Source: an optimization exercise on an open RTL-to-GDS flow (aim: small area and a short achievable clock period). Production flows keep margins and buffers that such runs may drop.
RTL that was checked went through simulation tests only; none was proved equivalent to the original.
The series may have gaps, and a smaller design here may also do less where the tests do not look.
No functional check of the RTL was part of runs 2 to 5, 7 and 8.

==> flow/design.v <==
`timescale 1ns/10ps
module CS(Y, X, reset, clk);
input clk, reset; 
input [7:0] X;
output [9:0] Y;
wire [7:0] X1, X2, X3, X4, X5, X6, X7, X8, X9;
wire [11:0] Sum_nxt, X1_9, X2_9, X3_9, X4_9, X5_9, X6_9, X7_9, X8_9, X9_9;
wire [11:0] After_Compare_to_Sum_X1_9, After_Compare_to_Sum_X2_9, After_Compare_to_Sum_X3_9, After_Compare_to_Sum_X4_9;
wire [11:0] After_Compare_to_Sum_X5_9, After_Compare_to_Sum_X6_9, After_Compare_to_Sum_X7_9, After_Compare_to_Sum_X8_9, After_Compare_to_Sum_X9_9;
wire [11:0] Compare_Reuslt_1, Compare_Reuslt_2, Compare_Reuslt_3, Compare_Reuslt_4, Compare_Reuslt_5, Compare_Reuslt_6, Compare_Reuslt_7;
wire [11:0] X_Appr_9;
wire Y_valid;
reg [11:0] Sum;
reg [7:0] X1_reg, X2_reg, X3_reg, X4_reg, X5_reg, X6_reg, X7_reg, X8_reg, X9_reg;
assign X1 = X1_reg;
assign X2 = X2_reg;
assign X3 = X3_reg;
assign X4 = X4_reg;
assign X5 = X5_reg;
assign X6 = X6_reg;
assign X7 = X7_reg;
assign X8 = X8_reg;
assign X9 = X9_reg;
assign Sum_nxt = Sum - X9 + X;
assign X1_9 = (X1<<3) + X1;
assign X2_9 = (X2<<3) + X2;
assign X3_9 = (X3<<3) + X3;
assign X4_9 = (X4<<3) + X4;
assign X5_9 = (X5<<3) + X5;
assign X6_9 = (X6<<3) + X6;
assign X7_9 = (X7<<3) + X7;
assign X8_9 = (X8<<3) + X8;
assign X9_9 = (X9<<3) + X9;
assign After_Compare_to_Sum_X1_9 = (Sum >= X1_9) ? X1_9 : 12'd0;
assign After_Compare_to_Sum_X2_9 = (Sum >= X2_9) ? X2_9 : 12'd0;
assign After_Compare_to_Sum_X3_9 = (Sum >= X3_9) ? X3_9 : 12'd0;
assign After_Compare_to_Sum_X4_9 = (Sum >= X4_9) ? X4_9 : 12'd0;
assign After_Compare_to_Sum_X5_9 = (Sum >= X5_9) ? X5_9 : 12'd0;
assign After_Compare_to_Sum_X6_9 = (Sum >= X6_9) ? X6_9 : 12'd0;
assign After_Compare_to_Sum_X7_9 = (Sum >= X7_9) ? X7_9 : 12'd0;
assign After_Compare_to_Sum_X8_9 = (Sum >= X8_9) ? X8_9 : 12'd0;
assign After_Compare_to_Sum_X9_9 = (Sum >= X9_9) ? X9_9 : 12'd0;
assign Compare_Reuslt_1 = (After_Compare_to_Sum_X1_9 >= After_Compare_to_Sum_X2_9) ? After_Compare_to_Sum_X1_9 : After_Compare_to_Sum_X2_9;
assign Compare_Reuslt_2 = (After_Compare_to_Sum_X3_9 >= After_Compare_to_Sum_X4_9) ? After_Compare_to_Sum_X3_9 : After_Compare_to_Sum_X4_9;
assign Compare_Reuslt_3 = (After_Compare_to_Sum_X5_9 >= After_Compare_to_Sum_X6_9) ? After_Compare_to_Sum_X5_9 : After_Compare_to_Sum_X6_9;
assign Compare_Reuslt_4 = (After_Compare_to_Sum_X7_9 >= After_Compare_to_Sum_X8_9) ? After_Compare_to_Sum_X7_9 : After_Compare_to_Sum_X8_9;
assign Compare_Reuslt_5 = (Compare_Reuslt_1 >= Compare_Reuslt_2) ? Compare_Reuslt_1 : Compare_Reuslt_2;
assign Compare_Reuslt_6 = (Compare_Reuslt_3 >= Compare_Reuslt_4) ? Compare_Reuslt_3 : Compare_Reuslt_4;
assign Compare_Reuslt_7 = (Compare_Reuslt_5 >= Compare_Reuslt_6) ? Compare_Reuslt_5 : Compare_Reuslt_6;
assign X_Appr_9 = (Compare_Reuslt_7 >= After_Compare_to_Sum_X9_9) ? Compare_Reuslt_7 : After_Compare_to_Sum_X9_9;
wire [12:0] Y_full;
assign Y_full = {1'b0, X_Appr_9} + {1'b0, Sum};
assign Y = Y_full[12:3];
always @(posedge clk) begin
    if (reset) begin
        Sum <= 0;
        X1_reg <= 0;
        X2_reg <= 0;
        X3_reg <= 0;
        X4_reg <= 0;
        X5_reg <= 0;
        X6_reg <= 0;
        X7_reg <= 0;
        X8_reg <= 0;
        X9_reg <= 0;
    end
    else begin
        Sum <= Sum_nxt;
        X1_reg <= X;
        X2_reg <= X1_reg;
        X3_reg <= X2_reg;
        X4_reg <= X3_reg;
        X5_reg <= X4_reg;
        X6_reg <= X5_reg;
        X7_reg <= X6_reg;
        X8_reg <= X7_reg;
        X9_reg <= X8_reg;
    end
end
endmodule
==> flow/run.sh <==
#!/bin/bash
# synth_recipe.tcl (not shown) runs the flow's synth.tcl, then flattens the netlist and writes it again
# the make line also repeats each setting of config.mk as NAME=value (left out here)
make -C /OpenROAD-flow-scripts/flow DESIGN_CONFIG=/design/flow/config.mk WORK_HOME=/design/flow/orfs CLKGATE_MAP_FILE= SYNTH_SCRIPT=/design/flow/synth_recipe.tcl finish
==> flow/config.mk <==
export PLATFORM = sky130hd
export DESIGN_NAME = CS
export DESIGN_NICKNAME = CS
export VERILOG_FILES = /design/flow/design.v
export SDC_FILE = /design/flow/constraint.sdc
export NUM_CORES = 4
export LEC_CHECK = 0
export CAP_MARGIN = 20
export CORE_MARGIN = 2
export CORE_UTILIZATION = 40
export SLEW_MARGIN = 20
==> flow/constraint.sdc <==
create_clock -name core_clock -period 16.0 [get_ports {clk}]
set_input_delay 3.2000 -clock core_clock [delete_from_list [all_inputs] [get_ports {clk}]]
set_output_delay 3.2000 -clock core_clock [all_outputs]
set_load 0.01 [all_outputs]
==> run notes, run 1 <==
row count=62; GRT overflow=0; Slew @ Worst Pin=969.9 ps; Initial DRC Count=661; crit-path max FO=8; Post-Syn Area=11710 sq um; cts hold-fix bufs=0; WHS Endpoint=X3_reg[3]$_SDFF_PP0_; Ys Warns=1; f_max=65.03 MHz; Hold/Removal Path Class=reg2reg; Max-Cap Viols=0; FF-to-FF End=Sum[10]$_SDFF_PP0_; status=finished clean; vias in the first global route=10130; Placer Congestion=0.9338; largest net degree at the start of global routing=85; final setup vio count=0; Main synth FF type=dfxtp_1; final worst slack=623.5 ps; Place WS=-66.93 ps; mean post-synth cell area=7.951 sq um; Die Width=175.1 um; FF-to-FF setup slack=12220 ps; crit-path max cell delay=500 ps; WHS=509.9 ps; I/O Pins=20; slew margin rel.=0.3534; Post-Synthesis Cells=1473; GRT Util Overall=0.2222; top cell type's share of synthesized area=0.2842; CTS Buffer Depth=2; Hold Crit Depth=1; Area Overhead vs Synth=13.64%
[run 1: cell families after synthesis]
family                   share of synthesized area
flip-flops                                  0.1436
buffers and inverters                      0.06709
XOR/XNOR                                   0.05203
adder cells (fa/ha/maj)                     0.3141
AND/OR/NAND/NOR                             0.1915
multiplexers                               0.03536
AO/OA/AOI/OAI                               0.1964
[run 1: metrics by stage]
stage          instances
5_1_grt             1915
3_5_place_dp        1880
6_report            1915
2_1_floorplan       1473
4_1_cts             1900
3_3_place_gp        1880
[run 1: final cells by class]
type	instances	area share
Sequential cell	84	0.1270
Inverter	167	0.04710
Multi-Input combinational cell	1182	0.7142
Clock inverter	6	0.003478
Timing Repair Buffer	82	0.05415
Tap cell	384	0.03610
Clock buffer	10	0.01796
[run 1: critical path: cells and delay by family, from the launching register on]
kind                     cells  cell delay [ps]
AO/OA/AOI/OAI               25             4720
multiplexers                 2              480
adder cells (fa/ha/maj)      9             2500
flip-flops                   1              360
XOR/XNOR                     1              220
buffers and inverters        4              570
AND/OR/NAND/NOR             17             2930
[run 1: cells in the final DEF (no fill, tap or decap), drive strengths merged, types with 26 or more instances in the layout]
| master | netlist | final |
|---|---|---|
| a21o | 65 | 65 |
| a21oi | 74 | 74 |
| buf | 13 | 62 |
| dfxtp | 84 | 84 |
| ha | 266 | 266 |
| inv | 167 | 169 |
| mux2i | 29 | 29 |
| nand2 | 89 | 89 |
| nand2b | 35 | 35 |
| nand3 | 28 | 28 |
| nor2 | 145 | 145 |
| nor2b | 58 | 58 |
| nor3 | 26 | 26 |
| o21ai | 59 | 59 |
| xnor2 | 37 | 37 |
| xor2 | 30 | 30 |
[run 1: routing by layer]
layer | wire (um) | track usage | share of wire
met1 | 15940 | 0.2966 | 0.47
met2 | 15380 | 0.3586 | 0.45
met3 | 1655 | 0.03111 | 0.048
met4 | 1169 | 0.09236 | 0.034
met5 | 0 | 0 | 0
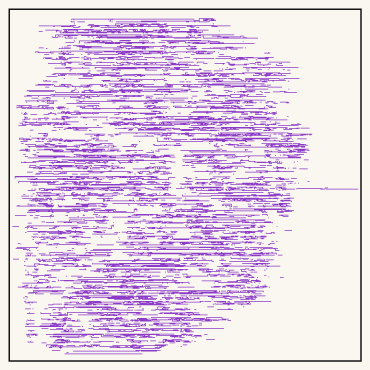
**Above:** run 1 (the metal 1 layer).
(2 px per um)
main direction: horizontal
wire length on this layer: 15900 um

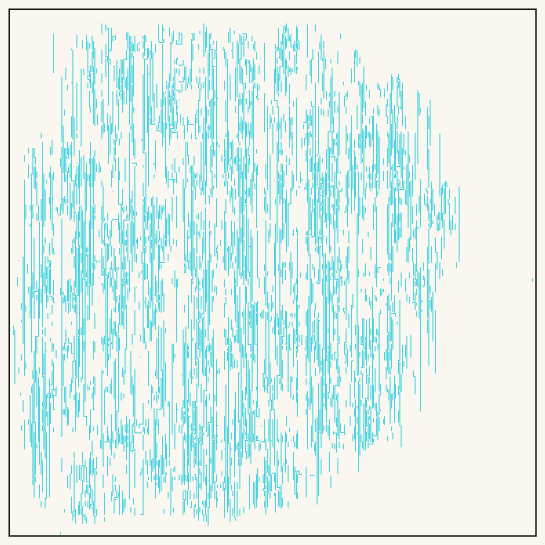
**Above:** run 1 (met2 routing).
(3 px per um)
wire length on this layer: 15400 um
nets with wire on the layer: 1503
main direction: vertical
share of all routed wire: 45%
longest straight run: 72.4 um
Vias: 10560
routed wire length: 34150 um

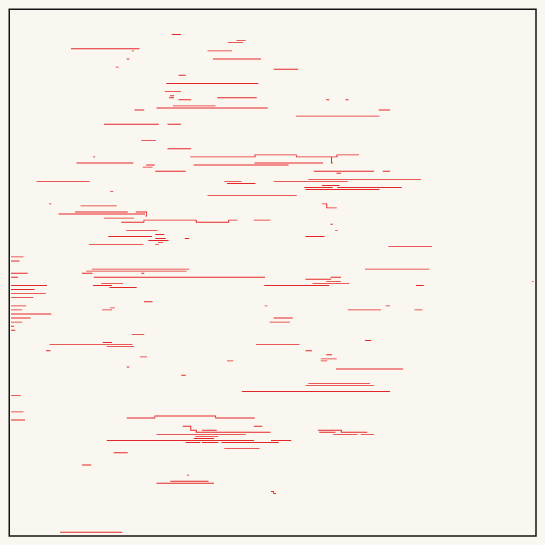
**Above:** run 1 (M3 wires).
(3 px per um)
share of all routed wire: 4.9%
longest straight run: 56.8 um
main direction: horizontal
nets with wire on the layer: 110
wire length on this layer: 1660 um
met3 usage: 0.03111

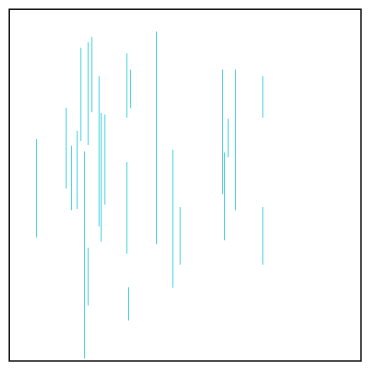
**Above:** run 1 (metal 4).
(2 px per um)
wire length on this layer: 1170 um
main direction: vertical

**Run 1: finished layout with every layer on**

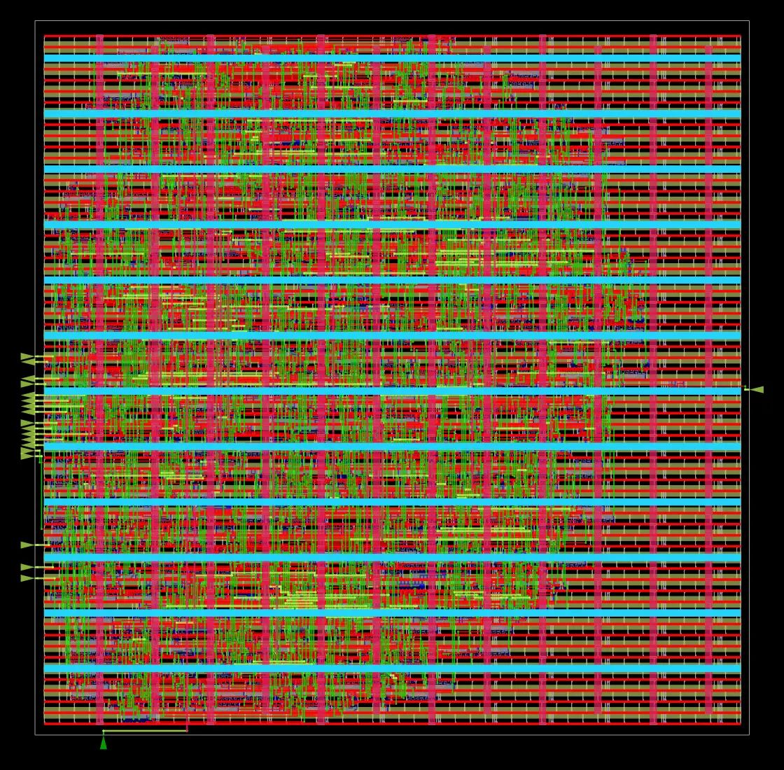

--- run 2 (diff from run 1) ---
==> flow/design.v (replaced) <==
`timescale 1ns/10ps
module CS(Y, X, reset, clk);
input clk, reset;
input [7:0] X;
output [9:0] Y;
reg [7:0] w [1:9];      
reg [7:0] M;            
reg [3:0] R;            
reg [35:0] g;           
function integer idx;   
    input integer i, j;
    idx = (i - 1) * 9 - (i * (i - 1)) / 2 + (j - i) - 1;
endfunction
function [8:0] divmod9;
    input [7:0] v;
    reg [4:0] q;
    reg [7:0] r;
    begin
        q = v / 9;
        r = v - q * 9;
        divmod9 = {q, r[3:0]};
    end
endfunction
wire [4:0] qx, q9;
wire [3:0] rx, r9;
assign {qx, rx} = divmod9(X);
assign {q9, r9} = divmod9(w[9]);
wire signed [5:0] t = $signed({2'b0, R}) + $signed({2'b0, rx}) - $signed({2'b0, r9});
wire t_neg = t[5];
wire t_big = !t[5] && (t >= 6'sd9);
wire [3:0] R_nxt = t_neg ? t[3:0] + 4'd9 : t_big ? t[3:0] - 4'd9 : t[3:0];
wire [7:0] M_nxt = M - {3'd0, q9} + {3'd0, qx} + {{7{t_neg}}, t_neg | t_big};
reg [35:0] G;           
reg [8:0] q, sel;
reg [7:0] A;
integer i, j;
always @* begin
    G = g;
    for (j = 2; j <= 9; j = j + 1) G[idx(1, j)] = (w[1] >= w[j]);
    for (i = 1; i <= 9; i = i + 1) q[i-1] = (w[i] <= M);
    for (i = 1; i <= 9; i = i + 1) begin
        sel[i-1] = q[i-1];
        for (j = 1; j <= 9; j = j + 1)
            if (j < i) sel[i-1] = sel[i-1] & (~q[j-1] | ~G[idx(j, i)]);
            else if (j > i) sel[i-1] = sel[i-1] & (~q[j-1] | G[idx(i, j)]);
    end
    A = 8'd0;
    for (i = 1; i <= 9; i = i + 1) A = A | (w[i] & {8{sel[i-1]}});
end
wire [11:0] S = {M, 3'd0} + {4'd0, M} + {8'd0, R};
wire [12:0] YS = {1'b0, S} + {2'b0, A, 3'd0} + {5'd0, A};
assign Y = YS[12:3];
always @(posedge clk) begin
    if (reset) begin
        M <= 8'd0;
        R <= 4'd0;
        for (i = 1; i <= 9; i = i + 1) w[i] <= 8'd0;
    end else begin
        M <= M_nxt;
        R <= R_nxt;
        w[1] <= X;
        for (i = 2; i <= 9; i = i + 1) w[i] <= w[i-1];
    end
    for (i = 1; i <= 7; i = i + 1)
        for (j = i + 1; j <= 8; j = j + 1)
            g[idx(i + 1, j + 1)] <= G[idx(i, j)];
end
endmodule
==> flow/flow/run.sh (new file) <==
#!/bin/bash
# Own layout flow: the standard ORFS flow (standard.sh), with
#  - synthesis mapped by an area-oriented ABC script (flow/abc.script) and
#    without extracting full/half-adder cells,
#  - a setup margin so that repair_timing aims below the clock period.
# Each step's full output goes to its own log file in this folder.
set -uo pipefail
SYNTH_VARS="ABC_AREA=1 ADDER_MAP_FILE= ABC_CLOCK_PERIOD_IN_PS=5000"
LAYOUT_VARS="SETUP_SLACK_MARGIN=6"
rm -rf myscripts
cp -r "$FLOW_HOME/scripts" myscripts
cp flow/abc.script myscripts/abc_area.script
bash standard.sh SCRIPTS_DIR="$PWD/myscripts" $SYNTH_VARS synth > synth.log 2>&1 || exit 1
bash standard.sh $LAYOUT_VARS finish > layout.log 2>&1 || exit 1
==> flow/flow/abc.script (new file) <==
strash
dch
map -a
topo
stime -c
buffer -c
upsize -c
dnsize -c
==> flow/standard.sh (new file) <==
#!/bin/bash
# synth_recipe.tcl (not shown) runs the flow's synth.tcl, then flattens the netlist and writes it again
# the make line also repeats each setting of config.mk as NAME=value (left out here)
make -C /OpenROAD-flow-scripts/flow DESIGN_CONFIG=/design/flow/config.mk WORK_HOME=/design/flow/orfs CLKGATE_MAP_FILE= SYNTH_SCRIPT=/design/flow/synth_recipe.tcl "${@:-finish}"
removed: flow/run.sh
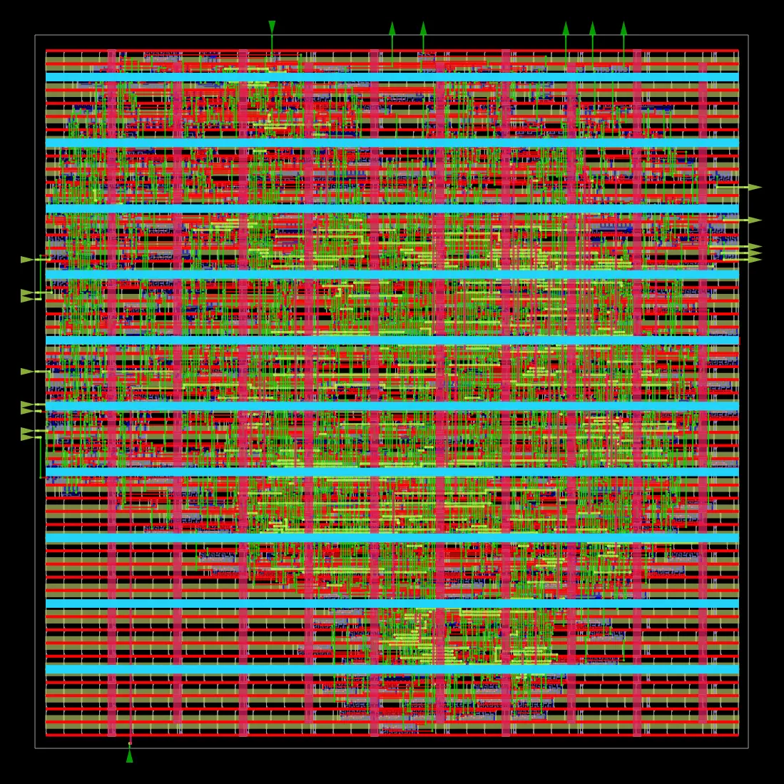
**Above:** run 2 (finished layout with every layer on).
I/O Pins: 20
final cell count without fillers: 1622

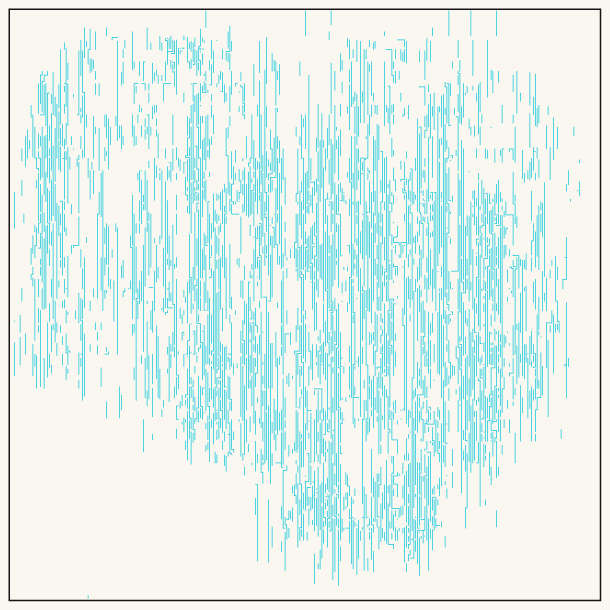
**Above:** run 2 (met2 routing).
(4 px per um)
wire length on this layer: 12400 um
main direction: vertical
nets with wire on the layer: 1143
longest straight run: 56.1 um
share of all routed wire: 45%
routed wire length: 27580 um
met2 usage: 0.3864
Vias: 9149

==> run 2 against run 1 <==
  * Still clean on timing, DRC and antenna
  * Cell area is 26% lower
  * Count of clock-buffer cells in the layout increased by 1
  * First-iteration DRC count grew 57%
  * Global-route usage up 2.6 points
  * Core utilization is 2.6 points higher
  * Synthesized cell count decreased by 11%
  * Highest routed layer unchanged
==> run notes, run 2 <==
status=finished clean (unchanged); WHS Endpoint=g[24]$_DFF_P_ (was X3_reg[3]$_SDFF_PP0_); Die Width=147.4 um (was 175.1 um); vias in the first global route=8369 (was 10130); crit-path max FO=12 (was 8); CTS Buffer Depth=2 (unchanged); Slew @ Worst Pin=943.7 ps (was 969.9 ps); final setup vio count=0 (unchanged); Max-Cap Viols=0 (unchanged); sinks on the clock net=112 (was 84); top cell type's share of synthesized area=0.2725 (was 0.2842); initial antenna violation count=0 (unchanged); Hold Crit Depth=0 (was 1); most frequent cells in the layout=nor2_1 (300), inv_1 (159), nand2_1 (151) (was ha_1 (262), inv_1 (167), nor2_1 (142)); area of the core=20230 sq um (was 28780 sq um); row count=52 (was 62); final worst slack=6230 ps (was 623.5 ps); commonest non-fill, non-tap cell in the layout=nor2_1 (was ha_1); crit-path max cell delay=560 ps (was 500 ps); Post-Synthesis Cells=1306 (was 1473); Placer Congestion=0.9308 (was 0.9338); FF-to-FF setup slack=8660 ps (was 12220 ps); Place WS=5025 ps (was -66.93 ps); Synth top cells by count=nor2_1 (316), inv_1 (168), nand2_1 (159) (was ha_1 (266), inv_1 (167), nor2_1 (145)); FF-to-FF End=M[7]$_SDFF_PP0_ (was Sum[10]$_SDFF_PP0_); GRT overflow=0 (unchanged); WHS=352.5 ps (was 509.9 ps); Main synth FF type=dfxtp_1 (unchanged); Post-synth EDFFs=0 (unchanged); Post-Syn Area=8227 sq um (was 11710 sq um); worst path bufs/invs=9 (was 4); delay-heaviest family, CP=buffers and inverters (was compound AO/OA/AOI/OAI gates); FF/Latch Area=2262 sq um (was 1690 sq um); CTS tree=built (unchanged); f_max=102.4 MHz (was 65.03 MHz); Ys Warns=2 (was 1); die area=21730 sq um (was 30660 sq um); Area Overhead vs Synth=20.09% (was 13.64%); slew margin rel.=0.3709 (was 0.3534); GRT Util Overall=0.2484 (was 0.2222); largest net degree at the start of global routing=85 (unchanged); routed len/inst=17.00 um (was 17.83 um)
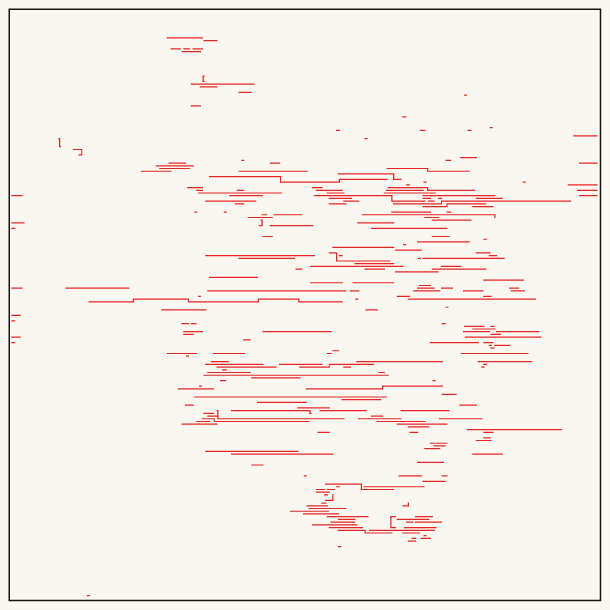
**Above:** run 2 (M3 wires).
(4 px per um)
share of all routed wire: 7.1%
main direction: horizontal
met3 usage: 0.02901

run 2: changes by cell type after synthesis, sizes merged, moves of 34 or more:
cell,previous run,this run
ha,266,0
nor2,145,328
nand2,89,168
a21o,65,2
nor2b,58,0
o22ai,4,46
nand2b,35,0
a22oi,2,36
run 2: logic make-up after synthesis:
family,share of synthesized area
xor gates and xnor gates,0.07407
and+or+nand+nor,0.2986
buffers and inverters,0.1086
AOI/OAI and AO/OA,0.2426
adders and majority gates,0.002434
DFF,0.2725
muxes,0.001217
run 2: worst max-delay path by stage:
stage / depth (start not counted) / end / slack [ps] / startpoint
2_1_floorplan: 37 / Y[8] / 6810 / M[7]$_SDFF_PP0_
3_3_place_gp: 62 / M[7]$_SDFF_PP0_ / 5180 / X[5]
3_5_place_dp: 62 / M[7]$_SDFF_PP0_ / 5020 / X[5]
4_1_cts: 38 / Y[9] / 5990 / M[7]$_SDFF_PP0_
5_1_grt: 59 / M[7]$_SDFF_PP0_ / 5820 / X[3]
6_report: 31 / Y[4] / 6230 / M[7]$_SDFF_PP0_
run 2: repair_timing:
item / in CTS / in global routing
hold buffers: 0 / 0
setup endpoints to repair: 12 / 14
endpoints found under the hold margin: 0 / 0
setup buffers: 19 / 24
pin swaps: 5 / 39
gates resized for setup: 33 / 101
run 2: final cells by class:
class / instances / area share
Sequential cell: 112 / 0.2290
Clock inverter: 5 / 0.008612
Multi-Input combinational cell: 958 / 0.5627
Tap cell: 270 / 0.03419
Clock buffer: 11 / 0.02558
Timing Repair Buffer: 69 / 0.06231
Inverter: 197 / 0.07763
run 2: through the flow:
stage,std cells
final,1622
after global routing,1622
after detailed placement,1563
after global placement,1563
after CTS,1598
after floorplan,1306
run 2: metal layers:
metal  part of all wire  track usage
met1               0.44       0.3499
met2               0.45       0.3864
met3              0.071      0.02901
met4              0.035       0.1029
met5                  0            0
**Run 2: metal 4**

(2 px per um)
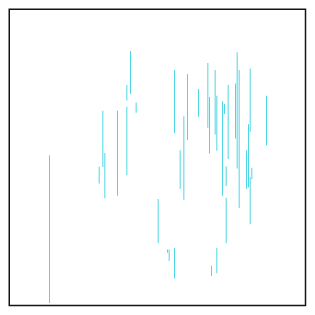

--- run 3 (diff from run 2) ---
--- a/flow/design.v
+++ b/flow/design.v
@@ -5,4 +5,5 @@
 output [9:0] Y;
 reg [7:0] w [1:9];      
+reg [9:1] v;            
 reg [7:0] M;            
 reg [3:0] R;            
@@ -22,8 +23,9 @@
     end
 endfunction
+wire [7:0] x9 = v[9] ? w[9] : 8'd0;
 wire [4:0] qx, q9;
 wire [3:0] rx, r9;
 assign {qx, rx} = divmod9(X);
-assign {q9, r9} = divmod9(w[9]);
+assign {q9, r9} = divmod9(x9);
 wire signed [5:0] t = $signed({2'b0, R}) + $signed({2'b0, rx}) - $signed({2'b0, r9});
 wire t_neg = t[5];
@@ -38,5 +40,5 @@
     G = g;
     for (j = 2; j <= 9; j = j + 1) G[idx(1, j)] = (w[1] >= w[j]);
-    for (i = 1; i <= 9; i = i + 1) q[i-1] = (w[i] <= M);
+    for (i = 1; i <= 9; i = i + 1) q[i-1] = v[i] & (w[i] <= M);
     for (i = 1; i <= 9; i = i + 1) begin
         sel[i-1] = q[i-1];
@@ -48,18 +50,19 @@
     for (i = 1; i <= 9; i = i + 1) A = A | (w[i] & {8{sel[i-1]}});
 end
-wire [11:0] S = {M, 3'd0} + {4'd0, M} + {8'd0, R};
-wire [12:0] YS = {1'b0, S} + {2'b0, A, 3'd0} + {5'd0, A};
-assign Y = YS[12:3];
+wire [8:0] U = {1'b0, M} + {1'b0, A};
+wire [9:0] T = {1'b0, U} + {6'd0, R};
+assign Y = {1'b0, U} + {3'd0, T[9:3]};
 always @(posedge clk) begin
     if (reset) begin
         M <= 8'd0;
         R <= 4'd0;
-        for (i = 1; i <= 9; i = i + 1) w[i] <= 8'd0;
+        v <= 9'd0;
     end else begin
         M <= M_nxt;
         R <= R_nxt;
-        w[1] <= X;
-        for (i = 2; i <= 9; i = i + 1) w[i] <= w[i-1];
+        v <= {v[8:1], 1'b1};
     end
+    w[1] <= X;
+    for (i = 2; i <= 9; i = i + 1) w[i] <= w[i-1];
     for (i = 1; i <= 7; i = i + 1)
         for (j = i + 1; j <= 8; j = j + 1)
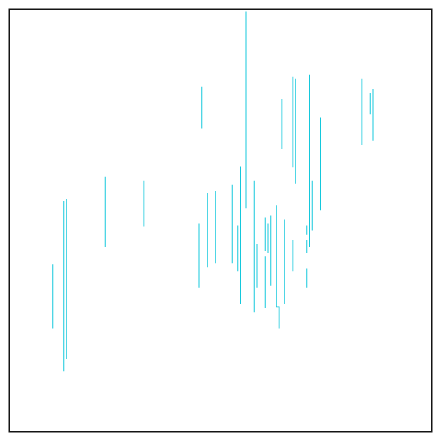
**Above:** run 3 (metal 4).
(3 px per um)
nets with wire on the layer: 31
main direction: vertical
wire length on this layer: 845 um
share of all routed wire: 3.4%

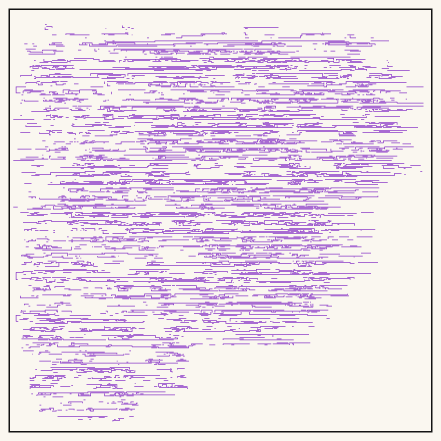
**Above:** run 3 (the metal 1 layer).
(3 px per um)
longest straight run: 45.5 um
wire length on this layer: 10700 um
main direction: horizontal
nets with wire on the layer: 1114
share of all routed wire: 42%
M1 GR Usage: 0.3271
routed wire length: 25150 um

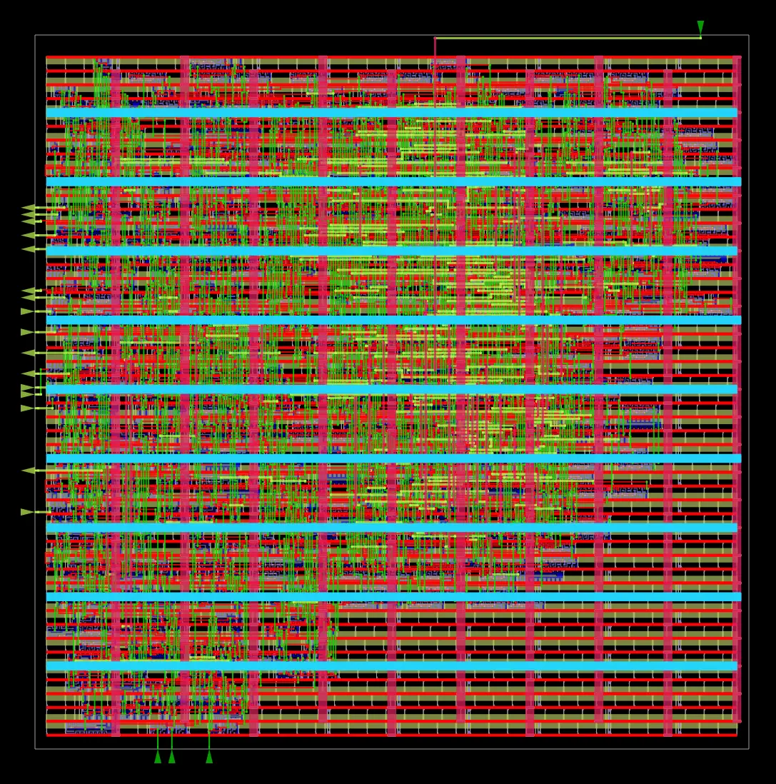
**Above:** run 3 (finished layout with every layer on).
Finished Core Util: 0.5265
row count: 49

==> run 3 against run 2 <==
  * Sequential cell count is 9 higher
  * Synthesized cell count is 17% lower
  * Largest cell class unchanged
==> run notes, run 3 <==
initial antenna violation count=0 (unchanged); largest family of logic cells by synthesized area=compound AO/OA/AOI/OAI gates (was simple AND/OR/NAND/NOR gates); status=finished clean (unchanged); final setup vio count=0 (unchanged); Ys Warns=2 (unchanged); Main synth FF type=dfxtp_1 (unchanged); slew margin rel.=0.2511 (was 0.3709); xor/xnor cell area share of the yosys netlist=0.05855 (was 0.07407); Compound-Gate Fraction of Synth Area=0.2725 (was 0.2426); Slew @ Worst Pin=1095 ps (was 943.7 ps); Area Overhead vs Synth=28.03% (was 20.09%); Synth top cells by count=nor2_1 (180), inv_1 (177), nand2_1 (129) (was nor2_1 (316), inv_1 (168), nand2_1 (159)); Placer Congestion=0.9275 (was 0.9308); CTS tree=built (unchanged); mean post-synth cell area=6.861 sq um (was 6.299 sq um); f_max=101.3 MHz (was 102.4 MHz); Highest Signal Layer=met4 (unchanged); largest net degree at the start of global routing=22 (was 85); met3 wire len=1961 um (was 1950 um); I/O Pins=20 (unchanged); die area=19700 sq um (was 21730 sq um); CTS Buffer Depth=2 (unchanged); adder-cell share of the synthesized area=0.009758 (was 0.002433)
## run 3: changes by cell type in the layout (fill, tap and decap cells not counted), moves of 9 or more
cell,change
dlymetal6s2s_1,-9
nor2_1,-145
a22oi_1,-13
dfxtp_2,+9
nand3_1,-9
nand2_1,-37
inv_2,+14
buf_4,+16
o22ai_1,+19
o21ai_0,-14
nor3_1,-12
a21oi_1,-10
## run 3: worst paths after layout
path	startpoint	endpoint	slack [ps]	cells past startpoint
setup / recovery	M[5]$_SDFF_PP0_	Y[7]	6120	37
hold / removal	w[4][6]$_DFF_P_	w[5][6]$_DFF_P_	350	0
setup reg to reg	w[9][7]$_DFF_P_	M[7]$_SDFF_PP0_	8130	67
hold reg to reg	w[4][6]$_DFF_P_	w[5][6]$_DFF_P_	350	0
## run 3: stage by stage
step	instance area, sq um	cells	setup WS, ps
CTS	8972	1380	5918
finish	9522	1406	6124
floorplan	7437	1084	6394
global placement	7830	1309	4902
detailed placement	7830	1309	4844
global route	9522	1406	5783
## run 3: critical path: cells and delay by family, from the launching register on
family          cells  cell delay, ps
fa+ha+maj           1             330
buf+inv            11            1270
compound gates      8            2030
flops               1             410
xor+xnor            2             340
simple gates       15            1870
## run 3: cell type report
type / count / area (sq um)
fill: 1771 / 8564
inverter: 208 / 807.0
multi-input combinational: 731 / 4743
sequential: 121 / 2450
tap: 229 / 286.5
clock inverter: 14 / 137.6
clock buffer: 18 / 439.2
timing repair buffer: 85 / 658.1
## run 3: logic make-up after synthesis
kind of cell             Yosys count
multiplexers                       1
AO/OA/AOI/OAI                    300
buffers and inverters            232
flip-flops                       121
adder cells (fa/ha/maj)            7
AND/OR/NAND/NOR                  375
XOR/XNOR                          48
## run 3: timing repair
action / in CTS / in global routing
setup endpoints to repair: 14 / 12
buffers inserted: 39 / 26
pin swaps: 22 / 58
hold buffers: 0 / 0
resized for setup: 89 / 122
## run 3: per-layer routing
layer  track usage  vias up
met5             0        -
met4       0.09197        0
met3       0.04957       71
met2        0.4048      360
met1        0.3271     3714
li1              -     3844
**Run 3: M3 wires**

(4 px per um)
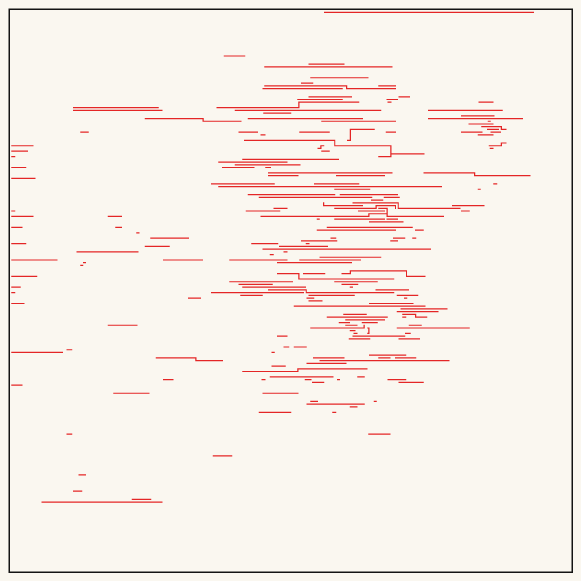

--- run 4 (diff from run 3) ---
==> flow/flow/abc.script (replaced) <==
&get -n
&st
&dch
&nf
&st
&syn2
&if -g -K 6
&synch2
&nf
&st
&syn2
&if -g -K 6
&synch2
&nf
&st
&syn2
&if -g -K 6
&synch2
&nf
&st
&syn2
&if -g -K 6
&synch2
&nf
&st
&syn2
&if -g -K 6
&synch2
&nf
&put
buffer -c
topo
stime -c
upsize -c
dnsize -c
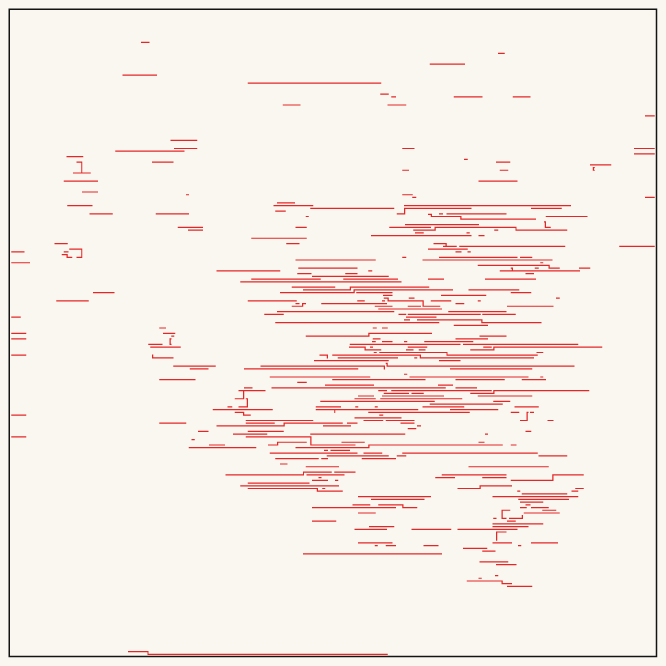
**Above:** run 4 (M3 wires).
(4 px per um)
wire length on this layer: 3130 um
share of all routed wire: 8.7%
longest straight run: 59.8 um
main direction: horizontal
nets with wire on the layer: 206
Vias: 10130
met3 usage: 0.04186
routed wire length: 35900 um

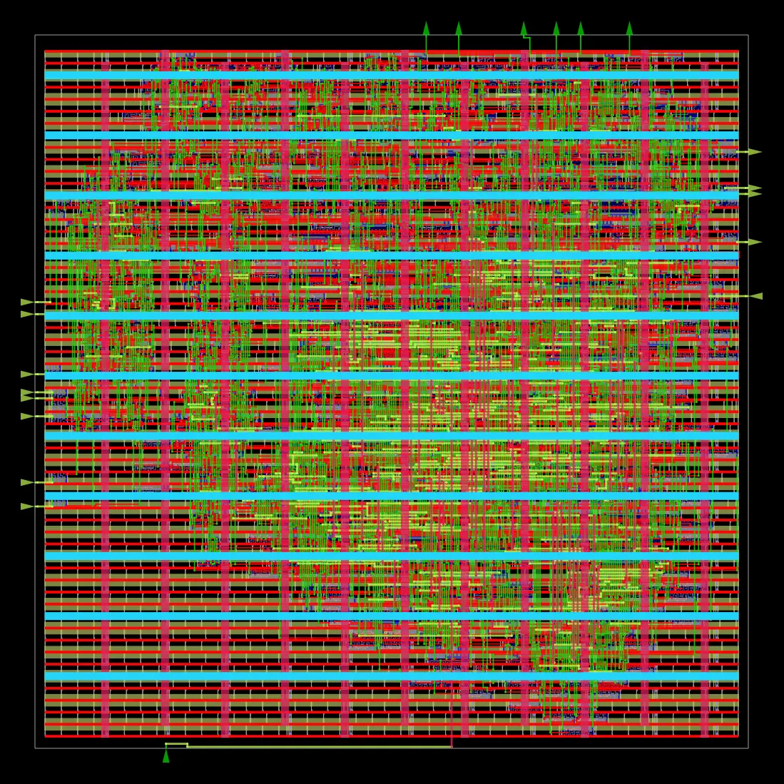
**Above:** run 4 (finished layout with every layer on).
Finished Core Util: 0.4872
Die Width: 161.4 um
Die Y: 161.4 um
final instance area: 11850 sq um

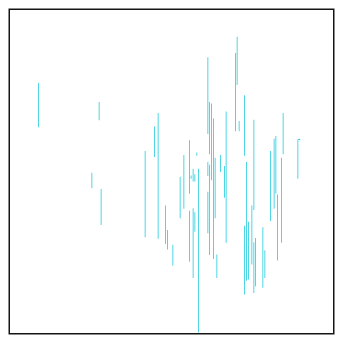
**Above:** run 4 (metal 4).
(2 px per um)
nets with wire on the layer: 44
share of all routed wire: 4.0%

==> run 4 against run 3 <==
  * Register-to-register slack better by 1200 ps
  * Sequential share of layout area is 4.8 points lower
  * Via count grew 27%
  * Non-clock buffer count is 19 lower
  * Critical path type unchanged
  * Critical endpoint unchanged
  * Largest cell class unchanged
  * Highest routed layer unchanged
==> run notes, run 4 <==
status=finished clean (unchanged); largest net degree at the start of global routing=27 (was 22); Placed Instances=1491 (was 1309); Post-Synthesis Cells=1206 (was 1084); initial antenna violation count=0 (unchanged); WHS=369.6 ps (was 345.4 ps); mean post-synth cell area=8.222 sq um (was 6.861 sq um); vias per cell=6.472 (was 5.682); crit-path max cell delay=550 ps (was 410 ps); Post-Syn Area=9916 sq um (was 7437 sq um); CTS tree=built (unchanged); CP Launch Type=register (unchanged); DPL Wire Length=25240 um (was 17740 um); Hold/Removal Path Class=reg2reg (unchanged); Ys Warns=2 (unchanged); I/O Pins=20 (unchanged); Post-synth EDFFs=0 (unchanged); cts hold-fix bufs=0 (unchanged); Max-Cap Viols=0 (unchanged); beginning of the critical path=M[2]$_SDFF_PP0_ (was M[5]$_SDFF_PP0_); DP Area=10230 sq um (was 7830 sq um); area of the core=24320 sq um (was 18090 sq um); most frequent cells in the layout=dfxtp_1 (95), nor2_1 (78), nand2_1 (61), xnor2_1 (61), nor2b_1 (59) (was inv_1 (157), nor2_1 (155), nand2_1 (114)); commonest non-fill, non-tap cell in the layout=dfxtp_1 (was inv_1); crit-path max FO=18 (was 9); initial core utilization=0.4077 (was 0.4112); final hold vios=0 (unchanged); routed len/inst=22.94 um (was 17.89 um); top cell type's share of synthesized area=0.2443 (was 0.3257); r2r startpoint=w[9][4]$_DFF_P_ (was w[9][7]$_DFF_P_); Slew @ Worst Pin=1036 ps (was 1095 ps); GRT overflow=0 (unchanged); Top Registers=w (72), g (28), v (9) (unchanged); die area=26060 sq um (was 19700 sq um); Area Overhead vs Synth=19.50% (was 28.03%); sinks on the clock net=121 (unchanged); fin. max-slew vios=0 (unchanged); final setup vio count=0 (unchanged); Synth top cells by count=dfxtp_1 (121), nor2_1 (82), xnor2_1 (64) (was nor2_1 (180), inv_1 (177), nand2_1 (129)); Hold Path Origin=g[27]$_DFF_P_ (was w[4][6]$_DFF_P_); CTS Buffer Depth=2 (unchanged); GRT Util Overall=0.2647 (was 0.2487); Place WS=5283 ps (was 4844 ps); row count=57 (was 49); Main synth FF type=dfxtp_1 (unchanged); vias in the first global route=9323 (was 7245); final cell count without fillers=1565 (was 1406); Initial DRC Count=1156 (was 793); slew margin rel.=0.3073 (was 0.2511)
[run 4: cell types whose count changed in the layout (fill, tap and decap cells not counted), moves of 31 or more]
cell / delta
inv_1: -103
inv_2: -42
maj3_1: +31
nand2_1: -53
nand2b_1: +48
nor2_1: -77
nor2b_1: +59
o22ai_1: -45
xnor2_1: +51
[run 4: what timing repair did]
action	4_1_cts	5_1_grt
gates cloned	1	1
gates resized for setup	94	65
endpoints found under the hold margin	0	0
buffers inserted	23	17
setup endpoints to repair	8	7
pin swaps	14	29
[run 4: area by class of cell]
class | instances | area, sq um
Fill cell | 2297 | 12470
Multi-Input combinational cell | 956 | 7468
Sequential cell | 121 | 2477
Timing Repair Buffer | 66 | 584.3
Clock buffer | 18 | 429.2
Tap cell | 324 | 405.4
Inverter | 65 | 289.0
Clock inverter | 14 | 187.7
Timing Repair inverter | 1 | 7.507
[run 4: final timing paths]
path | endpoint | slack (ps) | cells past startpoint
min reg2reg | g[31]$_DFF_P_ | 370 | 0
max reg2reg | M[7]$_SDFF_PP0_ | 9300 | 21
min | g[31]$_DFF_P_ | 370 | 0
max | Y[7] | 5840 | 22
[run 4: kinds of logic (layout without fill, tap and decap cells)]
logic type / after synthesis / after routing / synth area share
simple gates: 409 / 409 / 0.2309
compound gates: 407 / 407 / 0.3276
buf+inv: 129 / 164 / 0.05766
flops: 121 / 121 / 0.2443
xor+xnor: 93 / 93 / 0.09047
fa+ha+maj: 37 / 37 / 0.03760
mux: 10 / 10 / 0.01148
[run 4: routing by layer]
| metal | track usage | wire, um |
|---|---|---|
| met1 | 0.3547 | 15070 |
| met2 | 0.4281 | 16260 |
| met3 | 0.04186 | 3134 |
| met4 | 0.1002 | 1425 |
| met5 | 0 | 0 |
[run 4: worst max-delay path: cells and delay by family, from the launching register on]
kind	cells	cell delay, ps
AO/OA/AOI/OAI	12	3090
AND/OR/NAND/NOR	9	2470
buffers and inverters	1	550
flip-flops	1	410
**Run 4: the metal 1 layer**

(2 px per um)
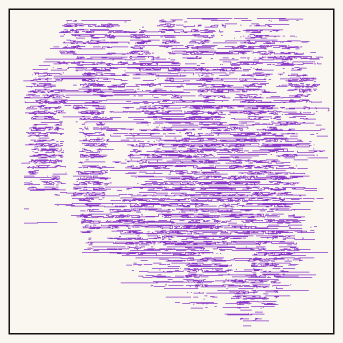

--- run 5 (diff from run 4) ---
==> flow/design.v (replaced) <==
`timescale 1ns/10ps
module CS(Y, X, reset, clk);
input clk, reset;
input [7:0] X;
output [9:0] Y;
reg [7:0] w [1:9];      
reg [9:1] v;            
reg [7:0] M;            
reg [3:0] R;            
reg [9:1] q;            
reg [35:0] g;           
function integer idx;   
    input integer i, j;
    idx = (i - 1) * 9 - (i * (i - 1)) / 2 + (j - i) - 1;
endfunction
function signed [4:0] mod9t;
    input [7:0] v;
    mod9t = $signed({3'b0, v[7:6]}) - $signed({2'b0, v[5:3]}) + $signed({2'b0, v[2:0]});
endfunction
function [4:0] mod9p;
    input [7:0] v;
    mod9p = {v[7:6], 3'b0} - {3'b0, v[7:6]} + {2'b0, v[5:3]};
endfunction
wire [7:0] x9 = v[9] ? w[9] : 8'd0;
wire signed [4:0] t9 = mod9t(x9);
wire [4:0] p9 = mod9p(x9);
wire t9_neg = t9 < 0;
wire t9_big = t9 > 5'sd8;
wire [4:0] q9 = p9 - {4'd0, t9_neg} + {4'd0, t9_big};                   
wire signed [5:0] r9 = t9 + (t9_neg ? 6'sd9 : t9_big ? -6'sd9 : 6'sd0);  
wire [7:0] B = M - {3'd0, q9};
wire signed [5:0] E = $signed({2'b0, R}) - r9;                          
wire signed [4:0] tx = mod9t(X);
wire [4:0] px = mod9p(X);
wire signed [5:0] z = E + tx;                                           
wire signed [2:0] k = (z < -6'sd9) ? -3'sd2 : (z < 6'sd0) ? -3'sd1 :
                      (z < 6'sd9) ? 3'sd0 : (z < 6'sd18) ? 3'sd1 : 3'sd2;
wire [5:0] Rz = z - (k == -3'sd2 ? -6'sd18 : k == -3'sd1 ? -6'sd9 : k == 3'sd1 ? 6'sd9 : k == 3'sd2 ? 6'sd18 : 6'sd0);
wire [7:0] M_nxt = B + {3'd0, px} + {{5{k[2]}}, k};
wire [3:0] R_nxt = Rz[3:0];
wire [9:1] v_nxt = reset ? 9'd0 : {v[8:1], 1'b1};
wire [7:0] M_new = reset ? 8'd0 : M_nxt;
wire [7:0] wn [1:9];    
assign wn[1] = X;
genvar gi;
generate
    for (gi = 2; gi <= 9; gi = gi + 1) begin : shift
        assign wn[gi] = w[gi-1];
    end
endgenerate
wire [9:1] q_nxt;
wire [35:0] g_nxt;
genvar gj;
generate
    for (gi = 1; gi <= 9; gi = gi + 1) begin : qual
        assign q_nxt[gi] = v_nxt[gi] & (wn[gi] <= M_new);
    end
    for (gj = 2; gj <= 9; gj = gj + 1) begin : order_new
        assign g_nxt[idx(1, gj)] = (X >= w[gj-1]);
    end
    for (gi = 1; gi <= 7; gi = gi + 1) begin : order_old
        for (gj = gi + 1; gj <= 8; gj = gj + 1) begin : pair
            assign g_nxt[idx(gi + 1, gj + 1)] = g[idx(gi, gj)];
        end
    end
endgenerate
integer k2;
always @(posedge clk) begin
    if (reset) begin
        M <= 8'd0;
        R <= 4'd0;
    end else begin
        M <= M_nxt;
        R <= R_nxt;
    end
    v <= v_nxt;
    q <= q_nxt;
    g <= g_nxt;
    for (k2 = 1; k2 <= 9; k2 = k2 + 1) w[k2] <= wn[k2];
end
reg [9:1] sel;
integer m, n;
reg [7:0] A;
always @* begin
    for (m = 1; m <= 9; m = m + 1) begin
        sel[m] = q[m];
        for (n = 1; n <= 9; n = n + 1)
            if (n < m) sel[m] = sel[m] & (~q[n] | ~g[idx(n, m)]);
            else if (n > m) sel[m] = sel[m] & (~q[n] | g[idx(m, n)]);
    end
    A = 8'd0;
    for (m = 1; m <= 9; m = m + 1) A = A | (w[m] & {8{sel[m]}});
end
wire [11:0] S = {1'b0, M, 3'd0} + {4'd0, M} + {8'd0, R};
wire [12:0] YS = {1'b0, S} + {2'b0, A, 3'd0} + {5'd0, A};
assign Y = YS[12:3];
endmodule
--- a/flow/flow/run.sh
+++ b/flow/flow/run.sh
@@ -6,6 +6,6 @@
 # Each step's full output goes to its own log file in this folder.
 set -uo pipefail
-SYNTH_VARS="ABC_AREA=1 ADDER_MAP_FILE= ABC_CLOCK_PERIOD_IN_PS=5000"
-LAYOUT_VARS="SETUP_SLACK_MARGIN=6"
+SYNTH_VARS="ABC_AREA=1 ADDER_MAP_FILE= ABC_CLOCK_PERIOD_IN_PS=5000 SYNTH_OPERATIONS_ARGS=-noabc"
+LAYOUT_VARS="SETUP_SLACK_MARGIN=8"
 rm -rf myscripts
 cp -r "$FLOW_HOME/scripts" myscripts
==> flow/flow/abc.script (replaced) <==
strash
dch
map -a
topo
stime -c
buffer -c
upsize -c
dnsize -c
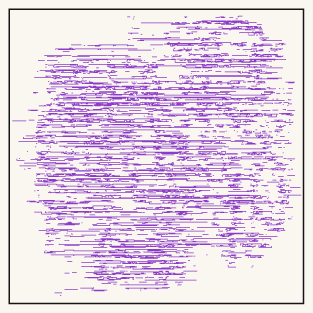
**Above:** run 5 (the metal 1 layer).
(2 px per um)
longest straight run: 82.8 um
wire length on this layer: 11100 um
nets with wire on the layer: 1175
share of all routed wire: 46%

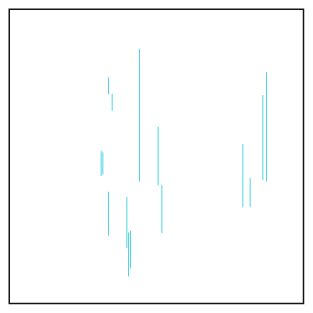
**Above:** run 5 (metal 4).
(2 px per um)
nets with wire on the layer: 11
main direction: vertical
share of all routed wire: 1.6%
routed wire length: 24220 um
Vias: 7945

==> run 5 against run 4 <==
  * Synthesized cell count down 3.3%
  * Non-clock buffer count up 7
  * Routed wire length down 33%
  * Critical path depth up 14
  * Worst hold slack worse by 19 ps
  * Register-to-register slack worse by 90 ps
  * Sequential share of layout area up 6.9 points
  * Still clean
  * Setup slack better by 1700 ps
  * Sequential cell count up 17
==> run notes, run 5 <==
Die Y=146.4 um (was 161.4 um); met3 wire len=1102 um (was 3134 um); FF-to-FF setup slack=9210 ps (was 9300 ps); status=finished clean (unchanged); Post-Synthesis Cells=1166 (was 1206); Main synth FF type=dfxtp_1 (unchanged); DPL Wire Length=17880 um (was 25240 um); Die Width=146.4 um (was 161.4 um); WL met2=11610 um (was 16260 um); routed len/inst=15.90 um (was 22.94 um); Synth top cells by count=nor2_1 (204), nand2_1 (178), inv_1 (166) (was dfxtp_1 (121), nor2_1 (82), xnor2_1 (64)); DP Area=8593 sq um (was 10230 sq um); final setup vio count=0 (unchanged); crit-path max cell delay=350 ps (was 550 ps); delay-heaviest family, CP=compound AO/OA/AOI/OAI gates (unchanged); sinks on the clock net=138 (was 121); CTS Buffer Depth=2 (unchanged); row count=52 (was 57); most frequent cells in the layout=nor2_1 (186), nand2_1 (174), inv_1 (151) (was dfxtp_1 (95), nor2_1 (78), nand2_1 (61), xnor2_1 (61), nor2b_1 (59)); Finished Core Util=0.4992 (was 0.4872); CTS tree=built (unchanged); GRT Util Overall=0.2238 (was 0.2647)
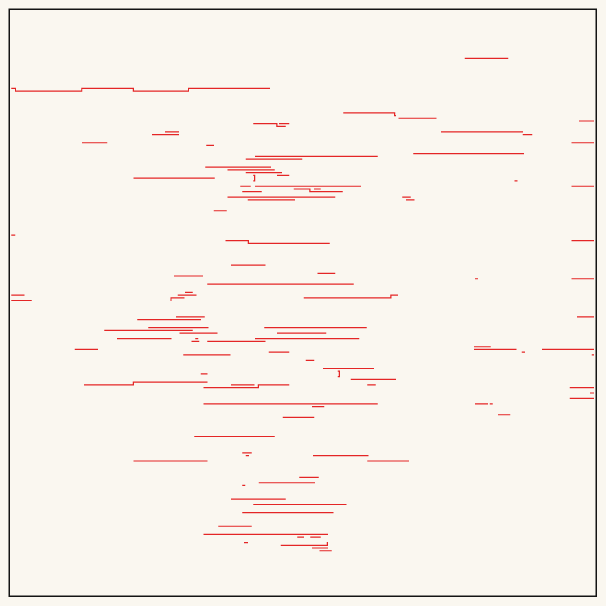
**Above:** run 5 (M3 wires).
(4 px per um)
main direction: horizontal
longest straight run: 43.2 um
nets with wire on the layer: 77
share of all routed wire: 4.6%

run 5: cell count changes after synthesis, moves of 49 or more:
cell	before	now
xnor2_1	64	13
inv_1	58	166
nor2b_1	59	0
nor2_1	82	204
nand2_1	62	178
nand2b_1	49	0
run 5: repair_timing:
| action | in CTS | in global routing |
|---|---|---|
| setup buffers | 30 | 22 |
| gates resized for setup | 106 | 64 |
| pin swaps | 29 | 35 |
| setup endpoints to repair | 23 | 20 |
| cloned | 0 | 1 |
run 5: final timing paths:
check	endpoint	cells after the start
worst min-delay path	w[4][4]$_DFF_P_	0
worst min register to register	w[4][4]$_DFF_P_	0
worst max-delay path	Y[7]	36
worst max register to register	q[2]$_DFF_P_	55
run 5: cell type report:
| type | instances | area, sq um | area share |
|---|---|---|---|
| clock buffer | 17 | 425.4 | 0.04253 |
| clock inverter | 15 | 140.1 | 0.01401 |
| inverter | 194 | 783.3 | 0.07830 |
| multi-input combinational | 815 | 4928 | 0.4927 |
| sequential | 138 | 2784 | 0.2783 |
| tap | 270 | 337.8 | 0.03377 |
| timing repair buffer | 73 | 596.8 | 0.05966 |
| timing repair inverter | 1 | 7.507 | 0.0007505 |
run 5: kinds of logic (layout without fill, tap and decap cells):
logic type,Yosys count,count (layout),synth area share
xor+xnor,51,51,0.05599
simple gates,465,465,0.2510
flops,138,138,0.3406
compound gates,295,295,0.2431
fa+ha+maj,4,4,0.004936
buf+inv,213,300,0.1044
run 5: layer usage:
layer / vias up / GRT usage
li1: 4039 / -
met1: 3683 / 0.2990
met2: 187 / 0.3759
met3: 36 / 0.03750
met4: 0 / 0.05971
met5: - / 0
run 5: metrics by stage:
step / std cells / hold WS [ps]
2_1_floorplan: 1166 / 330.8
3_3_place_gp: 1438 / 333.0
3_5_place_dp: 1438 / 334.9
4_1_cts: 1500 / 349.7
5_1_grt: 1523 / 361.8
6_report: 1523 / 350.8
**Run 5: finished layout with every layer on**

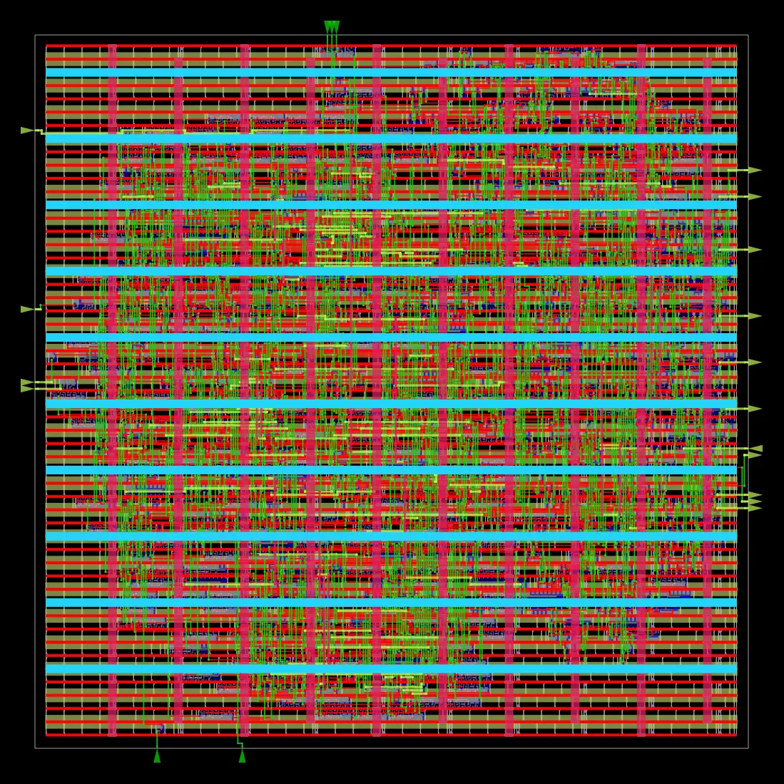

--- run 6 (diff from run 5) ---
--- a/flow/design.v
+++ b/flow/design.v
@@ -14,7 +14,7 @@
     idx = (i - 1) * 9 - (i * (i - 1)) / 2 + (j - i) - 1;
 endfunction
-function signed [4:0] mod9t;
+function [4:0] mod9t;
     input [7:0] v;
-    mod9t = $signed({3'b0, v[7:6]}) - $signed({2'b0, v[5:3]}) + $signed({2'b0, v[2:0]});
+    mod9t = {3'b0, v[7:6]} + {2'b0, v[2:0]} + {2'b0, ~v[5:3]};
 endfunction
 function [4:0] mod9p;
@@ -23,19 +23,18 @@
 endfunction
 wire [7:0] x9 = v[9] ? w[9] : 8'd0;
-wire signed [4:0] t9 = mod9t(x9);
+wire [4:0] t9 = mod9t(x9);
 wire [4:0] p9 = mod9p(x9);
-wire t9_neg = t9 < 0;
-wire t9_big = t9 > 5'sd8;
-wire [4:0] q9 = p9 - {4'd0, t9_neg} + {4'd0, t9_big};                   
-wire signed [5:0] r9 = t9 + (t9_neg ? 6'sd9 : t9_big ? -6'sd9 : 6'sd0);  
-wire [7:0] B = M - {3'd0, q9};
-wire signed [5:0] E = $signed({2'b0, R}) - r9;                          
-wire signed [4:0] tx = mod9t(X);
+wire t9_lo = t9 < 5'd7;                       
+wire t9_hi = t9 > 5'd15;                      
+wire [4:0] r9 = t9_lo ? t9 + 5'd2 : t9_hi ? t9 - 5'd16 : t9 - 5'd7;    
+wire [7:0] B = M - {3'd0, p9} - {7'd0, t9_hi} + {7'd0, t9_lo} - 8'd2;  
+wire [3:0] E = 4'd8 - r9[3:0];
+wire [4:0] tx = mod9t(X);
 wire [4:0] px = mod9p(X);
-wire signed [5:0] z = E + tx;                                           
-wire signed [2:0] k = (z < -6'sd9) ? -3'sd2 : (z < 6'sd0) ? -3'sd1 :
-                      (z < 6'sd9) ? 3'sd0 : (z < 6'sd18) ? 3'sd1 : 3'sd2;
-wire [5:0] Rz = z - (k == -3'sd2 ? -6'sd18 : k == -3'sd1 ? -6'sd9 : k == 3'sd1 ? 6'sd9 : k == 3'sd2 ? 6'sd18 : 6'sd0);
-wire [7:0] M_nxt = B + {3'd0, px} + {{5{k[2]}}, k};
+wire [5:0] z = {2'b0, R} + {2'b0, E} + {1'b0, tx};
+wire [2:0] kp = (z < 6'd6) ? 3'd0 : (z < 6'd15) ? 3'd1 : (z < 6'd24) ? 3'd2 :
+                (z < 6'd33) ? 3'd3 : 3'd4;
+wire [5:0] Rz = z + 6'd3 - {kp, 3'b0} - {3'b0, kp};
+wire [7:0] M_nxt = B + {3'd0, px} + {5'd0, kp};
 wire [3:0] R_nxt = Rz[3:0];
 wire [9:1] v_nxt = reset ? 9'd0 : {v[8:1], 1'b1};
==> flow/flow/abc.script (replaced) <==
strash
dch
map -a
topo
stime -c
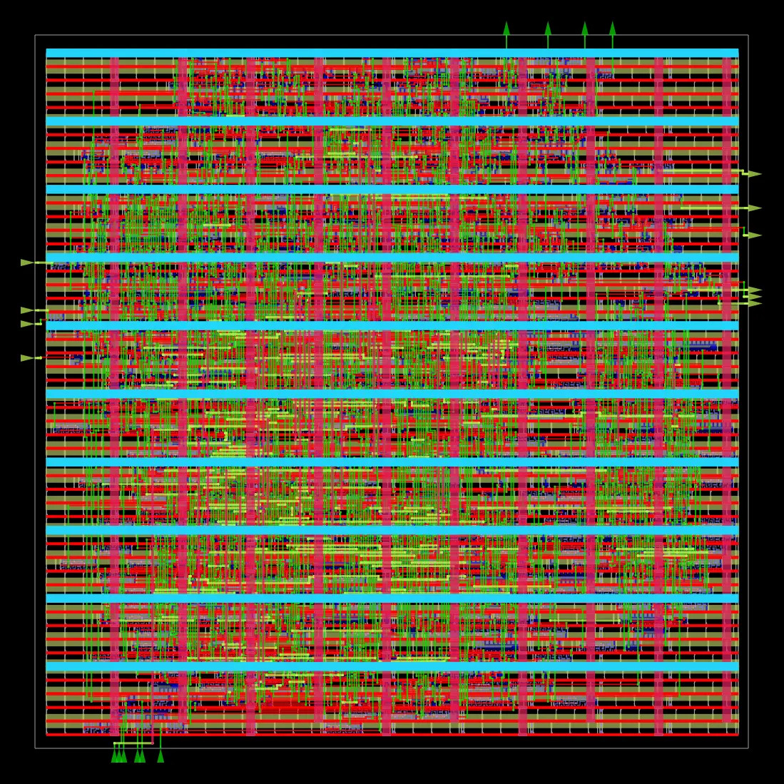
**Above:** run 6 (finished layout with every layer on).
die area: 20250 sq um
routed wire length: 26340 um
final instance area: 10350 sq um
row count: 50

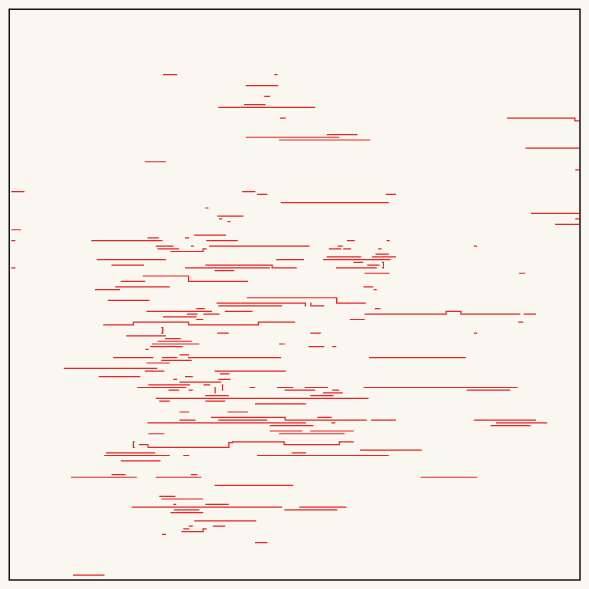
**Above:** run 6 (M3 wires).
(4 px per um)
main direction: horizontal
wire length on this layer: 1630 um
nets with wire on the layer: 123
share of all routed wire: 6.2%
longest straight run: 52.9 um
Vias: 8226
met3 usage: 0.05619

==> run 6 against run 5 <==
  * Sequential share of layout area fell by 0.78 points
  * Critical endpoint is now Y[8]
  * Non-clock buffer count grew 25
  * Highest routed layer unchanged
  * Still clean on timing, DRC and antenna
  * Critical path depth rose by 1
==> run notes, run 6 <==
cts hold-fix bufs=0 (unchanged); FF-to-FF setup slack=8590 ps (was 9210 ps); CTS Buffer Depth=2 (unchanged); CP Launch Type=register (unchanged); Top Registers=w (72), g (36) (unchanged); Area Overhead vs Synth=35.22% (was 23.32%); crit-path max cell delay=370 ps (was 350 ps); Finished Core Util=0.5513 (was 0.4992); xor/xnor cell area share of the yosys netlist=0.05379 (was 0.05599); DP Area=8184 sq um (was 8593 sq um); f_max=123.9 MHz (was 117.7 MHz); Placed Instances=1376 (was 1438); Slew @ Worst Pin=897.8 ps (was 775.5 ps); commonest non-fill, non-tap cell in the layout=nor2_1 (unchanged); DPL Wire Length=17720 um (was 17880 um); Hold/Removal Path Class=reg2reg (unchanged); Placer Congestion=0.9503 (was 0.9105); final hold vios=0 (unchanged); status=finished clean (unchanged); Post-synth EDFFs=0 (unchanged); fin. max-slew vios=0 (unchanged); r2r startpoint=v[9]$_DFF_P_ (unchanged)
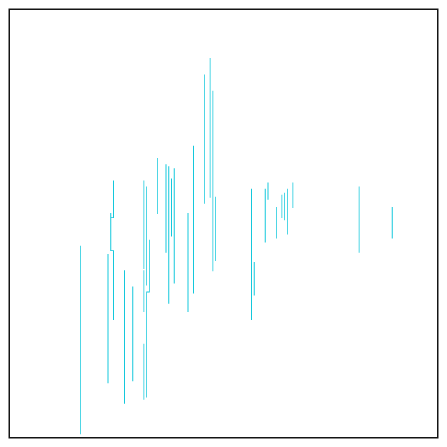
**Above:** run 6 (metal 4).
(3 px per um)
nets with wire on the layer: 25
wire length on this layer: 938 um

==> run 6: per-layer routing <==
metal  up-vias  track usage  wire length [um]
li1       4090            -                 -
met1      3751       0.3348             11650
met2       314       0.4066             12120
met3        71      0.05619              1626
met4         0       0.1115               938
met5         -            0                 0
==> run 6: cell families after synthesis <==
logic type               Yosys count
AO/OA/AOI/OAI                    279
XOR/XNOR                          47
adder cells (fa/ha/maj)            6
buffers and inverters            200
flip-flops                       138
AND/OR/NAND/NOR                  447
==> run 6: critical path, delay by kind of cell (launching register included) <==
kind	cells	cell delay, ps
flip-flops	1	370
buffers and inverters	8	890
AND/OR/NAND/NOR	22	2380
AO/OA/AOI/OAI	7	770
==> run 6: stage by stage <==
| stage | setup WS [ps] |
|---|---|
| after global placement | 6425 |
| after global routing | 7625 |
| after detailed placement | 6263 |
| after CTS | 7842 |
| final | 7930 |
| after floorplan | 8053 |
==> run 6: how the worst min path moves through the flow <==
stage                          from              end  slack, ps  cells past startpoint
CTS                 w[7][4]$_DFF_P_  w[8][4]$_DFF_P_        350                      0
finish              w[7][4]$_DFF_P_  w[8][4]$_DFF_P_        360                      0
global route        w[3][4]$_DFF_P_  w[4][4]$_DFF_P_        360                      0
floorplan           w[3][4]$_DFF_P_  w[4][4]$_DFF_P_        340                      0
global placement    w[3][4]$_DFF_P_  w[4][4]$_DFF_P_        340                      0
detailed placement  w[3][6]$_DFF_P_  w[4][6]$_DFF_P_        340                      0
==> run 6: area by class of cell <==
type | instances | area (sq um)
multi-input combinational | 781 | 4916
timing repair inverter | 2 | 16.27
inverter | 200 | 862.1
clock inverter | 9 | 135.1
timing repair buffer | 98 | 838.3
tap | 234 | 292.8
sequential | 138 | 2799
clock buffer | 23 | 488.0
fill | 1766 | 8421
==> run 6: repair_timing <==
action	CTS	global route
setup buffers	46	26
setup endpoints to repair	25	22
resized for setup	178	141
gates cloned	3	2
pin swaps	41	51
**Run 6: met2 routing**

(4 px per um)
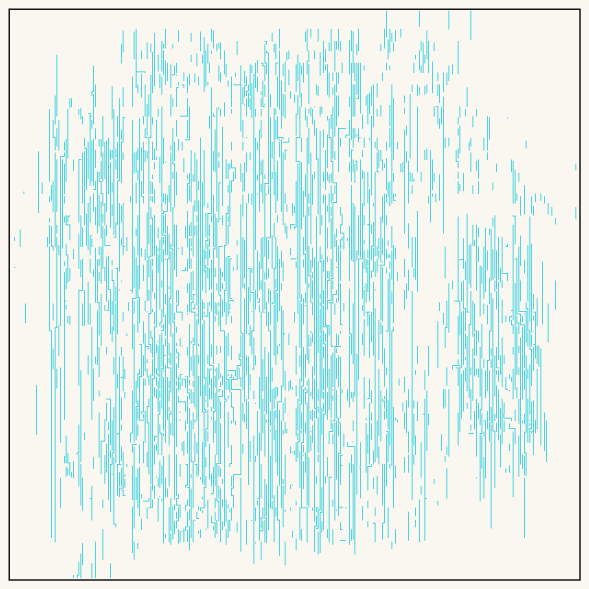

--- run 7 (diff from run 6) ---
--- a/flow/design.v
+++ b/flow/design.v
@@ -8,5 +8,5 @@
 reg [7:0] M;            
 reg [3:0] R;            
-reg [9:1] q;            
+reg [9:1] sel;          
 reg [35:0] g;           
 function integer idx;   
@@ -48,6 +48,7 @@
     end
 endgenerate
-wire [9:1] q_nxt;
-wire [35:0] g_nxt;
+wire [9:1] q_nxt;       
+wire [35:0] g_nxt;      
+wire [9:1] sel_nxt;
 genvar gj;
 generate
@@ -63,4 +64,17 @@
         end
     end
+    for (gi = 1; gi <= 9; gi = gi + 1) begin : pick
+        wire [9:1] ok;
+        for (gj = 1; gj <= 9; gj = gj + 1) begin : other
+            if (gj < gi) begin : older
+                assign ok[gj] = ~q_nxt[gj] | ~g_nxt[idx(gj, gi)];
+            end else if (gj > gi) begin : newer
+                assign ok[gj] = ~q_nxt[gj] | g_nxt[idx(gi, gj)];
+            end else begin : self
+                assign ok[gj] = q_nxt[gj];
+            end
+        end
+        assign sel_nxt[gi] = &ok;
+    end
 endgenerate
 integer k2;
@@ -74,18 +88,11 @@
     end
     v <= v_nxt;
-    q <= q_nxt;
+    sel <= sel_nxt;
     g <= g_nxt;
     for (k2 = 1; k2 <= 9; k2 = k2 + 1) w[k2] <= wn[k2];
 end
-reg [9:1] sel;
-integer m, n;
 reg [7:0] A;
+integer m;
 always @* begin
-    for (m = 1; m <= 9; m = m + 1) begin
-        sel[m] = q[m];
-        for (n = 1; n <= 9; n = n + 1)
-            if (n < m) sel[m] = sel[m] & (~q[n] | ~g[idx(n, m)]);
-            else if (n > m) sel[m] = sel[m] & (~q[n] | g[idx(m, n)]);
-    end
     A = 8'd0;
     for (m = 1; m <= 9; m = m + 1) A = A | (w[m] & {8{sel[m]}});
--- a/flow/flow/run.sh
+++ b/flow/flow/run.sh
@@ -7,5 +7,5 @@
 set -uo pipefail
 SYNTH_VARS="ABC_AREA=1 ADDER_MAP_FILE= ABC_CLOCK_PERIOD_IN_PS=5000 SYNTH_OPERATIONS_ARGS=-noabc"
-LAYOUT_VARS="SETUP_SLACK_MARGIN=8"
+LAYOUT_VARS="SETUP_SLACK_MARGIN=8.5"
 rm -rf myscripts
 cp -r "$FLOW_HOME/scripts" myscripts
==> flow/flow/abc.script (replaced) <==
strash
dch
map -a
topo
stime -c
buffer -c
upsize -c
dnsize -c
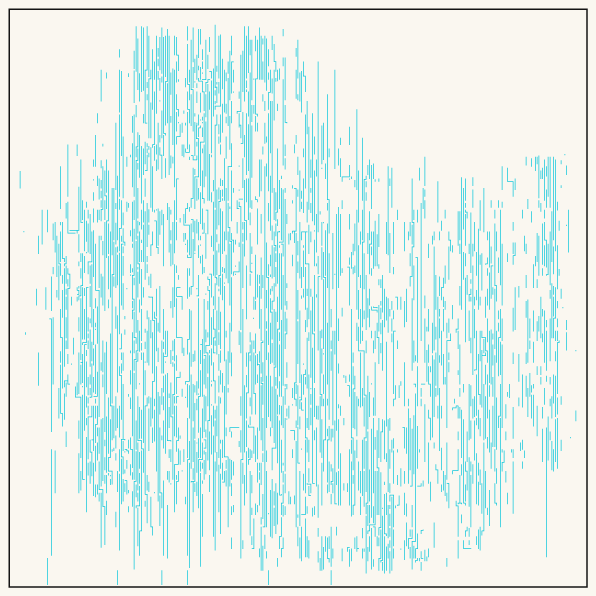
**Above:** run 7 (met2 routing).
(4 px per um)
wire length on this layer: 12600 um
longest straight run: 90.1 um
Vias: 8324
routed wire length: 25800 um

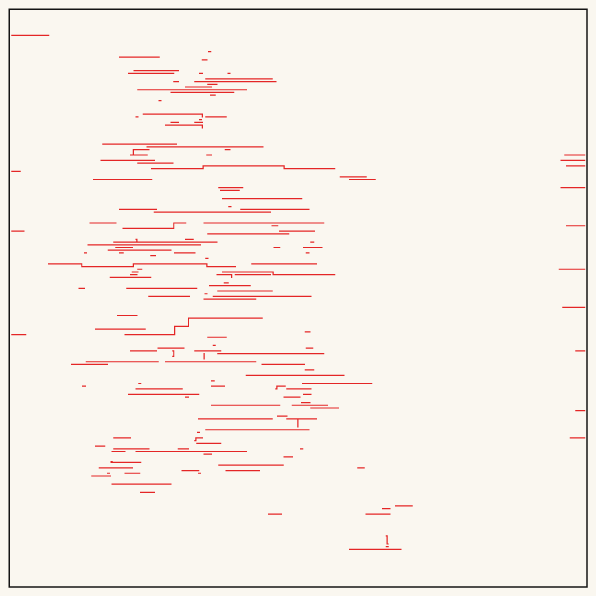
**Above:** run 7 (M3 wires).
(4 px per um)
share of all routed wire: 5.3%
main direction: horizontal
met3 usage: 0.03510

==> run 7 against run 6 <==
  * Area after synthesis up 2.5%
  * Via count up 1.2%
  * Register-to-register slack worse by 70 ps
  * Final cell count up 3.1%
  * Critical path depth up 5
  * Largest cell class unchanged
  * First-iteration DRC count down 15%
  * Non-clock buffer count up 14
  * Critical endpoint is now sel[3]$_DFF_P_
  * Die area up 2.4%
  * Maximum frequency up 3.7%
  * Highest routed layer unchanged
  * Sequential cell count down 8
==> run notes, run 7 <==
delay-heaviest family, CP=simple AND/OR/NAND/NOR gates (unchanged); I/O Pins=20 (unchanged); Main synth FF type=dfxtp_1 (unchanged); final setup vio count=0 (unchanged); DPL Wire Length=17180 um (was 17720 um); Post-Synthesis Cells=1145 (was 1117); Ys Warns=2 (unchanged); commonest non-fill, non-tap cell in the layout=nor2_1 (unchanged); Post-Syn Area=7844 sq um (was 7652 sq um); fin. max-slew vios=0 (unchanged); Die Width=144.0 um (was 142.3 um); final cell count without fillers=1531 (was 1485); Finished Core Util=0.5499 (was 0.5513); mean post-synth cell area=6.850 sq um (was 6.851 sq um); WHS=351.4 ps (was 356.6 ps); status=finished clean (unchanged); final hold vios=0 (unchanged); largest family of logic cells by synthesized area=simple AND/OR/NAND/NOR gates (was compound AO/OA/AOI/OAI gates); CTS Buffer Depth=2 (unchanged); Hold/Removal Path Class=reg2reg (unchanged); crit-path max FO=6 (unchanged); routed len/inst=16.85 um (was 17.74 um); r2r startpoint=w[9][7]$_DFF_P_ (was v[9]$_DFF_P_); mux share of post-synthesis cell area=0 (unchanged); f_max=128.4 MHz (was 123.9 MHz); Die Y=144.0 um (was 142.3 um); top cell type's share of synthesized area=0.3318 (was 0.3610); CP Launch Type=input pin (was register); Top Registers=w (72), g (28) (was w (72), g (36)); WHS Endpoint=w[3][6]$_DFF_P_ (was w[8][4]$_DFF_P_); sinks on the clock net=130 (was 138); Slew @ Worst Pin=639.9 ps (was 897.8 ps); vias in the first global route=7758 (was 7480); vias per cell=5.437 (was 5.539); worst path bufs/invs=10 (was 8); Hold Crit Depth=0 (unchanged); most frequent cells in the layout=nor2_1 (176), inv_1 (133), nand2_1 (127) (was nor2_1 (169), nand2_1 (154), clkinv_1 (152)); GRT overflow=0 (unchanged); Hold Path Origin=w[2][6]$_DFF_P_ (was w[7][4]$_DFF_P_); Placer Congestion=0.8981 (was 0.9503); Area Overhead vs Synth=35.54% (was 35.22%)
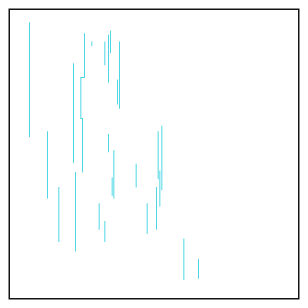
**Above:** run 7 (metal 4).
(2 px per um)
share of all routed wire: 2.3%
longest straight run: 57.1 um
nets with wire on the layer: 22
wire length on this layer: 588 um
main direction: vertical

==> run 7: cell types whose count changed in the layout (fill, tap and decap cells not counted), moves of 9 or more <==
cell and change:
clkinv_1 -152, inv_1 +133, o221ai_1 -30, nand2_1 -27, nand2_2 +22, buf_6 +17, inv_2 +14, o21ai_1 +14
a22oi_1 +10, dfxtp_1 -9
==> run 7: cells by family after synthesis <==
logic type                 count (synthesis)
AOI/OAI and AO/OA                        289
xor gates and xnor gates                  47
adders and majority gates                  4
buffers and inverters                    207
DFF                                      130
and+or+nand+nor                          468
==> run 7: cell type report <==
| cell class | instances | area [sq um] | share of cell area |
|---|---|---|---|
| Inverter | 183 | 787.0 | 0.07403 |
| Clock buffer | 19 | 452.9 | 0.04260 |
| Sequential cell | 130 | 2633 | 0.2476 |
| Tap cell | 265 | 331.6 | 0.03119 |
| Timing Repair inverter | 1 | 6.256 | 0.0005884 |
| Timing Repair Buffer | 112 | 958.4 | 0.09015 |
| Clock inverter | 12 | 132.6 | 0.01248 |
| Multi-Input combinational cell | 809 | 5330 | 0.5014 |
==> run 7: worst max path at each step <==
stage,from,to,slack (ps)
after floorplan,X[1],sel[5]$_DFF_P_,8540
after global placement,X[1],sel[2]$_DFF_P_,6770
after detailed placement,X[1],sel[2]$_DFF_P_,6610
after CTS,X[0],sel[5]$_DFF_P_,8310
after global routing,X[0],sel[1]$_DFF_P_,7930
final,X[0],sel[3]$_DFF_P_,8210
==> run 7: what timing repair did <==
action,4_1_cts,5_1_grt
cloned,2,0
setup buffers,70,21
hold endpoints to repair,0,0
setup endpoints to repair,18,16
pin swaps,79,71
gates resized for setup,214,127
==> run 7: metrics by stage <==
step,instance area [sq um],worst slack (ps)
after floorplan,7861,8544
after global placement,8280,6770
after detailed placement,8280,6606
after CTS,9996,8311
after global routing,10630,7933
final,10630,8215
==> run 7: routing by layer <==
layer  part of all wire  global-route usage  vias to the layer above
met5                  0                   0                        -
met4              0.023             0.08617                        0
met3              0.053             0.03510                       59
met2               0.49              0.4198                      281
met1               0.44              0.3126                     3927
li1                   -                   -                     4057
--- run 8 (diff from run 7) ---
--- a/flow/flow/run.sh
+++ b/flow/flow/run.sh
@@ -7,5 +7,5 @@
 set -uo pipefail
 SYNTH_VARS="ABC_AREA=1 ADDER_MAP_FILE= ABC_CLOCK_PERIOD_IN_PS=5000 SYNTH_OPERATIONS_ARGS=-noabc"
-LAYOUT_VARS="SETUP_SLACK_MARGIN=8.5"
+LAYOUT_VARS="SETUP_SLACK_MARGIN=8.5 CTS_CLUSTER_SIZE=30 CTS_CLUSTER_DIAMETER=100"
 rm -rf myscripts
 cp -r "$FLOW_HOME/scripts" myscripts
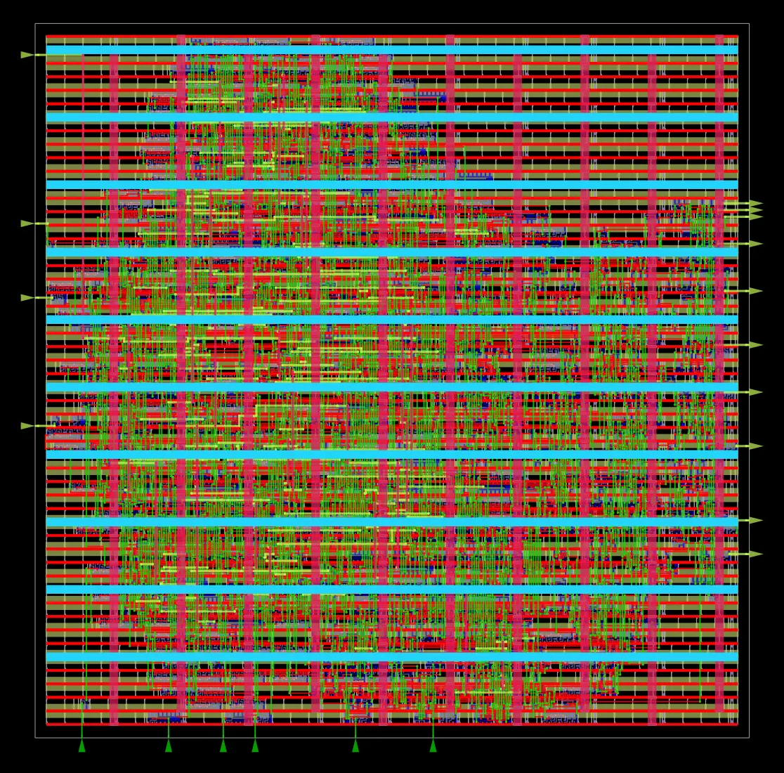
**Above:** run 8 (finished layout with every layer on).
die area: 20750 sq um
Die Width: 144.0 um
Die Y: 144.0 um
final cell count without fillers: 1531

==> run 8 against run 7 <==
  * Still clean
  * Via count unchanged
  * Clock skew unchanged
  * Sequential cell count is the same
  * Die area unchanged
==> run notes, run 8 <==
status=finished clean (unchanged); slew margin rel.=0.5734 (unchanged); Post-synth EDFFs=0 (unchanged); adder-cell share of the synthesized area=0.005104 (unchanged); Register-to-Register Path Depth=61 (unchanged); Area Overhead vs Synth=35.54% (unchanged); largest net degree at the start of global routing=17 (unchanged); DPL Wire Length=17180 um (unchanged); Post-Syn Area=7844 sq um (unchanged); area of the core=19330 sq um (unchanged); r2r startpoint=w[9][7]$_DFF_P_ (unchanged); GRT Util Overall=0.2441 (unchanged); Main synth FF type=dfxtp_1 (unchanged); DP Area=8280 sq um (unchanged); Hold Path Origin=w[2][6]$_DFF_P_ (unchanged); Synth top cells by count=nor2_1 (198), nand2_1 (161), inv_1 (146) (unchanged); WHS Endpoint=w[3][6]$_DFF_P_ (unchanged); delay-heaviest family, CP=simple AND/OR/NAND/NOR gates (unchanged); Slew @ Worst Pin=639.9 ps (unchanged); routed wire length=25800 um (unchanged); most frequent cells in the layout=nor2_1 (176), inv_1 (133), nand2_1 (127) (unchanged); FF-to-FF setup slack=8520 ps (about the same); fin. max-slew vios=0 (unchanged); mean post-synth cell area=6.850 sq um (unchanged); xor/xnor cell area share of the yosys netlist=0.05439 (unchanged); CTS Buffer Depth=2 (unchanged); worst path bufs/invs=10 (unchanged); commonest non-fill, non-tap cell in the layout=nor2_1 (unchanged); Max-Cap Viols=0 (unchanged); largest family of logic cells by synthesized area=simple AND/OR/NAND/NOR gates (unchanged); initial antenna violation count=0 (unchanged); Vias=8324 (unchanged); f_max=128.4 MHz (unchanged); Compound-Gate Fraction of Synth Area=0.2457 (unchanged); Stages on worst setup path=42 (unchanged); Simple-Gate Fraction of Synth Area=0.2605 (unchanged); mux share of post-synthesis cell area=0 (unchanged)
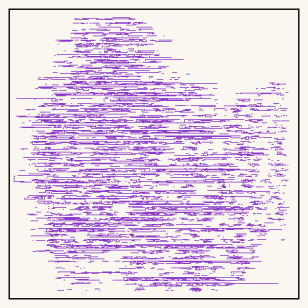
**Above:** run 8 (the metal 1 layer).
(2 px per um)
wire length on this layer: 11300 um
share of all routed wire: 44%
main direction: horizontal
longest straight run: 61.6 um

[run 8: cell counts in the layout (fill, tap and decap cells not counted)]
No cell type changed its count.
[run 8: through the flow]
stage / setup WS (ps) / std cells / util
3_3_place_gp: 6770 / 1407 / 0.4283
3_5_place_dp: 6606 / 1407 / 0.4283
6_report: 8215 / 1531 / 0.5499
2_1_floorplan: 8544 / 1145 / -
5_1_grt: 7933 / 1531 / 0.5499
4_1_cts: 8311 / 1510 / 0.5170
[run 8: worst reg2reg max path: cells and delay by family, from the launching register on]
kind / cells / cell delay (ps)
and+or+nand+nor: 36 / 3930
AOI/OAI and AO/OA: 11 / 1590
buffers and inverters: 13 / 1200
DFF: 1 / 460
xor gates and xnor gates: 1 / 180
[run 8: worst max path at each step]
stage / end / slack [ps] / startpoint
after floorplan: sel[5]$_DFF_P_ / 8540 / X[1]
after global placement: sel[2]$_DFF_P_ / 6770 / X[1]
after detailed placement: sel[2]$_DFF_P_ / 6610 / X[1]
after CTS: sel[5]$_DFF_P_ / 8310 / X[0]
after global routing: sel[1]$_DFF_P_ / 7930 / X[0]
final: sel[3]$_DFF_P_ / 8210 / X[0]
[run 8: logic make-up after synthesis]
logic type / Yosys count
AND/OR/NAND/NOR: 468
XOR/XNOR: 47
flip-flops: 130
AO/OA/AOI/OAI: 289
adder cells (fa/ha/maj): 4
buffers and inverters: 207
[run 8: timing repair]
action,CTS,global route
setup endpoints to repair,18,16
pin swaps,79,71
cloned,2,0
gates resized for setup,214,127
setup buffers,70,21
[run 8: layout make-up]
type	instances	area [sq um]
Clock buffer	19	452.9
Clock inverter	12	132.6
Fill cell	1777	8703
Inverter	183	787.0
Multi-Input combinational cell	809	5330
Sequential cell	130	2633
Tap cell	265	331.6
Timing Repair Buffer	112	958.4
Timing Repair inverter	1	6.256
[run 8: per-layer routing]
| layer | part of all wire | track usage | vias to the layer above |
|---|---|---|---|
| met2 | 0.49 | 0.4198 | 281 |
| met5 | 0 | 0 | - |
| li1 | - | - | 4057 |
| met1 | 0.44 | 0.3126 | 3927 |
| met4 | 0.023 | 0.08617 | 0 |
| met3 | 0.053 | 0.03510 | 59 |
--- run 9 (diff from run 8) ---
--- a/flow/design.v
+++ b/flow/design.v
@@ -98,6 +98,6 @@
     for (m = 1; m <= 9; m = m + 1) A = A | (w[m] & {8{sel[m]}});
 end
-wire [11:0] S = {1'b0, M, 3'd0} + {4'd0, M} + {8'd0, R};
-wire [12:0] YS = {1'b0, S} + {2'b0, A, 3'd0} + {5'd0, A};
-assign Y = YS[12:3];
+wire [8:0] U = {1'b0, M} + {1'b0, A};
+wire [9:0] T = {1'b0, U} + {6'd0, R};
+assign Y = {1'b0, U} + {3'd0, T[9:3]};
 endmodule
--- a/flow/flow/run.sh
+++ b/flow/flow/run.sh
@@ -7,8 +7,8 @@
 set -uo pipefail
 SYNTH_VARS="ABC_AREA=1 ADDER_MAP_FILE= ABC_CLOCK_PERIOD_IN_PS=5000 SYNTH_OPERATIONS_ARGS=-noabc"
-LAYOUT_VARS="SETUP_SLACK_MARGIN=8.5 CTS_CLUSTER_SIZE=30 CTS_CLUSTER_DIAMETER=100"
+LAYOUT_VARS=(SETUP_SLACK_MARGIN=0)
 rm -rf myscripts
 cp -r "$FLOW_HOME/scripts" myscripts
 cp flow/abc.script myscripts/abc_area.script
 bash standard.sh SCRIPTS_DIR="$PWD/myscripts" $SYNTH_VARS synth > synth.log 2>&1 || exit 1
-bash standard.sh $LAYOUT_VARS finish > layout.log 2>&1 || exit 1
+bash standard.sh "${LAYOUT_VARS[@]}" finish > layout.log 2>&1 || exit 1
==> flow/flow/abc.script (replaced) <==
strash
dc2
dch -f
map -a
topo
stime -c
buffer -c
upsize -c
dnsize -c
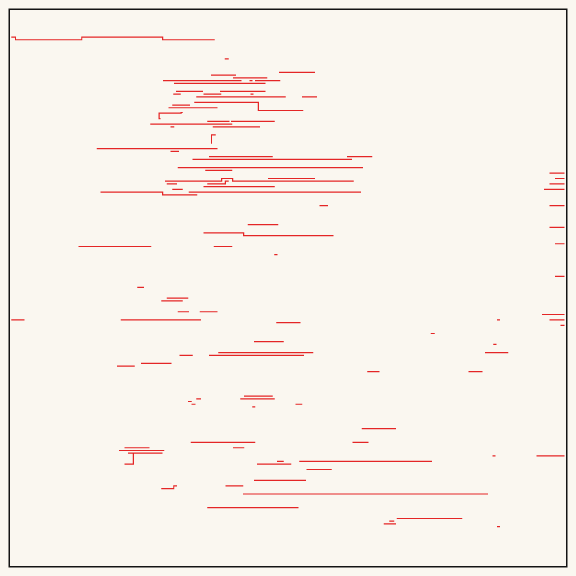
**Above:** run 9 (M3 wires).
(4 px per um)
longest straight run: 61.0 um
main direction: horizontal
wire length on this layer: 1060 um

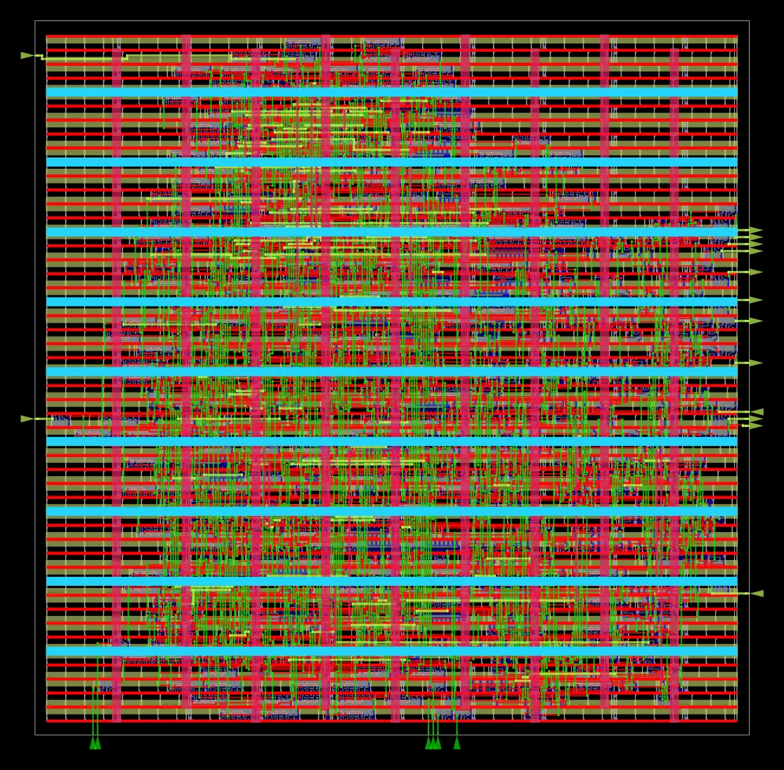
**Above:** run 9 (finished layout with every layer on).
final cell count without fillers: 1226
die area: 19330 sq um
Finished Core Util: 0.4636
final instance area: 8299 sq um

==> run 9 against run 8 <==
  * Count of clock-buffer cells in the layout unchanged
  * Core utilization down 8.6 points
  * Area after synthesis down 7.0%
  * Maximum frequency down 17%
  * First-iteration DRC count down 5.7%
  * Sequential cell count unchanged
  * Cell area down 22%
  * Final cell count down 20%
  * Critical path type unchanged
==> run notes, run 9 <==
initial antenna violation count=0 (unchanged); Area Overhead vs Synth=13.81% (was 35.54%); Die Width=139.0 um (was 144.0 um); routed len/inst=16.35 um (was 16.85 um); most frequent cell after synthesis=nand2_1 (was nor2_1); CTS Buffer Depth=2 (unchanged); M1 GR Usage=0.2851 (was 0.3126); max reg flops=72 (unchanged); GRT overflow=0 (unchanged); crit-path max cell delay=700 ps (was 320 ps); commonest non-fill, non-tap cell in the layout=nand2_1 (was nor2_1); CTS tree=built (unchanged); Hold/Removal Path Class=reg2reg (unchanged); most used routing layer=met2 (unchanged); Die Y=139.0 um (was 144.0 um); crit-path max FO=18 (was 6); post_cts resized=0 (was 214); most frequent cells in the layout=nand2_1 (189), dfxtp_1 (130), inv_1 (104) (was nor2_1 (176), inv_1 (133), nand2_1 (127)); row count=49 (was 51); Post-Synthesis Cells=972 (was 1145); f_max=106.3 MHz (was 128.4 MHz); initial core utilization=0.4073 (was 0.4057); slew margin rel.=0.2939 (was 0.5734); vias in the first global route=6174 (was 7758); CP Launch Type=input pin (unchanged); vias per cell=5.458 (was 5.437); Initial DRC Count=562 (was 596); cts hold-fix bufs=0 (unchanged); I/O Pins=20 (unchanged); Ys Warns=2 (unchanged); Top Registers=w (72), g (28) (unchanged); Post-synth EDFFs=0 (unchanged); Max-Cap Viols=0 (unchanged); Synth top cells by count=nand2_1 (189), dfxtp_1 (130), inv_1 (104) (was nor2_1 (198), nand2_1 (161), inv_1 (146)); Fillers=1771 (was 1777); Placer Congestion=0.9230 (was 0.8981); Slew @ Worst Pin=1032 ps (was 639.9 ps); Vias=6692 (was 8324); met2 usage=0.3300 (was 0.4198); final hold vios=0 (unchanged); CP max-delay cell=clkdlybuf4s50_1 (was or3_1); Main synth FF type=dfxtp_1 (unchanged); routed wire length=20040 um (was 25800 um); largest net degree at the start of global routing=22 (was 17); final setup vio count=0 (unchanged); top cell type's share of synthesized area=0.3569 (was 0.3318); status=finished clean (unchanged); Req. time, crit path=16300 ps (was 16310 ps); met3 usage=0.04454 (was 0.03510); mean post-synth cell area=7.502 sq um (was 6.850 sq um); DPL Wire Length=15470 um (was 17180 um); sinks on the clock net=130 (unchanged); fin. max-slew vios=0 (unchanged); area of the core=17900 sq um (was 19330 sq um); Post-Syn Area=7292 sq um (was 7844 sq um); GRT Util Overall=0.2073 (was 0.2441)
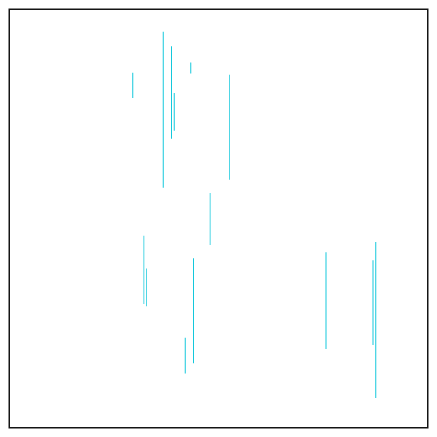
**Above:** run 9 (metal 4).
(3 px per um)
longest straight run: 51.7 um
share of all routed wire: 1.8%

==> run 9: cell types whose count changed in the layout (fill, tap and decap cells not counted), sizes merged, moves of 18 or more <==
cell,change
nor2,-136
buf,-100
inv,-52
nand2,+26
a21oi,-25
o221ai,+19
nor3,-18
==> run 9: worst paths after layout <==
path                      to  slack [ps]             from  depth (start not counted)
max           sel[2]$_DFF_P_        6590             X[4]                         33
min          w[7][0]$_DFF_P_         350  w[6][0]$_DFF_P_                          0
max reg2reg   sel[2]$_DFF_P_        8010     v[9]$_DFF_P_                         58
min reg2reg  w[7][0]$_DFF_P_         350  w[6][0]$_DFF_P_                          0
==> run 9: kinds of logic (layout without fill, tap and decap cells) <==
logic type | count (synthesis) | count (layout) | synth area share
AND/OR/NAND/NOR | 344 | 344 | 0.2078
AO/OA/AOI/OAI | 277 | 277 | 0.2690
buffers and inverters | 155 | 180 | 0.08647
flip-flops | 130 | 130 | 0.3569
XOR/XNOR | 63 | 63 | 0.07567
adder cells (fa/ha/maj) | 3 | 3 | 0.004118
==> run 9: area by class of cell <==
class                      instances  area, sq um  share of cell area
clock buffer                      19        432.9             0.05216
clock inverter                    13        230.2             0.02774
inverter                         127        481.7             0.05804
multi-input combinational        687         4060              0.4892
sequential                       130         2603              0.3136
tap                              229        286.5             0.03452
timing repair buffer              21        205.2             0.02472
==> run 9: metrics by stage <==
stage          cell area (sq um)    util  setup WS (ps)  hold slack [ps]  instances
6_report                    8299  0.4636           6592            349.1       1226
5_1_grt                     8299  0.4636           5903            355.0       1226
4_1_cts                     8298  0.4635           6697            352.4       1226
3_5_place_dp                7635  0.4265           6277            339.7       1194
3_3_place_gp                7635  0.4265           6394            335.2       1194
2_1_floorplan               7292       -           8127            330.8        972
==> run 9: routing by layer <==
layer / wire (um) / part of all wire
met1: 9593 / 0.48
met2: 9035 / 0.45
met3: 1063 / 0.053
met4: 350 / 0.017
met5: 0 / 0
==> run 9: worst max-delay path: cells and delay by family <==
| kind | cells | cell delay (ps) |
|---|---|---|
| simple gates | 10 | 1500 |
| xor+xnor | 4 | 1010 |
| buf+inv | 6 | 1760 |
| compound gates | 13 | 2230 |
**Run 9: the metal 1 layer**

(3 px per um)
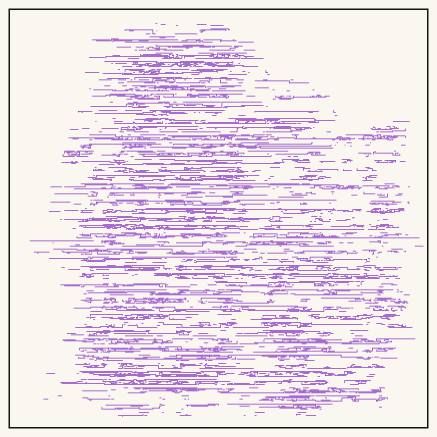

--- run 10 (diff from run 9) ---
--- a/flow/flow/run.sh
+++ b/flow/flow/run.sh
@@ -7,5 +7,5 @@
 set -uo pipefail
 SYNTH_VARS="ABC_AREA=1 ADDER_MAP_FILE= ABC_CLOCK_PERIOD_IN_PS=5000 SYNTH_OPERATIONS_ARGS=-noabc"
-LAYOUT_VARS=(SETUP_SLACK_MARGIN=0)
+LAYOUT_VARS=(SETUP_SLACK_MARGIN=0 "CTS_ARGS=-sink_clustering_enable -repair_clock_nets -dont_use_dummy_load -sink_clustering_size 30 -sink_clustering_max_diameter 100")
 rm -rf myscripts
 cp -r "$FLOW_HOME/scripts" myscripts
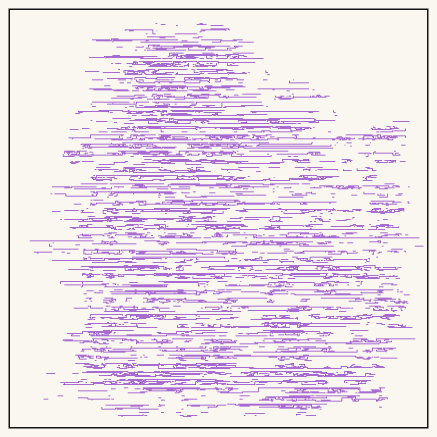
**Above:** run 10 (the metal 1 layer).
(3 px per um)
longest straight run: 58.0 um
share of all routed wire: 48%
main direction: horizontal
wire length on this layer: 9570 um
nets with wire on the layer: 932
Vias: 6647
M1 GR Usage: 0.2877
routed wire length: 19860 um

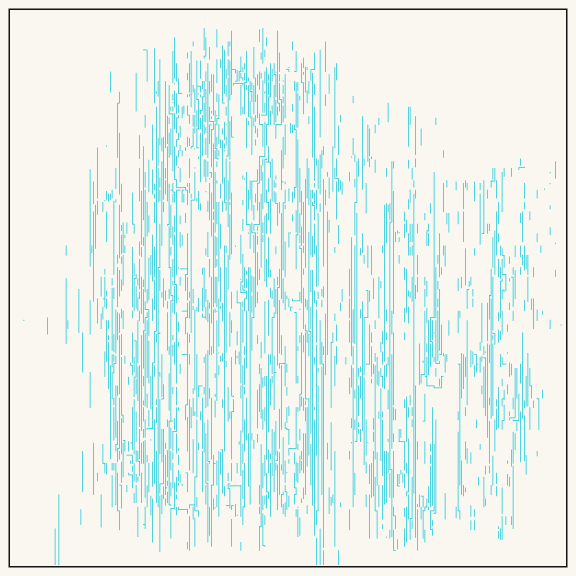
**Above:** run 10 (met2 routing).
(4 px per um)
longest straight run: 74.8 um
wire length on this layer: 8990 um
main direction: vertical

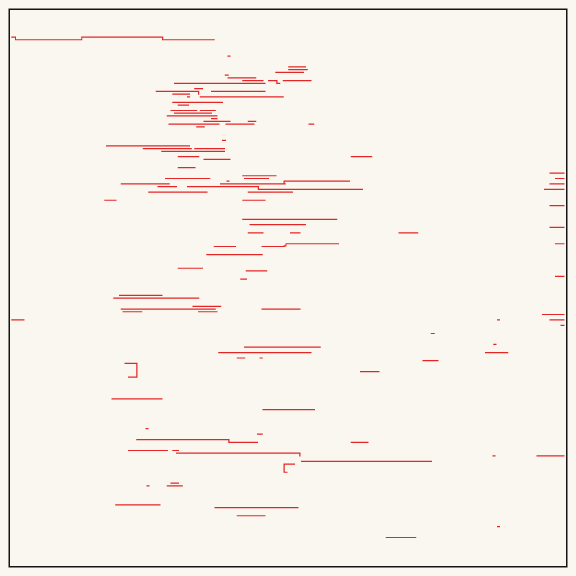
**Above:** run 10 (M3 wires).
(4 px per um)
wire length on this layer: 960 um
nets with wire on the layer: 88
longest straight run: 32.4 um
met3 usage: 0.03488

==> run 10 against run 9 <==
  * Still clean
  * Setup slack improved by 17 ps
  * Worst hold slack about the same
  * Area after synthesis unchanged
  * Count of clock-buffer cells in the layout fell by 2
  * Global-route usage down 0.16 points
  * Critical path depth unchanged
  * Maximum frequency up 0.18%
  * Non-clock buffer count did not move
  * Routed wire length shrank 0.91%
  * Sequential cell count unchanged
  * Critical endpoint unchanged
==> run notes, run 10 <==
status=finished clean (unchanged); Initial DRC Count=569 (was 562); Post-synth EDFFs=0 (unchanged); Req. time, crit path=16290 ps (was 16300 ps); f_max=106.5 MHz (was 106.3 MHz); CP max-delay cell=clkdlybuf4s50_1 (unchanged); Area Overhead vs Synth=10.55% (was 13.81%); Synth top cells by count=nand2_1 (189), dfxtp_1 (130), inv_1 (104) (unchanged); Placer Congestion=0.9230 (unchanged); Ys Warns=2 (unchanged); max reg flops=72 (unchanged); Fillers=1812 (was 1771); Register-to-Register Path Depth=58 (unchanged); most frequent cells in the layout=nand2_1 (189), dfxtp_1 (130), inv_1 (104) (unchanged); most used routing layer=met2 (unchanged); post_cts resized=0 (unchanged); Slew @ Worst Pin=1038 ps (was 1032 ps); final hold vios=0 (unchanged); crit-path max FO=18 (unchanged); Hold/Removal Path Class=reg2reg (unchanged); largest net degree at the start of global routing=22 (unchanged); Simple-Gate Fraction of Synth Area=0.2078 (unchanged); most frequent cell after synthesis=nand2_1 (unchanged); DPL Wire Length=15470 um (unchanged); Placed Instances=1194 (unchanged); routed len/inst=16.40 um (was 16.35 um); sinks on the clock net=130 (unchanged); area of the core=17900 sq um (unchanged); final setup vio count=0 (unchanged); final cell count without fillers=1211 (was 1226); WHS=349.0 ps (was 349.1 ps)
[run 10: cell counts after synthesis]
No cell type changed its count.
[run 10: path summary, 6_finish.rpt]
check / from / end
worst max-delay path: X[4] / sel[2]$_DFF_P_
worst max register to register: v[9]$_DFF_P_ / sel[2]$_DFF_P_
worst min-delay path: w[6][0]$_DFF_P_ / w[7][0]$_DFF_P_
worst min register to register: w[6][0]$_DFF_P_ / w[7][0]$_DFF_P_
[run 10: area by class of cell]
type	count	area, sq um	share of cell area
tap	229	286.5	0.03554
multi-input combinational	687	4060	0.5036
inverter	127	481.7	0.05975
timing repair buffer	21	205.2	0.02545
clock buffer	17	425.4	0.05277
sequential	130	2603	0.3228
[run 10: cell families (layout without fill, tap and decap cells)]
group                      count (synthesis)  count (layout)
and+or+nand+nor                          344             344
xor gates and xnor gates                  63              63
AOI/OAI and AO/OA                        277             277
DFF                                      130             130
buffers and inverters                    155             165
adders and majority gates                  3               3
[run 10: worst max-delay path, delay by kind of cell]
kind,cells,cell delay [ps]
buf+inv,6,1740
xor+xnor,4,1000
compound gates,13,2230
simple gates,10,1500
[run 10: metal layers]
| layer | part of all wire | wire, um | vias to the layer above |
|---|---|---|---|
| met5 | 0 | 0 | - |
| met1 | 0.48 | 9571 | 3060 |
| met2 | 0.45 | 8993 | 200 |
| li1 | - | - | 3360 |
| met3 | 0.048 | 959 | 27 |
| met4 | 0.017 | 335 | 0 |
**Run 10: finished layout with every layer on**

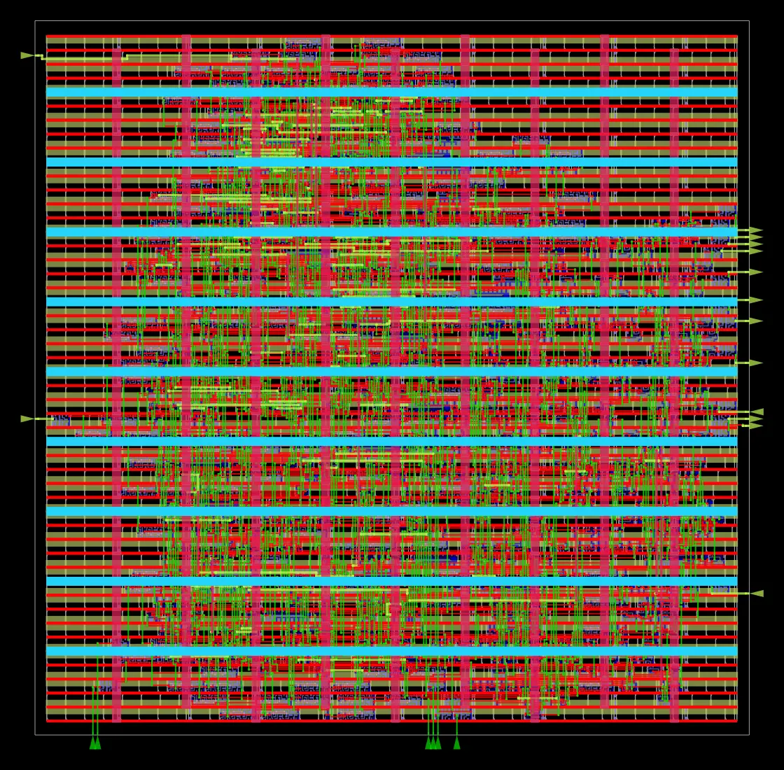

--- run 11 (diff from run 10) ---
--- a/flow/flow/run.sh
+++ b/flow/flow/run.sh
@@ -7,5 +7,5 @@
 set -uo pipefail
 SYNTH_VARS="ABC_AREA=1 ADDER_MAP_FILE= ABC_CLOCK_PERIOD_IN_PS=5000 SYNTH_OPERATIONS_ARGS=-noabc"
-LAYOUT_VARS=(SETUP_SLACK_MARGIN=0 "CTS_ARGS=-sink_clustering_enable -repair_clock_nets -dont_use_dummy_load -sink_clustering_size 30 -sink_clustering_max_diameter 100")
+LAYOUT_VARS=(SETUP_SLACK_MARGIN=0 "BUFFER_PORTS_ARGS=-buffer_cell sky130_fd_sc_hd__buf_2" "CTS_ARGS=-sink_clustering_enable -repair_clock_nets -dont_use_dummy_load -sink_clustering_size 30 -sink_clustering_max_diameter 100")
 rm -rf myscripts
 cp -r "$FLOW_HOME/scripts" myscripts
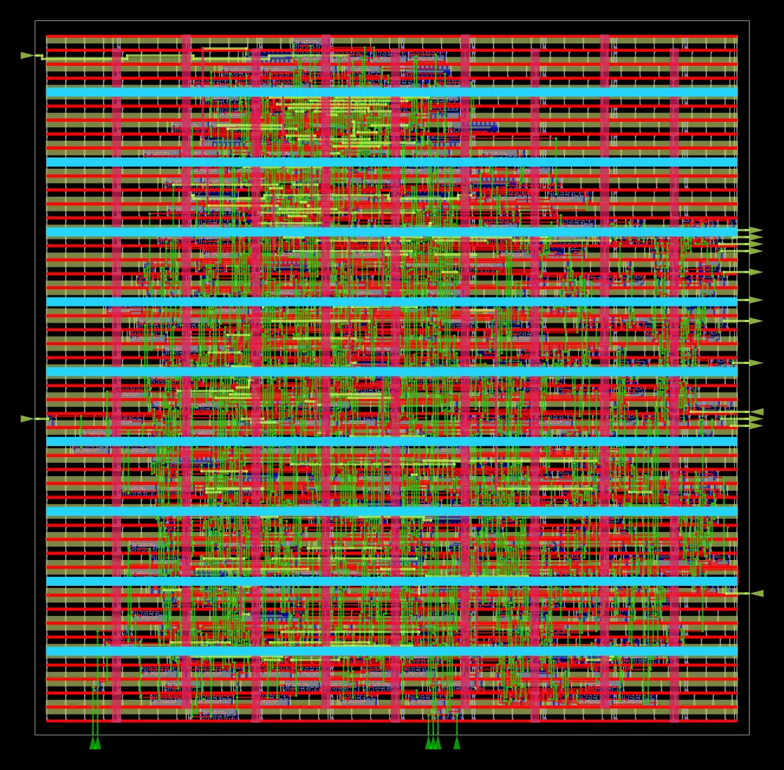
**Above:** run 11 (finished layout with every layer on).
Die Y: 139.0 um
final cell count without fillers: 1212
routed wire length: 19840 um

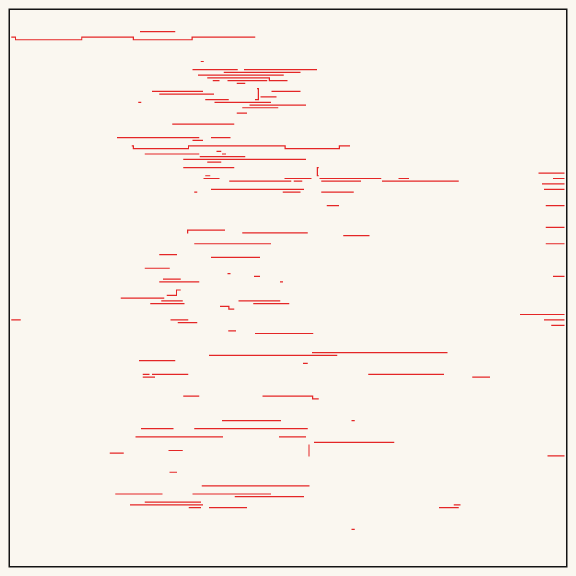
**Above:** run 11 (M3 wires).
(4 px per um)
nets with wire on the layer: 96
wire length on this layer: 1130 um
share of all routed wire: 5.7%

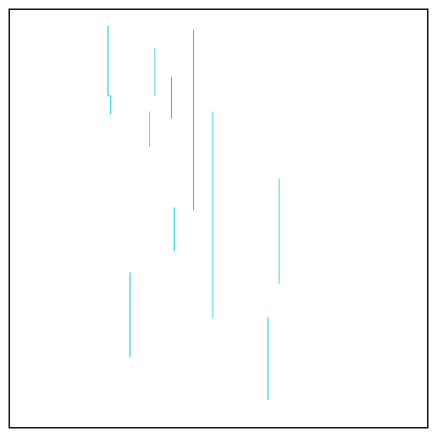
**Above:** run 11 (metal 4).
(3 px per um)
longest straight run: 68.7 um
main direction: vertical
share of all routed wire: 1.5%
wire length on this layer: 304 um

==> run 11 against run 10 <==
  * Synthesized cell count is the same
  * Final cell count barely moved
  * Count of clock-buffer cells in the layout did not move
  * Die area did not move
  * Highest routed layer unchanged
  * First-iteration DRC count increased by 13%
  * Sequential cell count unchanged
  * Clock skew is 9.2 ps lower
  * Register-to-register slack lost 70 ps
  * Via count shrank 0.12%
  * Sequential share of layout area is 0.36 points higher
  * Still clean on timing, DRC and antenna
==> run notes, run 11 <==
CP Launch Type=input pin (unchanged); Place WS=6816 ps (was 6277 ps); fin. max-slew vios=0 (unchanged); Post-synth EDFFs=0 (unchanged); vias in the first global route=6164 (was 6148); row count=49 (unchanged); max reg flops=72 (unchanged); Fillers=1818 (was 1812); Multi-input gate area=4059 sq um (was 4060 sq um); mean post-synth cell area=7.502 sq um (unchanged); sinks on the clock net=130 (unchanged); Post-Syn Area=7292 sq um (unchanged); Ys Warns=2 (unchanged); Placer Congestion=0.9077 (was 0.9230); final setup vio count=0 (unchanged); Req. time, crit path=16290 ps (about the same); most frequent cells in the layout=nand2_1 (189), dfxtp_1 (130), inv_1 (104) (unchanged); worst path bufs/invs=6 (unchanged); initial antenna violation count=0 (unchanged); top cell type's share of synthesized area=0.3569 (unchanged); post_cts resized=0 (unchanged); Max-Cap Viols=0 (unchanged); Area Overhead vs Synth=9.334% (was 10.55%); r2r startpoint=v[9]$_DFF_P_ (unchanged); largest net degree at the start of global routing=22 (unchanged); Synth top cells by count=nand2_1 (189), dfxtp_1 (130), inv_1 (104) (unchanged); area of the core=17900 sq um (unchanged); postcts setup bufs=0 (unchanged); f_max=112.2 MHz (was 106.5 MHz); die area=19330 sq um (unchanged); Main synth FF type=dfxtp_1 (unchanged); status=finished clean (unchanged); Register-to-Register Path Depth=53 (was 58); Post-Synthesis Cells=972 (unchanged); WHS=351.1 ps (was 349.0 ps); vias per cell=5.478 (was 5.489); I/O Pins=20 (unchanged); DPL Wire Length=15330 um (was 15470 um); Vias=6639 (was 6647); final hold vios=0 (unchanged); FF-to-FF setup slack=7930 ps (was 8000 ps); routed len/inst=16.37 um (was 16.40 um); FF-to-FF End=sel[4]$_DFF_P_ (was sel[2]$_DFF_P_); Hold Crit Depth=0 (unchanged); Hold Path Origin=w[6][0]$_DFF_P_ (unchanged); WHS Endpoint=w[7][0]$_DFF_P_ (unchanged); Top Registers=w (72), g (28) (unchanged)
-- run 11: kinds of logic after synthesis --
group	synth area share
AOI/OAI and AO/OA	0.2690
xor gates and xnor gates	0.07567
adders and majority gates	0.004118
buffers and inverters	0.08647
DFF	0.3569
and+or+nand+nor	0.2078
-- run 11: area by class of cell --
cell class,instances,area share
timing repair buffer,22,0.01475
tap,229,0.03594
clock buffer,17,0.05336
inverter,127,0.06042
sequential,130,0.3264
multi-input combinational,687,0.5091
-- run 11: worst max-delay path by stage --
stage                     startpoint             end  cells past startpoint
final                           X[4]  sel[4]$_DFF_P_                     33
after global placement          X[4]  sel[4]$_DFF_P_                     33
after detailed placement        X[4]  sel[4]$_DFF_P_                     33
after floorplan                 X[0]  sel[8]$_DFF_P_                     41
after global routing            X[4]  sel[4]$_DFF_P_                     33
after CTS                       X[4]  sel[4]$_DFF_P_                     33
-- run 11: stage by stage --
step,utilization,instance area [sq um]
global route,0.4453,7973
CTS,0.4453,7973
global placement,0.4216,7547
floorplan,-,7292
finish,0.4453,7973
detailed placement,0.4216,7547
-- run 11: per-layer routing --
layer / vias up / routed length [um] / track usage
li1: 3363 / - / -
met1: 3035 / 9380 / 0.2802
met2: 217 / 9023 / 0.3311
met3: 24 / 1130 / 0.03453
met4: 0 / 303 / 0.06539
met5: - / 0 / 0
**Run 11: met2 routing**

(4 px per um)
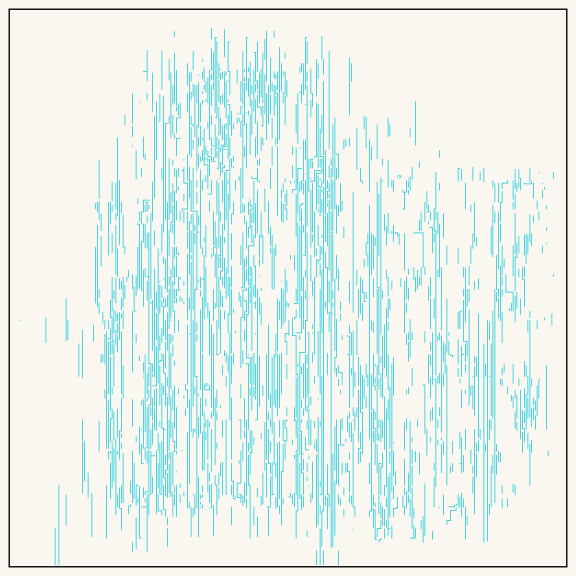

--- run 12 (diff from run 11) ---
--- a/flow/flow/run.sh
+++ b/flow/flow/run.sh
@@ -7,5 +7,5 @@
 set -uo pipefail
 SYNTH_VARS="ABC_AREA=1 ADDER_MAP_FILE= ABC_CLOCK_PERIOD_IN_PS=5000 SYNTH_OPERATIONS_ARGS=-noabc"
-LAYOUT_VARS=(SETUP_SLACK_MARGIN=0 "BUFFER_PORTS_ARGS=-buffer_cell sky130_fd_sc_hd__buf_2" "CTS_ARGS=-sink_clustering_enable -repair_clock_nets -dont_use_dummy_load -sink_clustering_size 30 -sink_clustering_max_diameter 100")
+LAYOUT_VARS=(SETUP_SLACK_MARGIN=7.5 "BUFFER_PORTS_ARGS=-buffer_cell sky130_fd_sc_hd__buf_2" "CTS_ARGS=-sink_clustering_enable -repair_clock_nets -dont_use_dummy_load -sink_clustering_size 30 -sink_clustering_max_diameter 100 -buf_list sky130_fd_sc_hd__clkbuf_8 -root_buf sky130_fd_sc_hd__clkbuf_16")
 rm -rf myscripts
 cp -r "$FLOW_HOME/scripts" myscripts
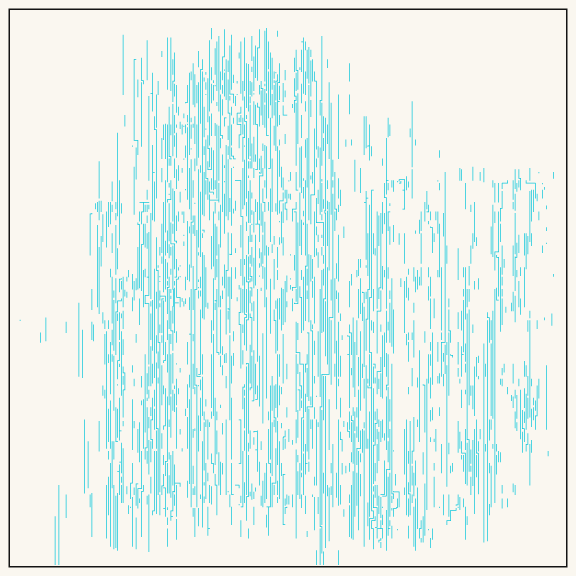
**Above:** run 12 (met2 routing).
(4 px per um)
longest straight run: 55.1 um
main direction: vertical
nets with wire on the layer: 855
share of all routed wire: 47%

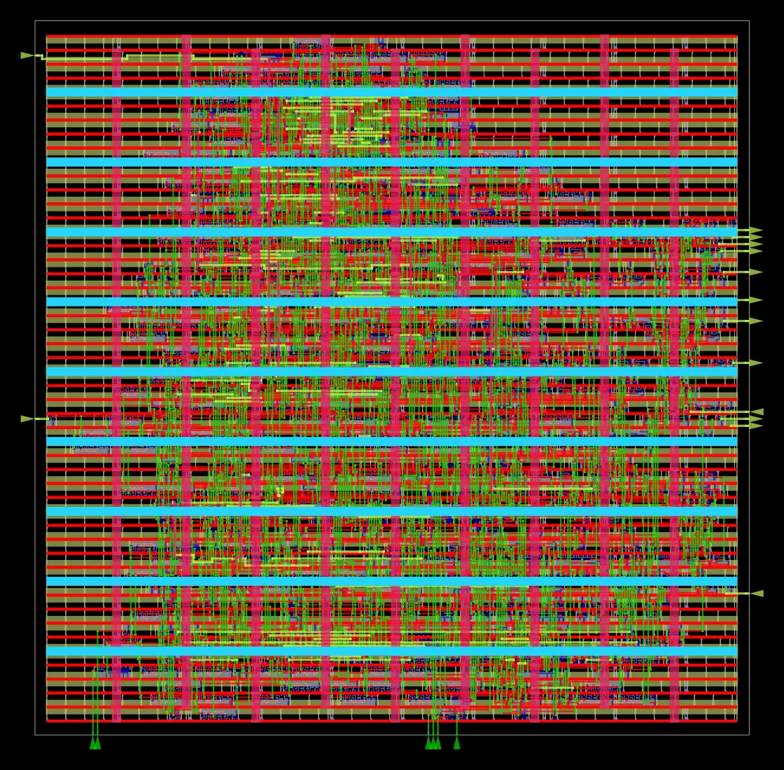
**Above:** run 12 (finished layout with every layer on).
Die Width: 139.0 um
Finished Core Util: 0.4695
row count: 49
final cell count without fillers: 1251

==> run 12 against run 11 <==
  * Still clean on timing, DRC and antenna
  * Via count is 2.8% higher
  * Final cell count is 3.2% higher
  * Sequential share of layout area down 1.6 points
  * Critical path type unchanged
  * Highest routed layer unchanged
==> run notes, run 12 <==
initial antenna violation count=0 (unchanged); initial core utilization=0.4073 (unchanged); vias per cell=5.455 (was 5.478); final instance area=8404 sq um (was 7973 sq um); Main synth FF type=dfxtp_1 (unchanged); Hold Crit Depth=0 (unchanged); routed wire length=20930 um (was 19840 um); GRT Util Overall=0.2064 (was 0.2050); sinks on the clock net=130 (unchanged); Initial DRC Count=659 (was 643); routed len/inst=16.73 um (was 16.37 um); crit-path max FO=6 (was 18); mean post-synth cell area=7.502 sq um (unchanged); commonest non-fill, non-tap cell in the layout=nand2_1 (unchanged); CTS tree=built (unchanged); Post-Syn Area=7292 sq um (unchanged); Slew @ Worst Pin=914.2 ps (was 1022 ps); WHS=351.4 ps (was 351.1 ps); top cell type's share of synthesized area=0.3569 (unchanged); mux share of post-synthesis cell area=0 (unchanged); most frequent cells in the layout=nand2_1 (188), dfxtp_1 (128), inv_1 (102) (was nand2_1 (189), dfxtp_1 (130), inv_1 (104)); Placed Instances=1195 (unchanged); status=finished clean (unchanged); vias in the first global route=6168 (was 6164); DPL Wire Length=15330 um (unchanged); f_max=119.6 MHz (was 112.2 MHz); Ys Warns=2 (unchanged)
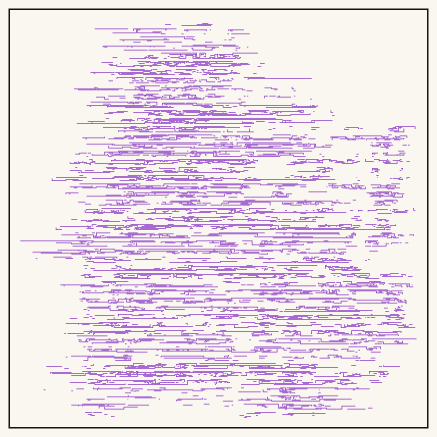
**Above:** run 12 (the metal 1 layer).
(3 px per um)
share of all routed wire: 46%
main direction: horizontal
Vias: 6824
M1 GR Usage: 0.2815

## run 12: cell counts after synthesis
No cell type changed its count.
## run 12: layout make-up
| class | count | area [sq um] |
|---|---|---|
| Timing Repair inverter | 1 | 7.507 |
| Tap cell | 229 | 286.5 |
| Timing Repair Buffer | 60 | 445.4 |
| Sequential cell | 130 | 2605 |
| Inverter | 127 | 498.0 |
| Fill cell | 1772 | 9498 |
| Clock buffer | 17 | 245.2 |
| Multi-Input combinational cell | 687 | 4317 |
## run 12: what timing repair did
| item | CTS | global route |
|---|---|---|
| gates resized for setup | 4 | 67 |
| pin swaps | 0 | 33 |
| buffers inserted | 2 | 36 |
| cloned | 0 | 1 |
| hold buffers | 0 | 0 |
| setup endpoints to repair | 11 | 14 |
## run 12: worst paths after layout
kind / to
max: sel[2]$_DFF_P_
min: w[7][0]$_DFF_P_
max reg2reg: sel[2]$_DFF_P_
min reg2reg: w[7][0]$_DFF_P_
## run 12: routing by layer
layer  up-vias  wire length [um]  track usage
li1       3446                 -            -
met1      3140              9604       0.2815
met2       208              9806       0.3300
met3        30              1232      0.04316
met4         0               288      0.06114
met5         -                 0            0
## run 12: per-stage QoR
step | utilization | setup slack (ps)
after global placement | 0.4216 | 6929
final | 0.4695 | 7642
after detailed placement | 0.4216 | 6816
after global routing | 0.4695 | 7305
after floorplan | - | 8127
after CTS | 0.4367 | 7504
## run 12: critical path, delay by kind of cell
kind | cells | cell delay, ps
simple gates | 20 | 2570
buf+inv | 10 | 840
compound gates | 11 | 1640
xor+xnor | 2 | 310

==> layout pictures side by side <==
The metal 1 layer.
panel A
(3 px per um)
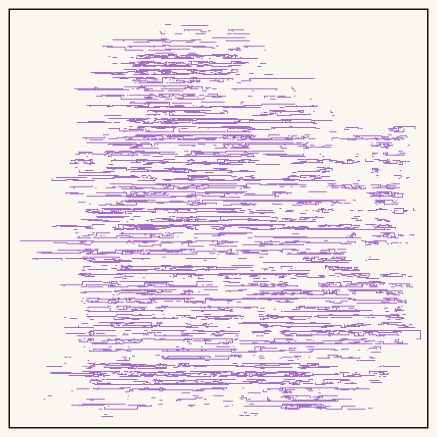
panel B
(2 px per um)
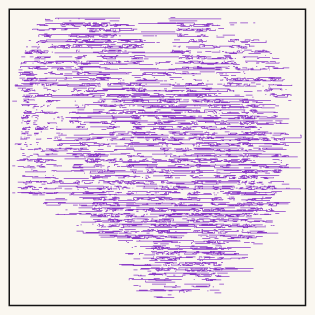
panel C
(3 px per um)
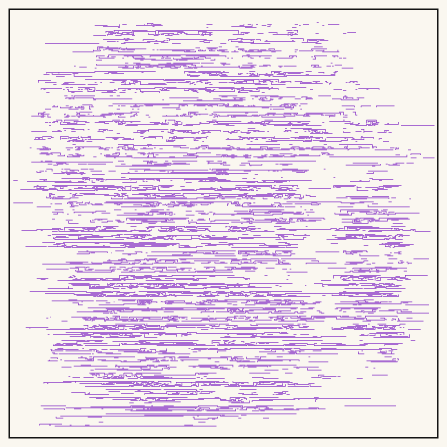
panel C: run 6
panel B: run 2
panel A: run 11


==> gallery <==
Met2 routing.
(4 px per um)
(a)
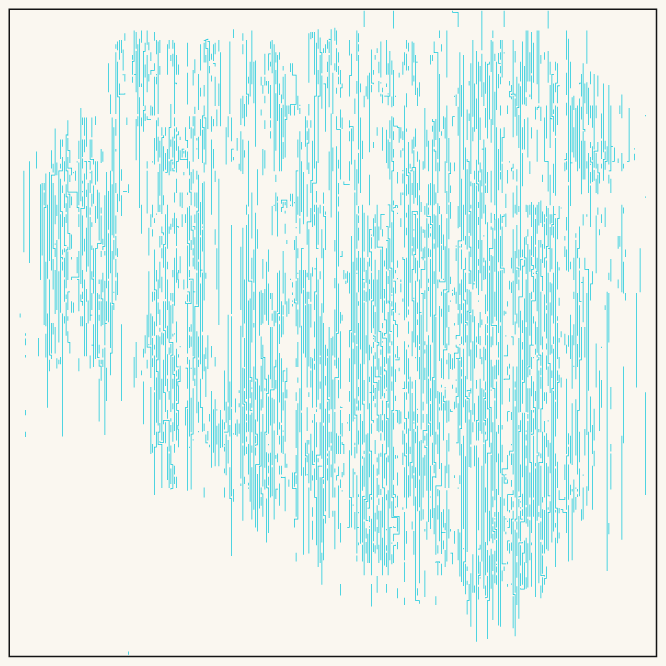
(b)
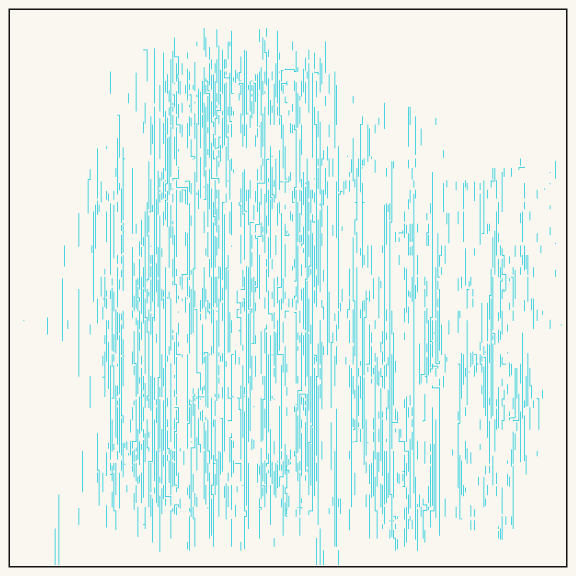
(c)
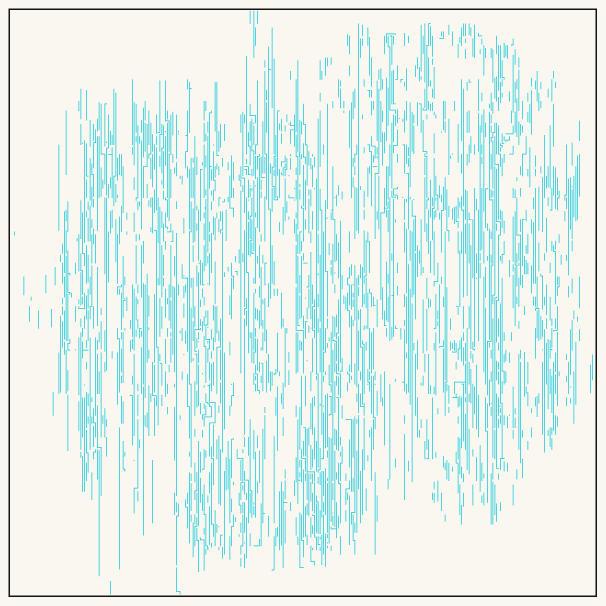
(d)
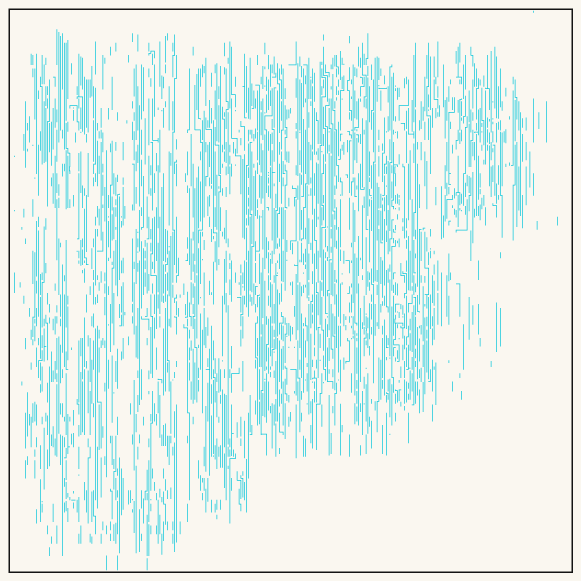
run 4 -> (a)
run 5 -> (c)
run 3 -> (d)
run 9 -> (b)

[static timing again, ports no longer ideal]
In the flow no input, the clock included, has a driving cell. The finished layouts below were timed again as built, in two steps.
Step 1: set_driving_cell puts a clkbuf_16 on clk and a buf_2 on each other input, an assumption about the parent block.
Step 2 moves the port delays by t, midway between the first and last clock arrival at a register: inputs arrive t later, outputs are due t later. That takes back most of the time a late clock gives input paths.
a / b / c = ideal / step 1 / step 2; a / b = the first two.
run	t (ns)	slack for setup (ns)	cell pins on the clock port's net
run 1	0.414	0.624 / 0.572 / 0.986	1
run 2	0.413	6.230 / 6.185 / 6.161	1
run 3	0.463	6.124 / 6.081 / 5.964	1
run 4	0.475	5.838 / 5.793 / 6.005	1
run 5	0.471	7.502 / 7.455 / 7.886	1
run 6	0.475	7.930 / 7.884 / 7.815	1
run 7	0.469	8.215 / 8.194 / 7.725	1
run 8	0.469	8.215 / 8.194 / 7.725	1
run 9	0.454	6.592 / 6.612 / 6.159	1
run 10	0.444	6.609 / 6.628 / 6.184	1
run 11	0.452	7.088 / 7.112 / 6.660	1
run 12	0.403	7.642 / 7.621 / 7.218	1
After both steps setup and hold are still met in every run listed.
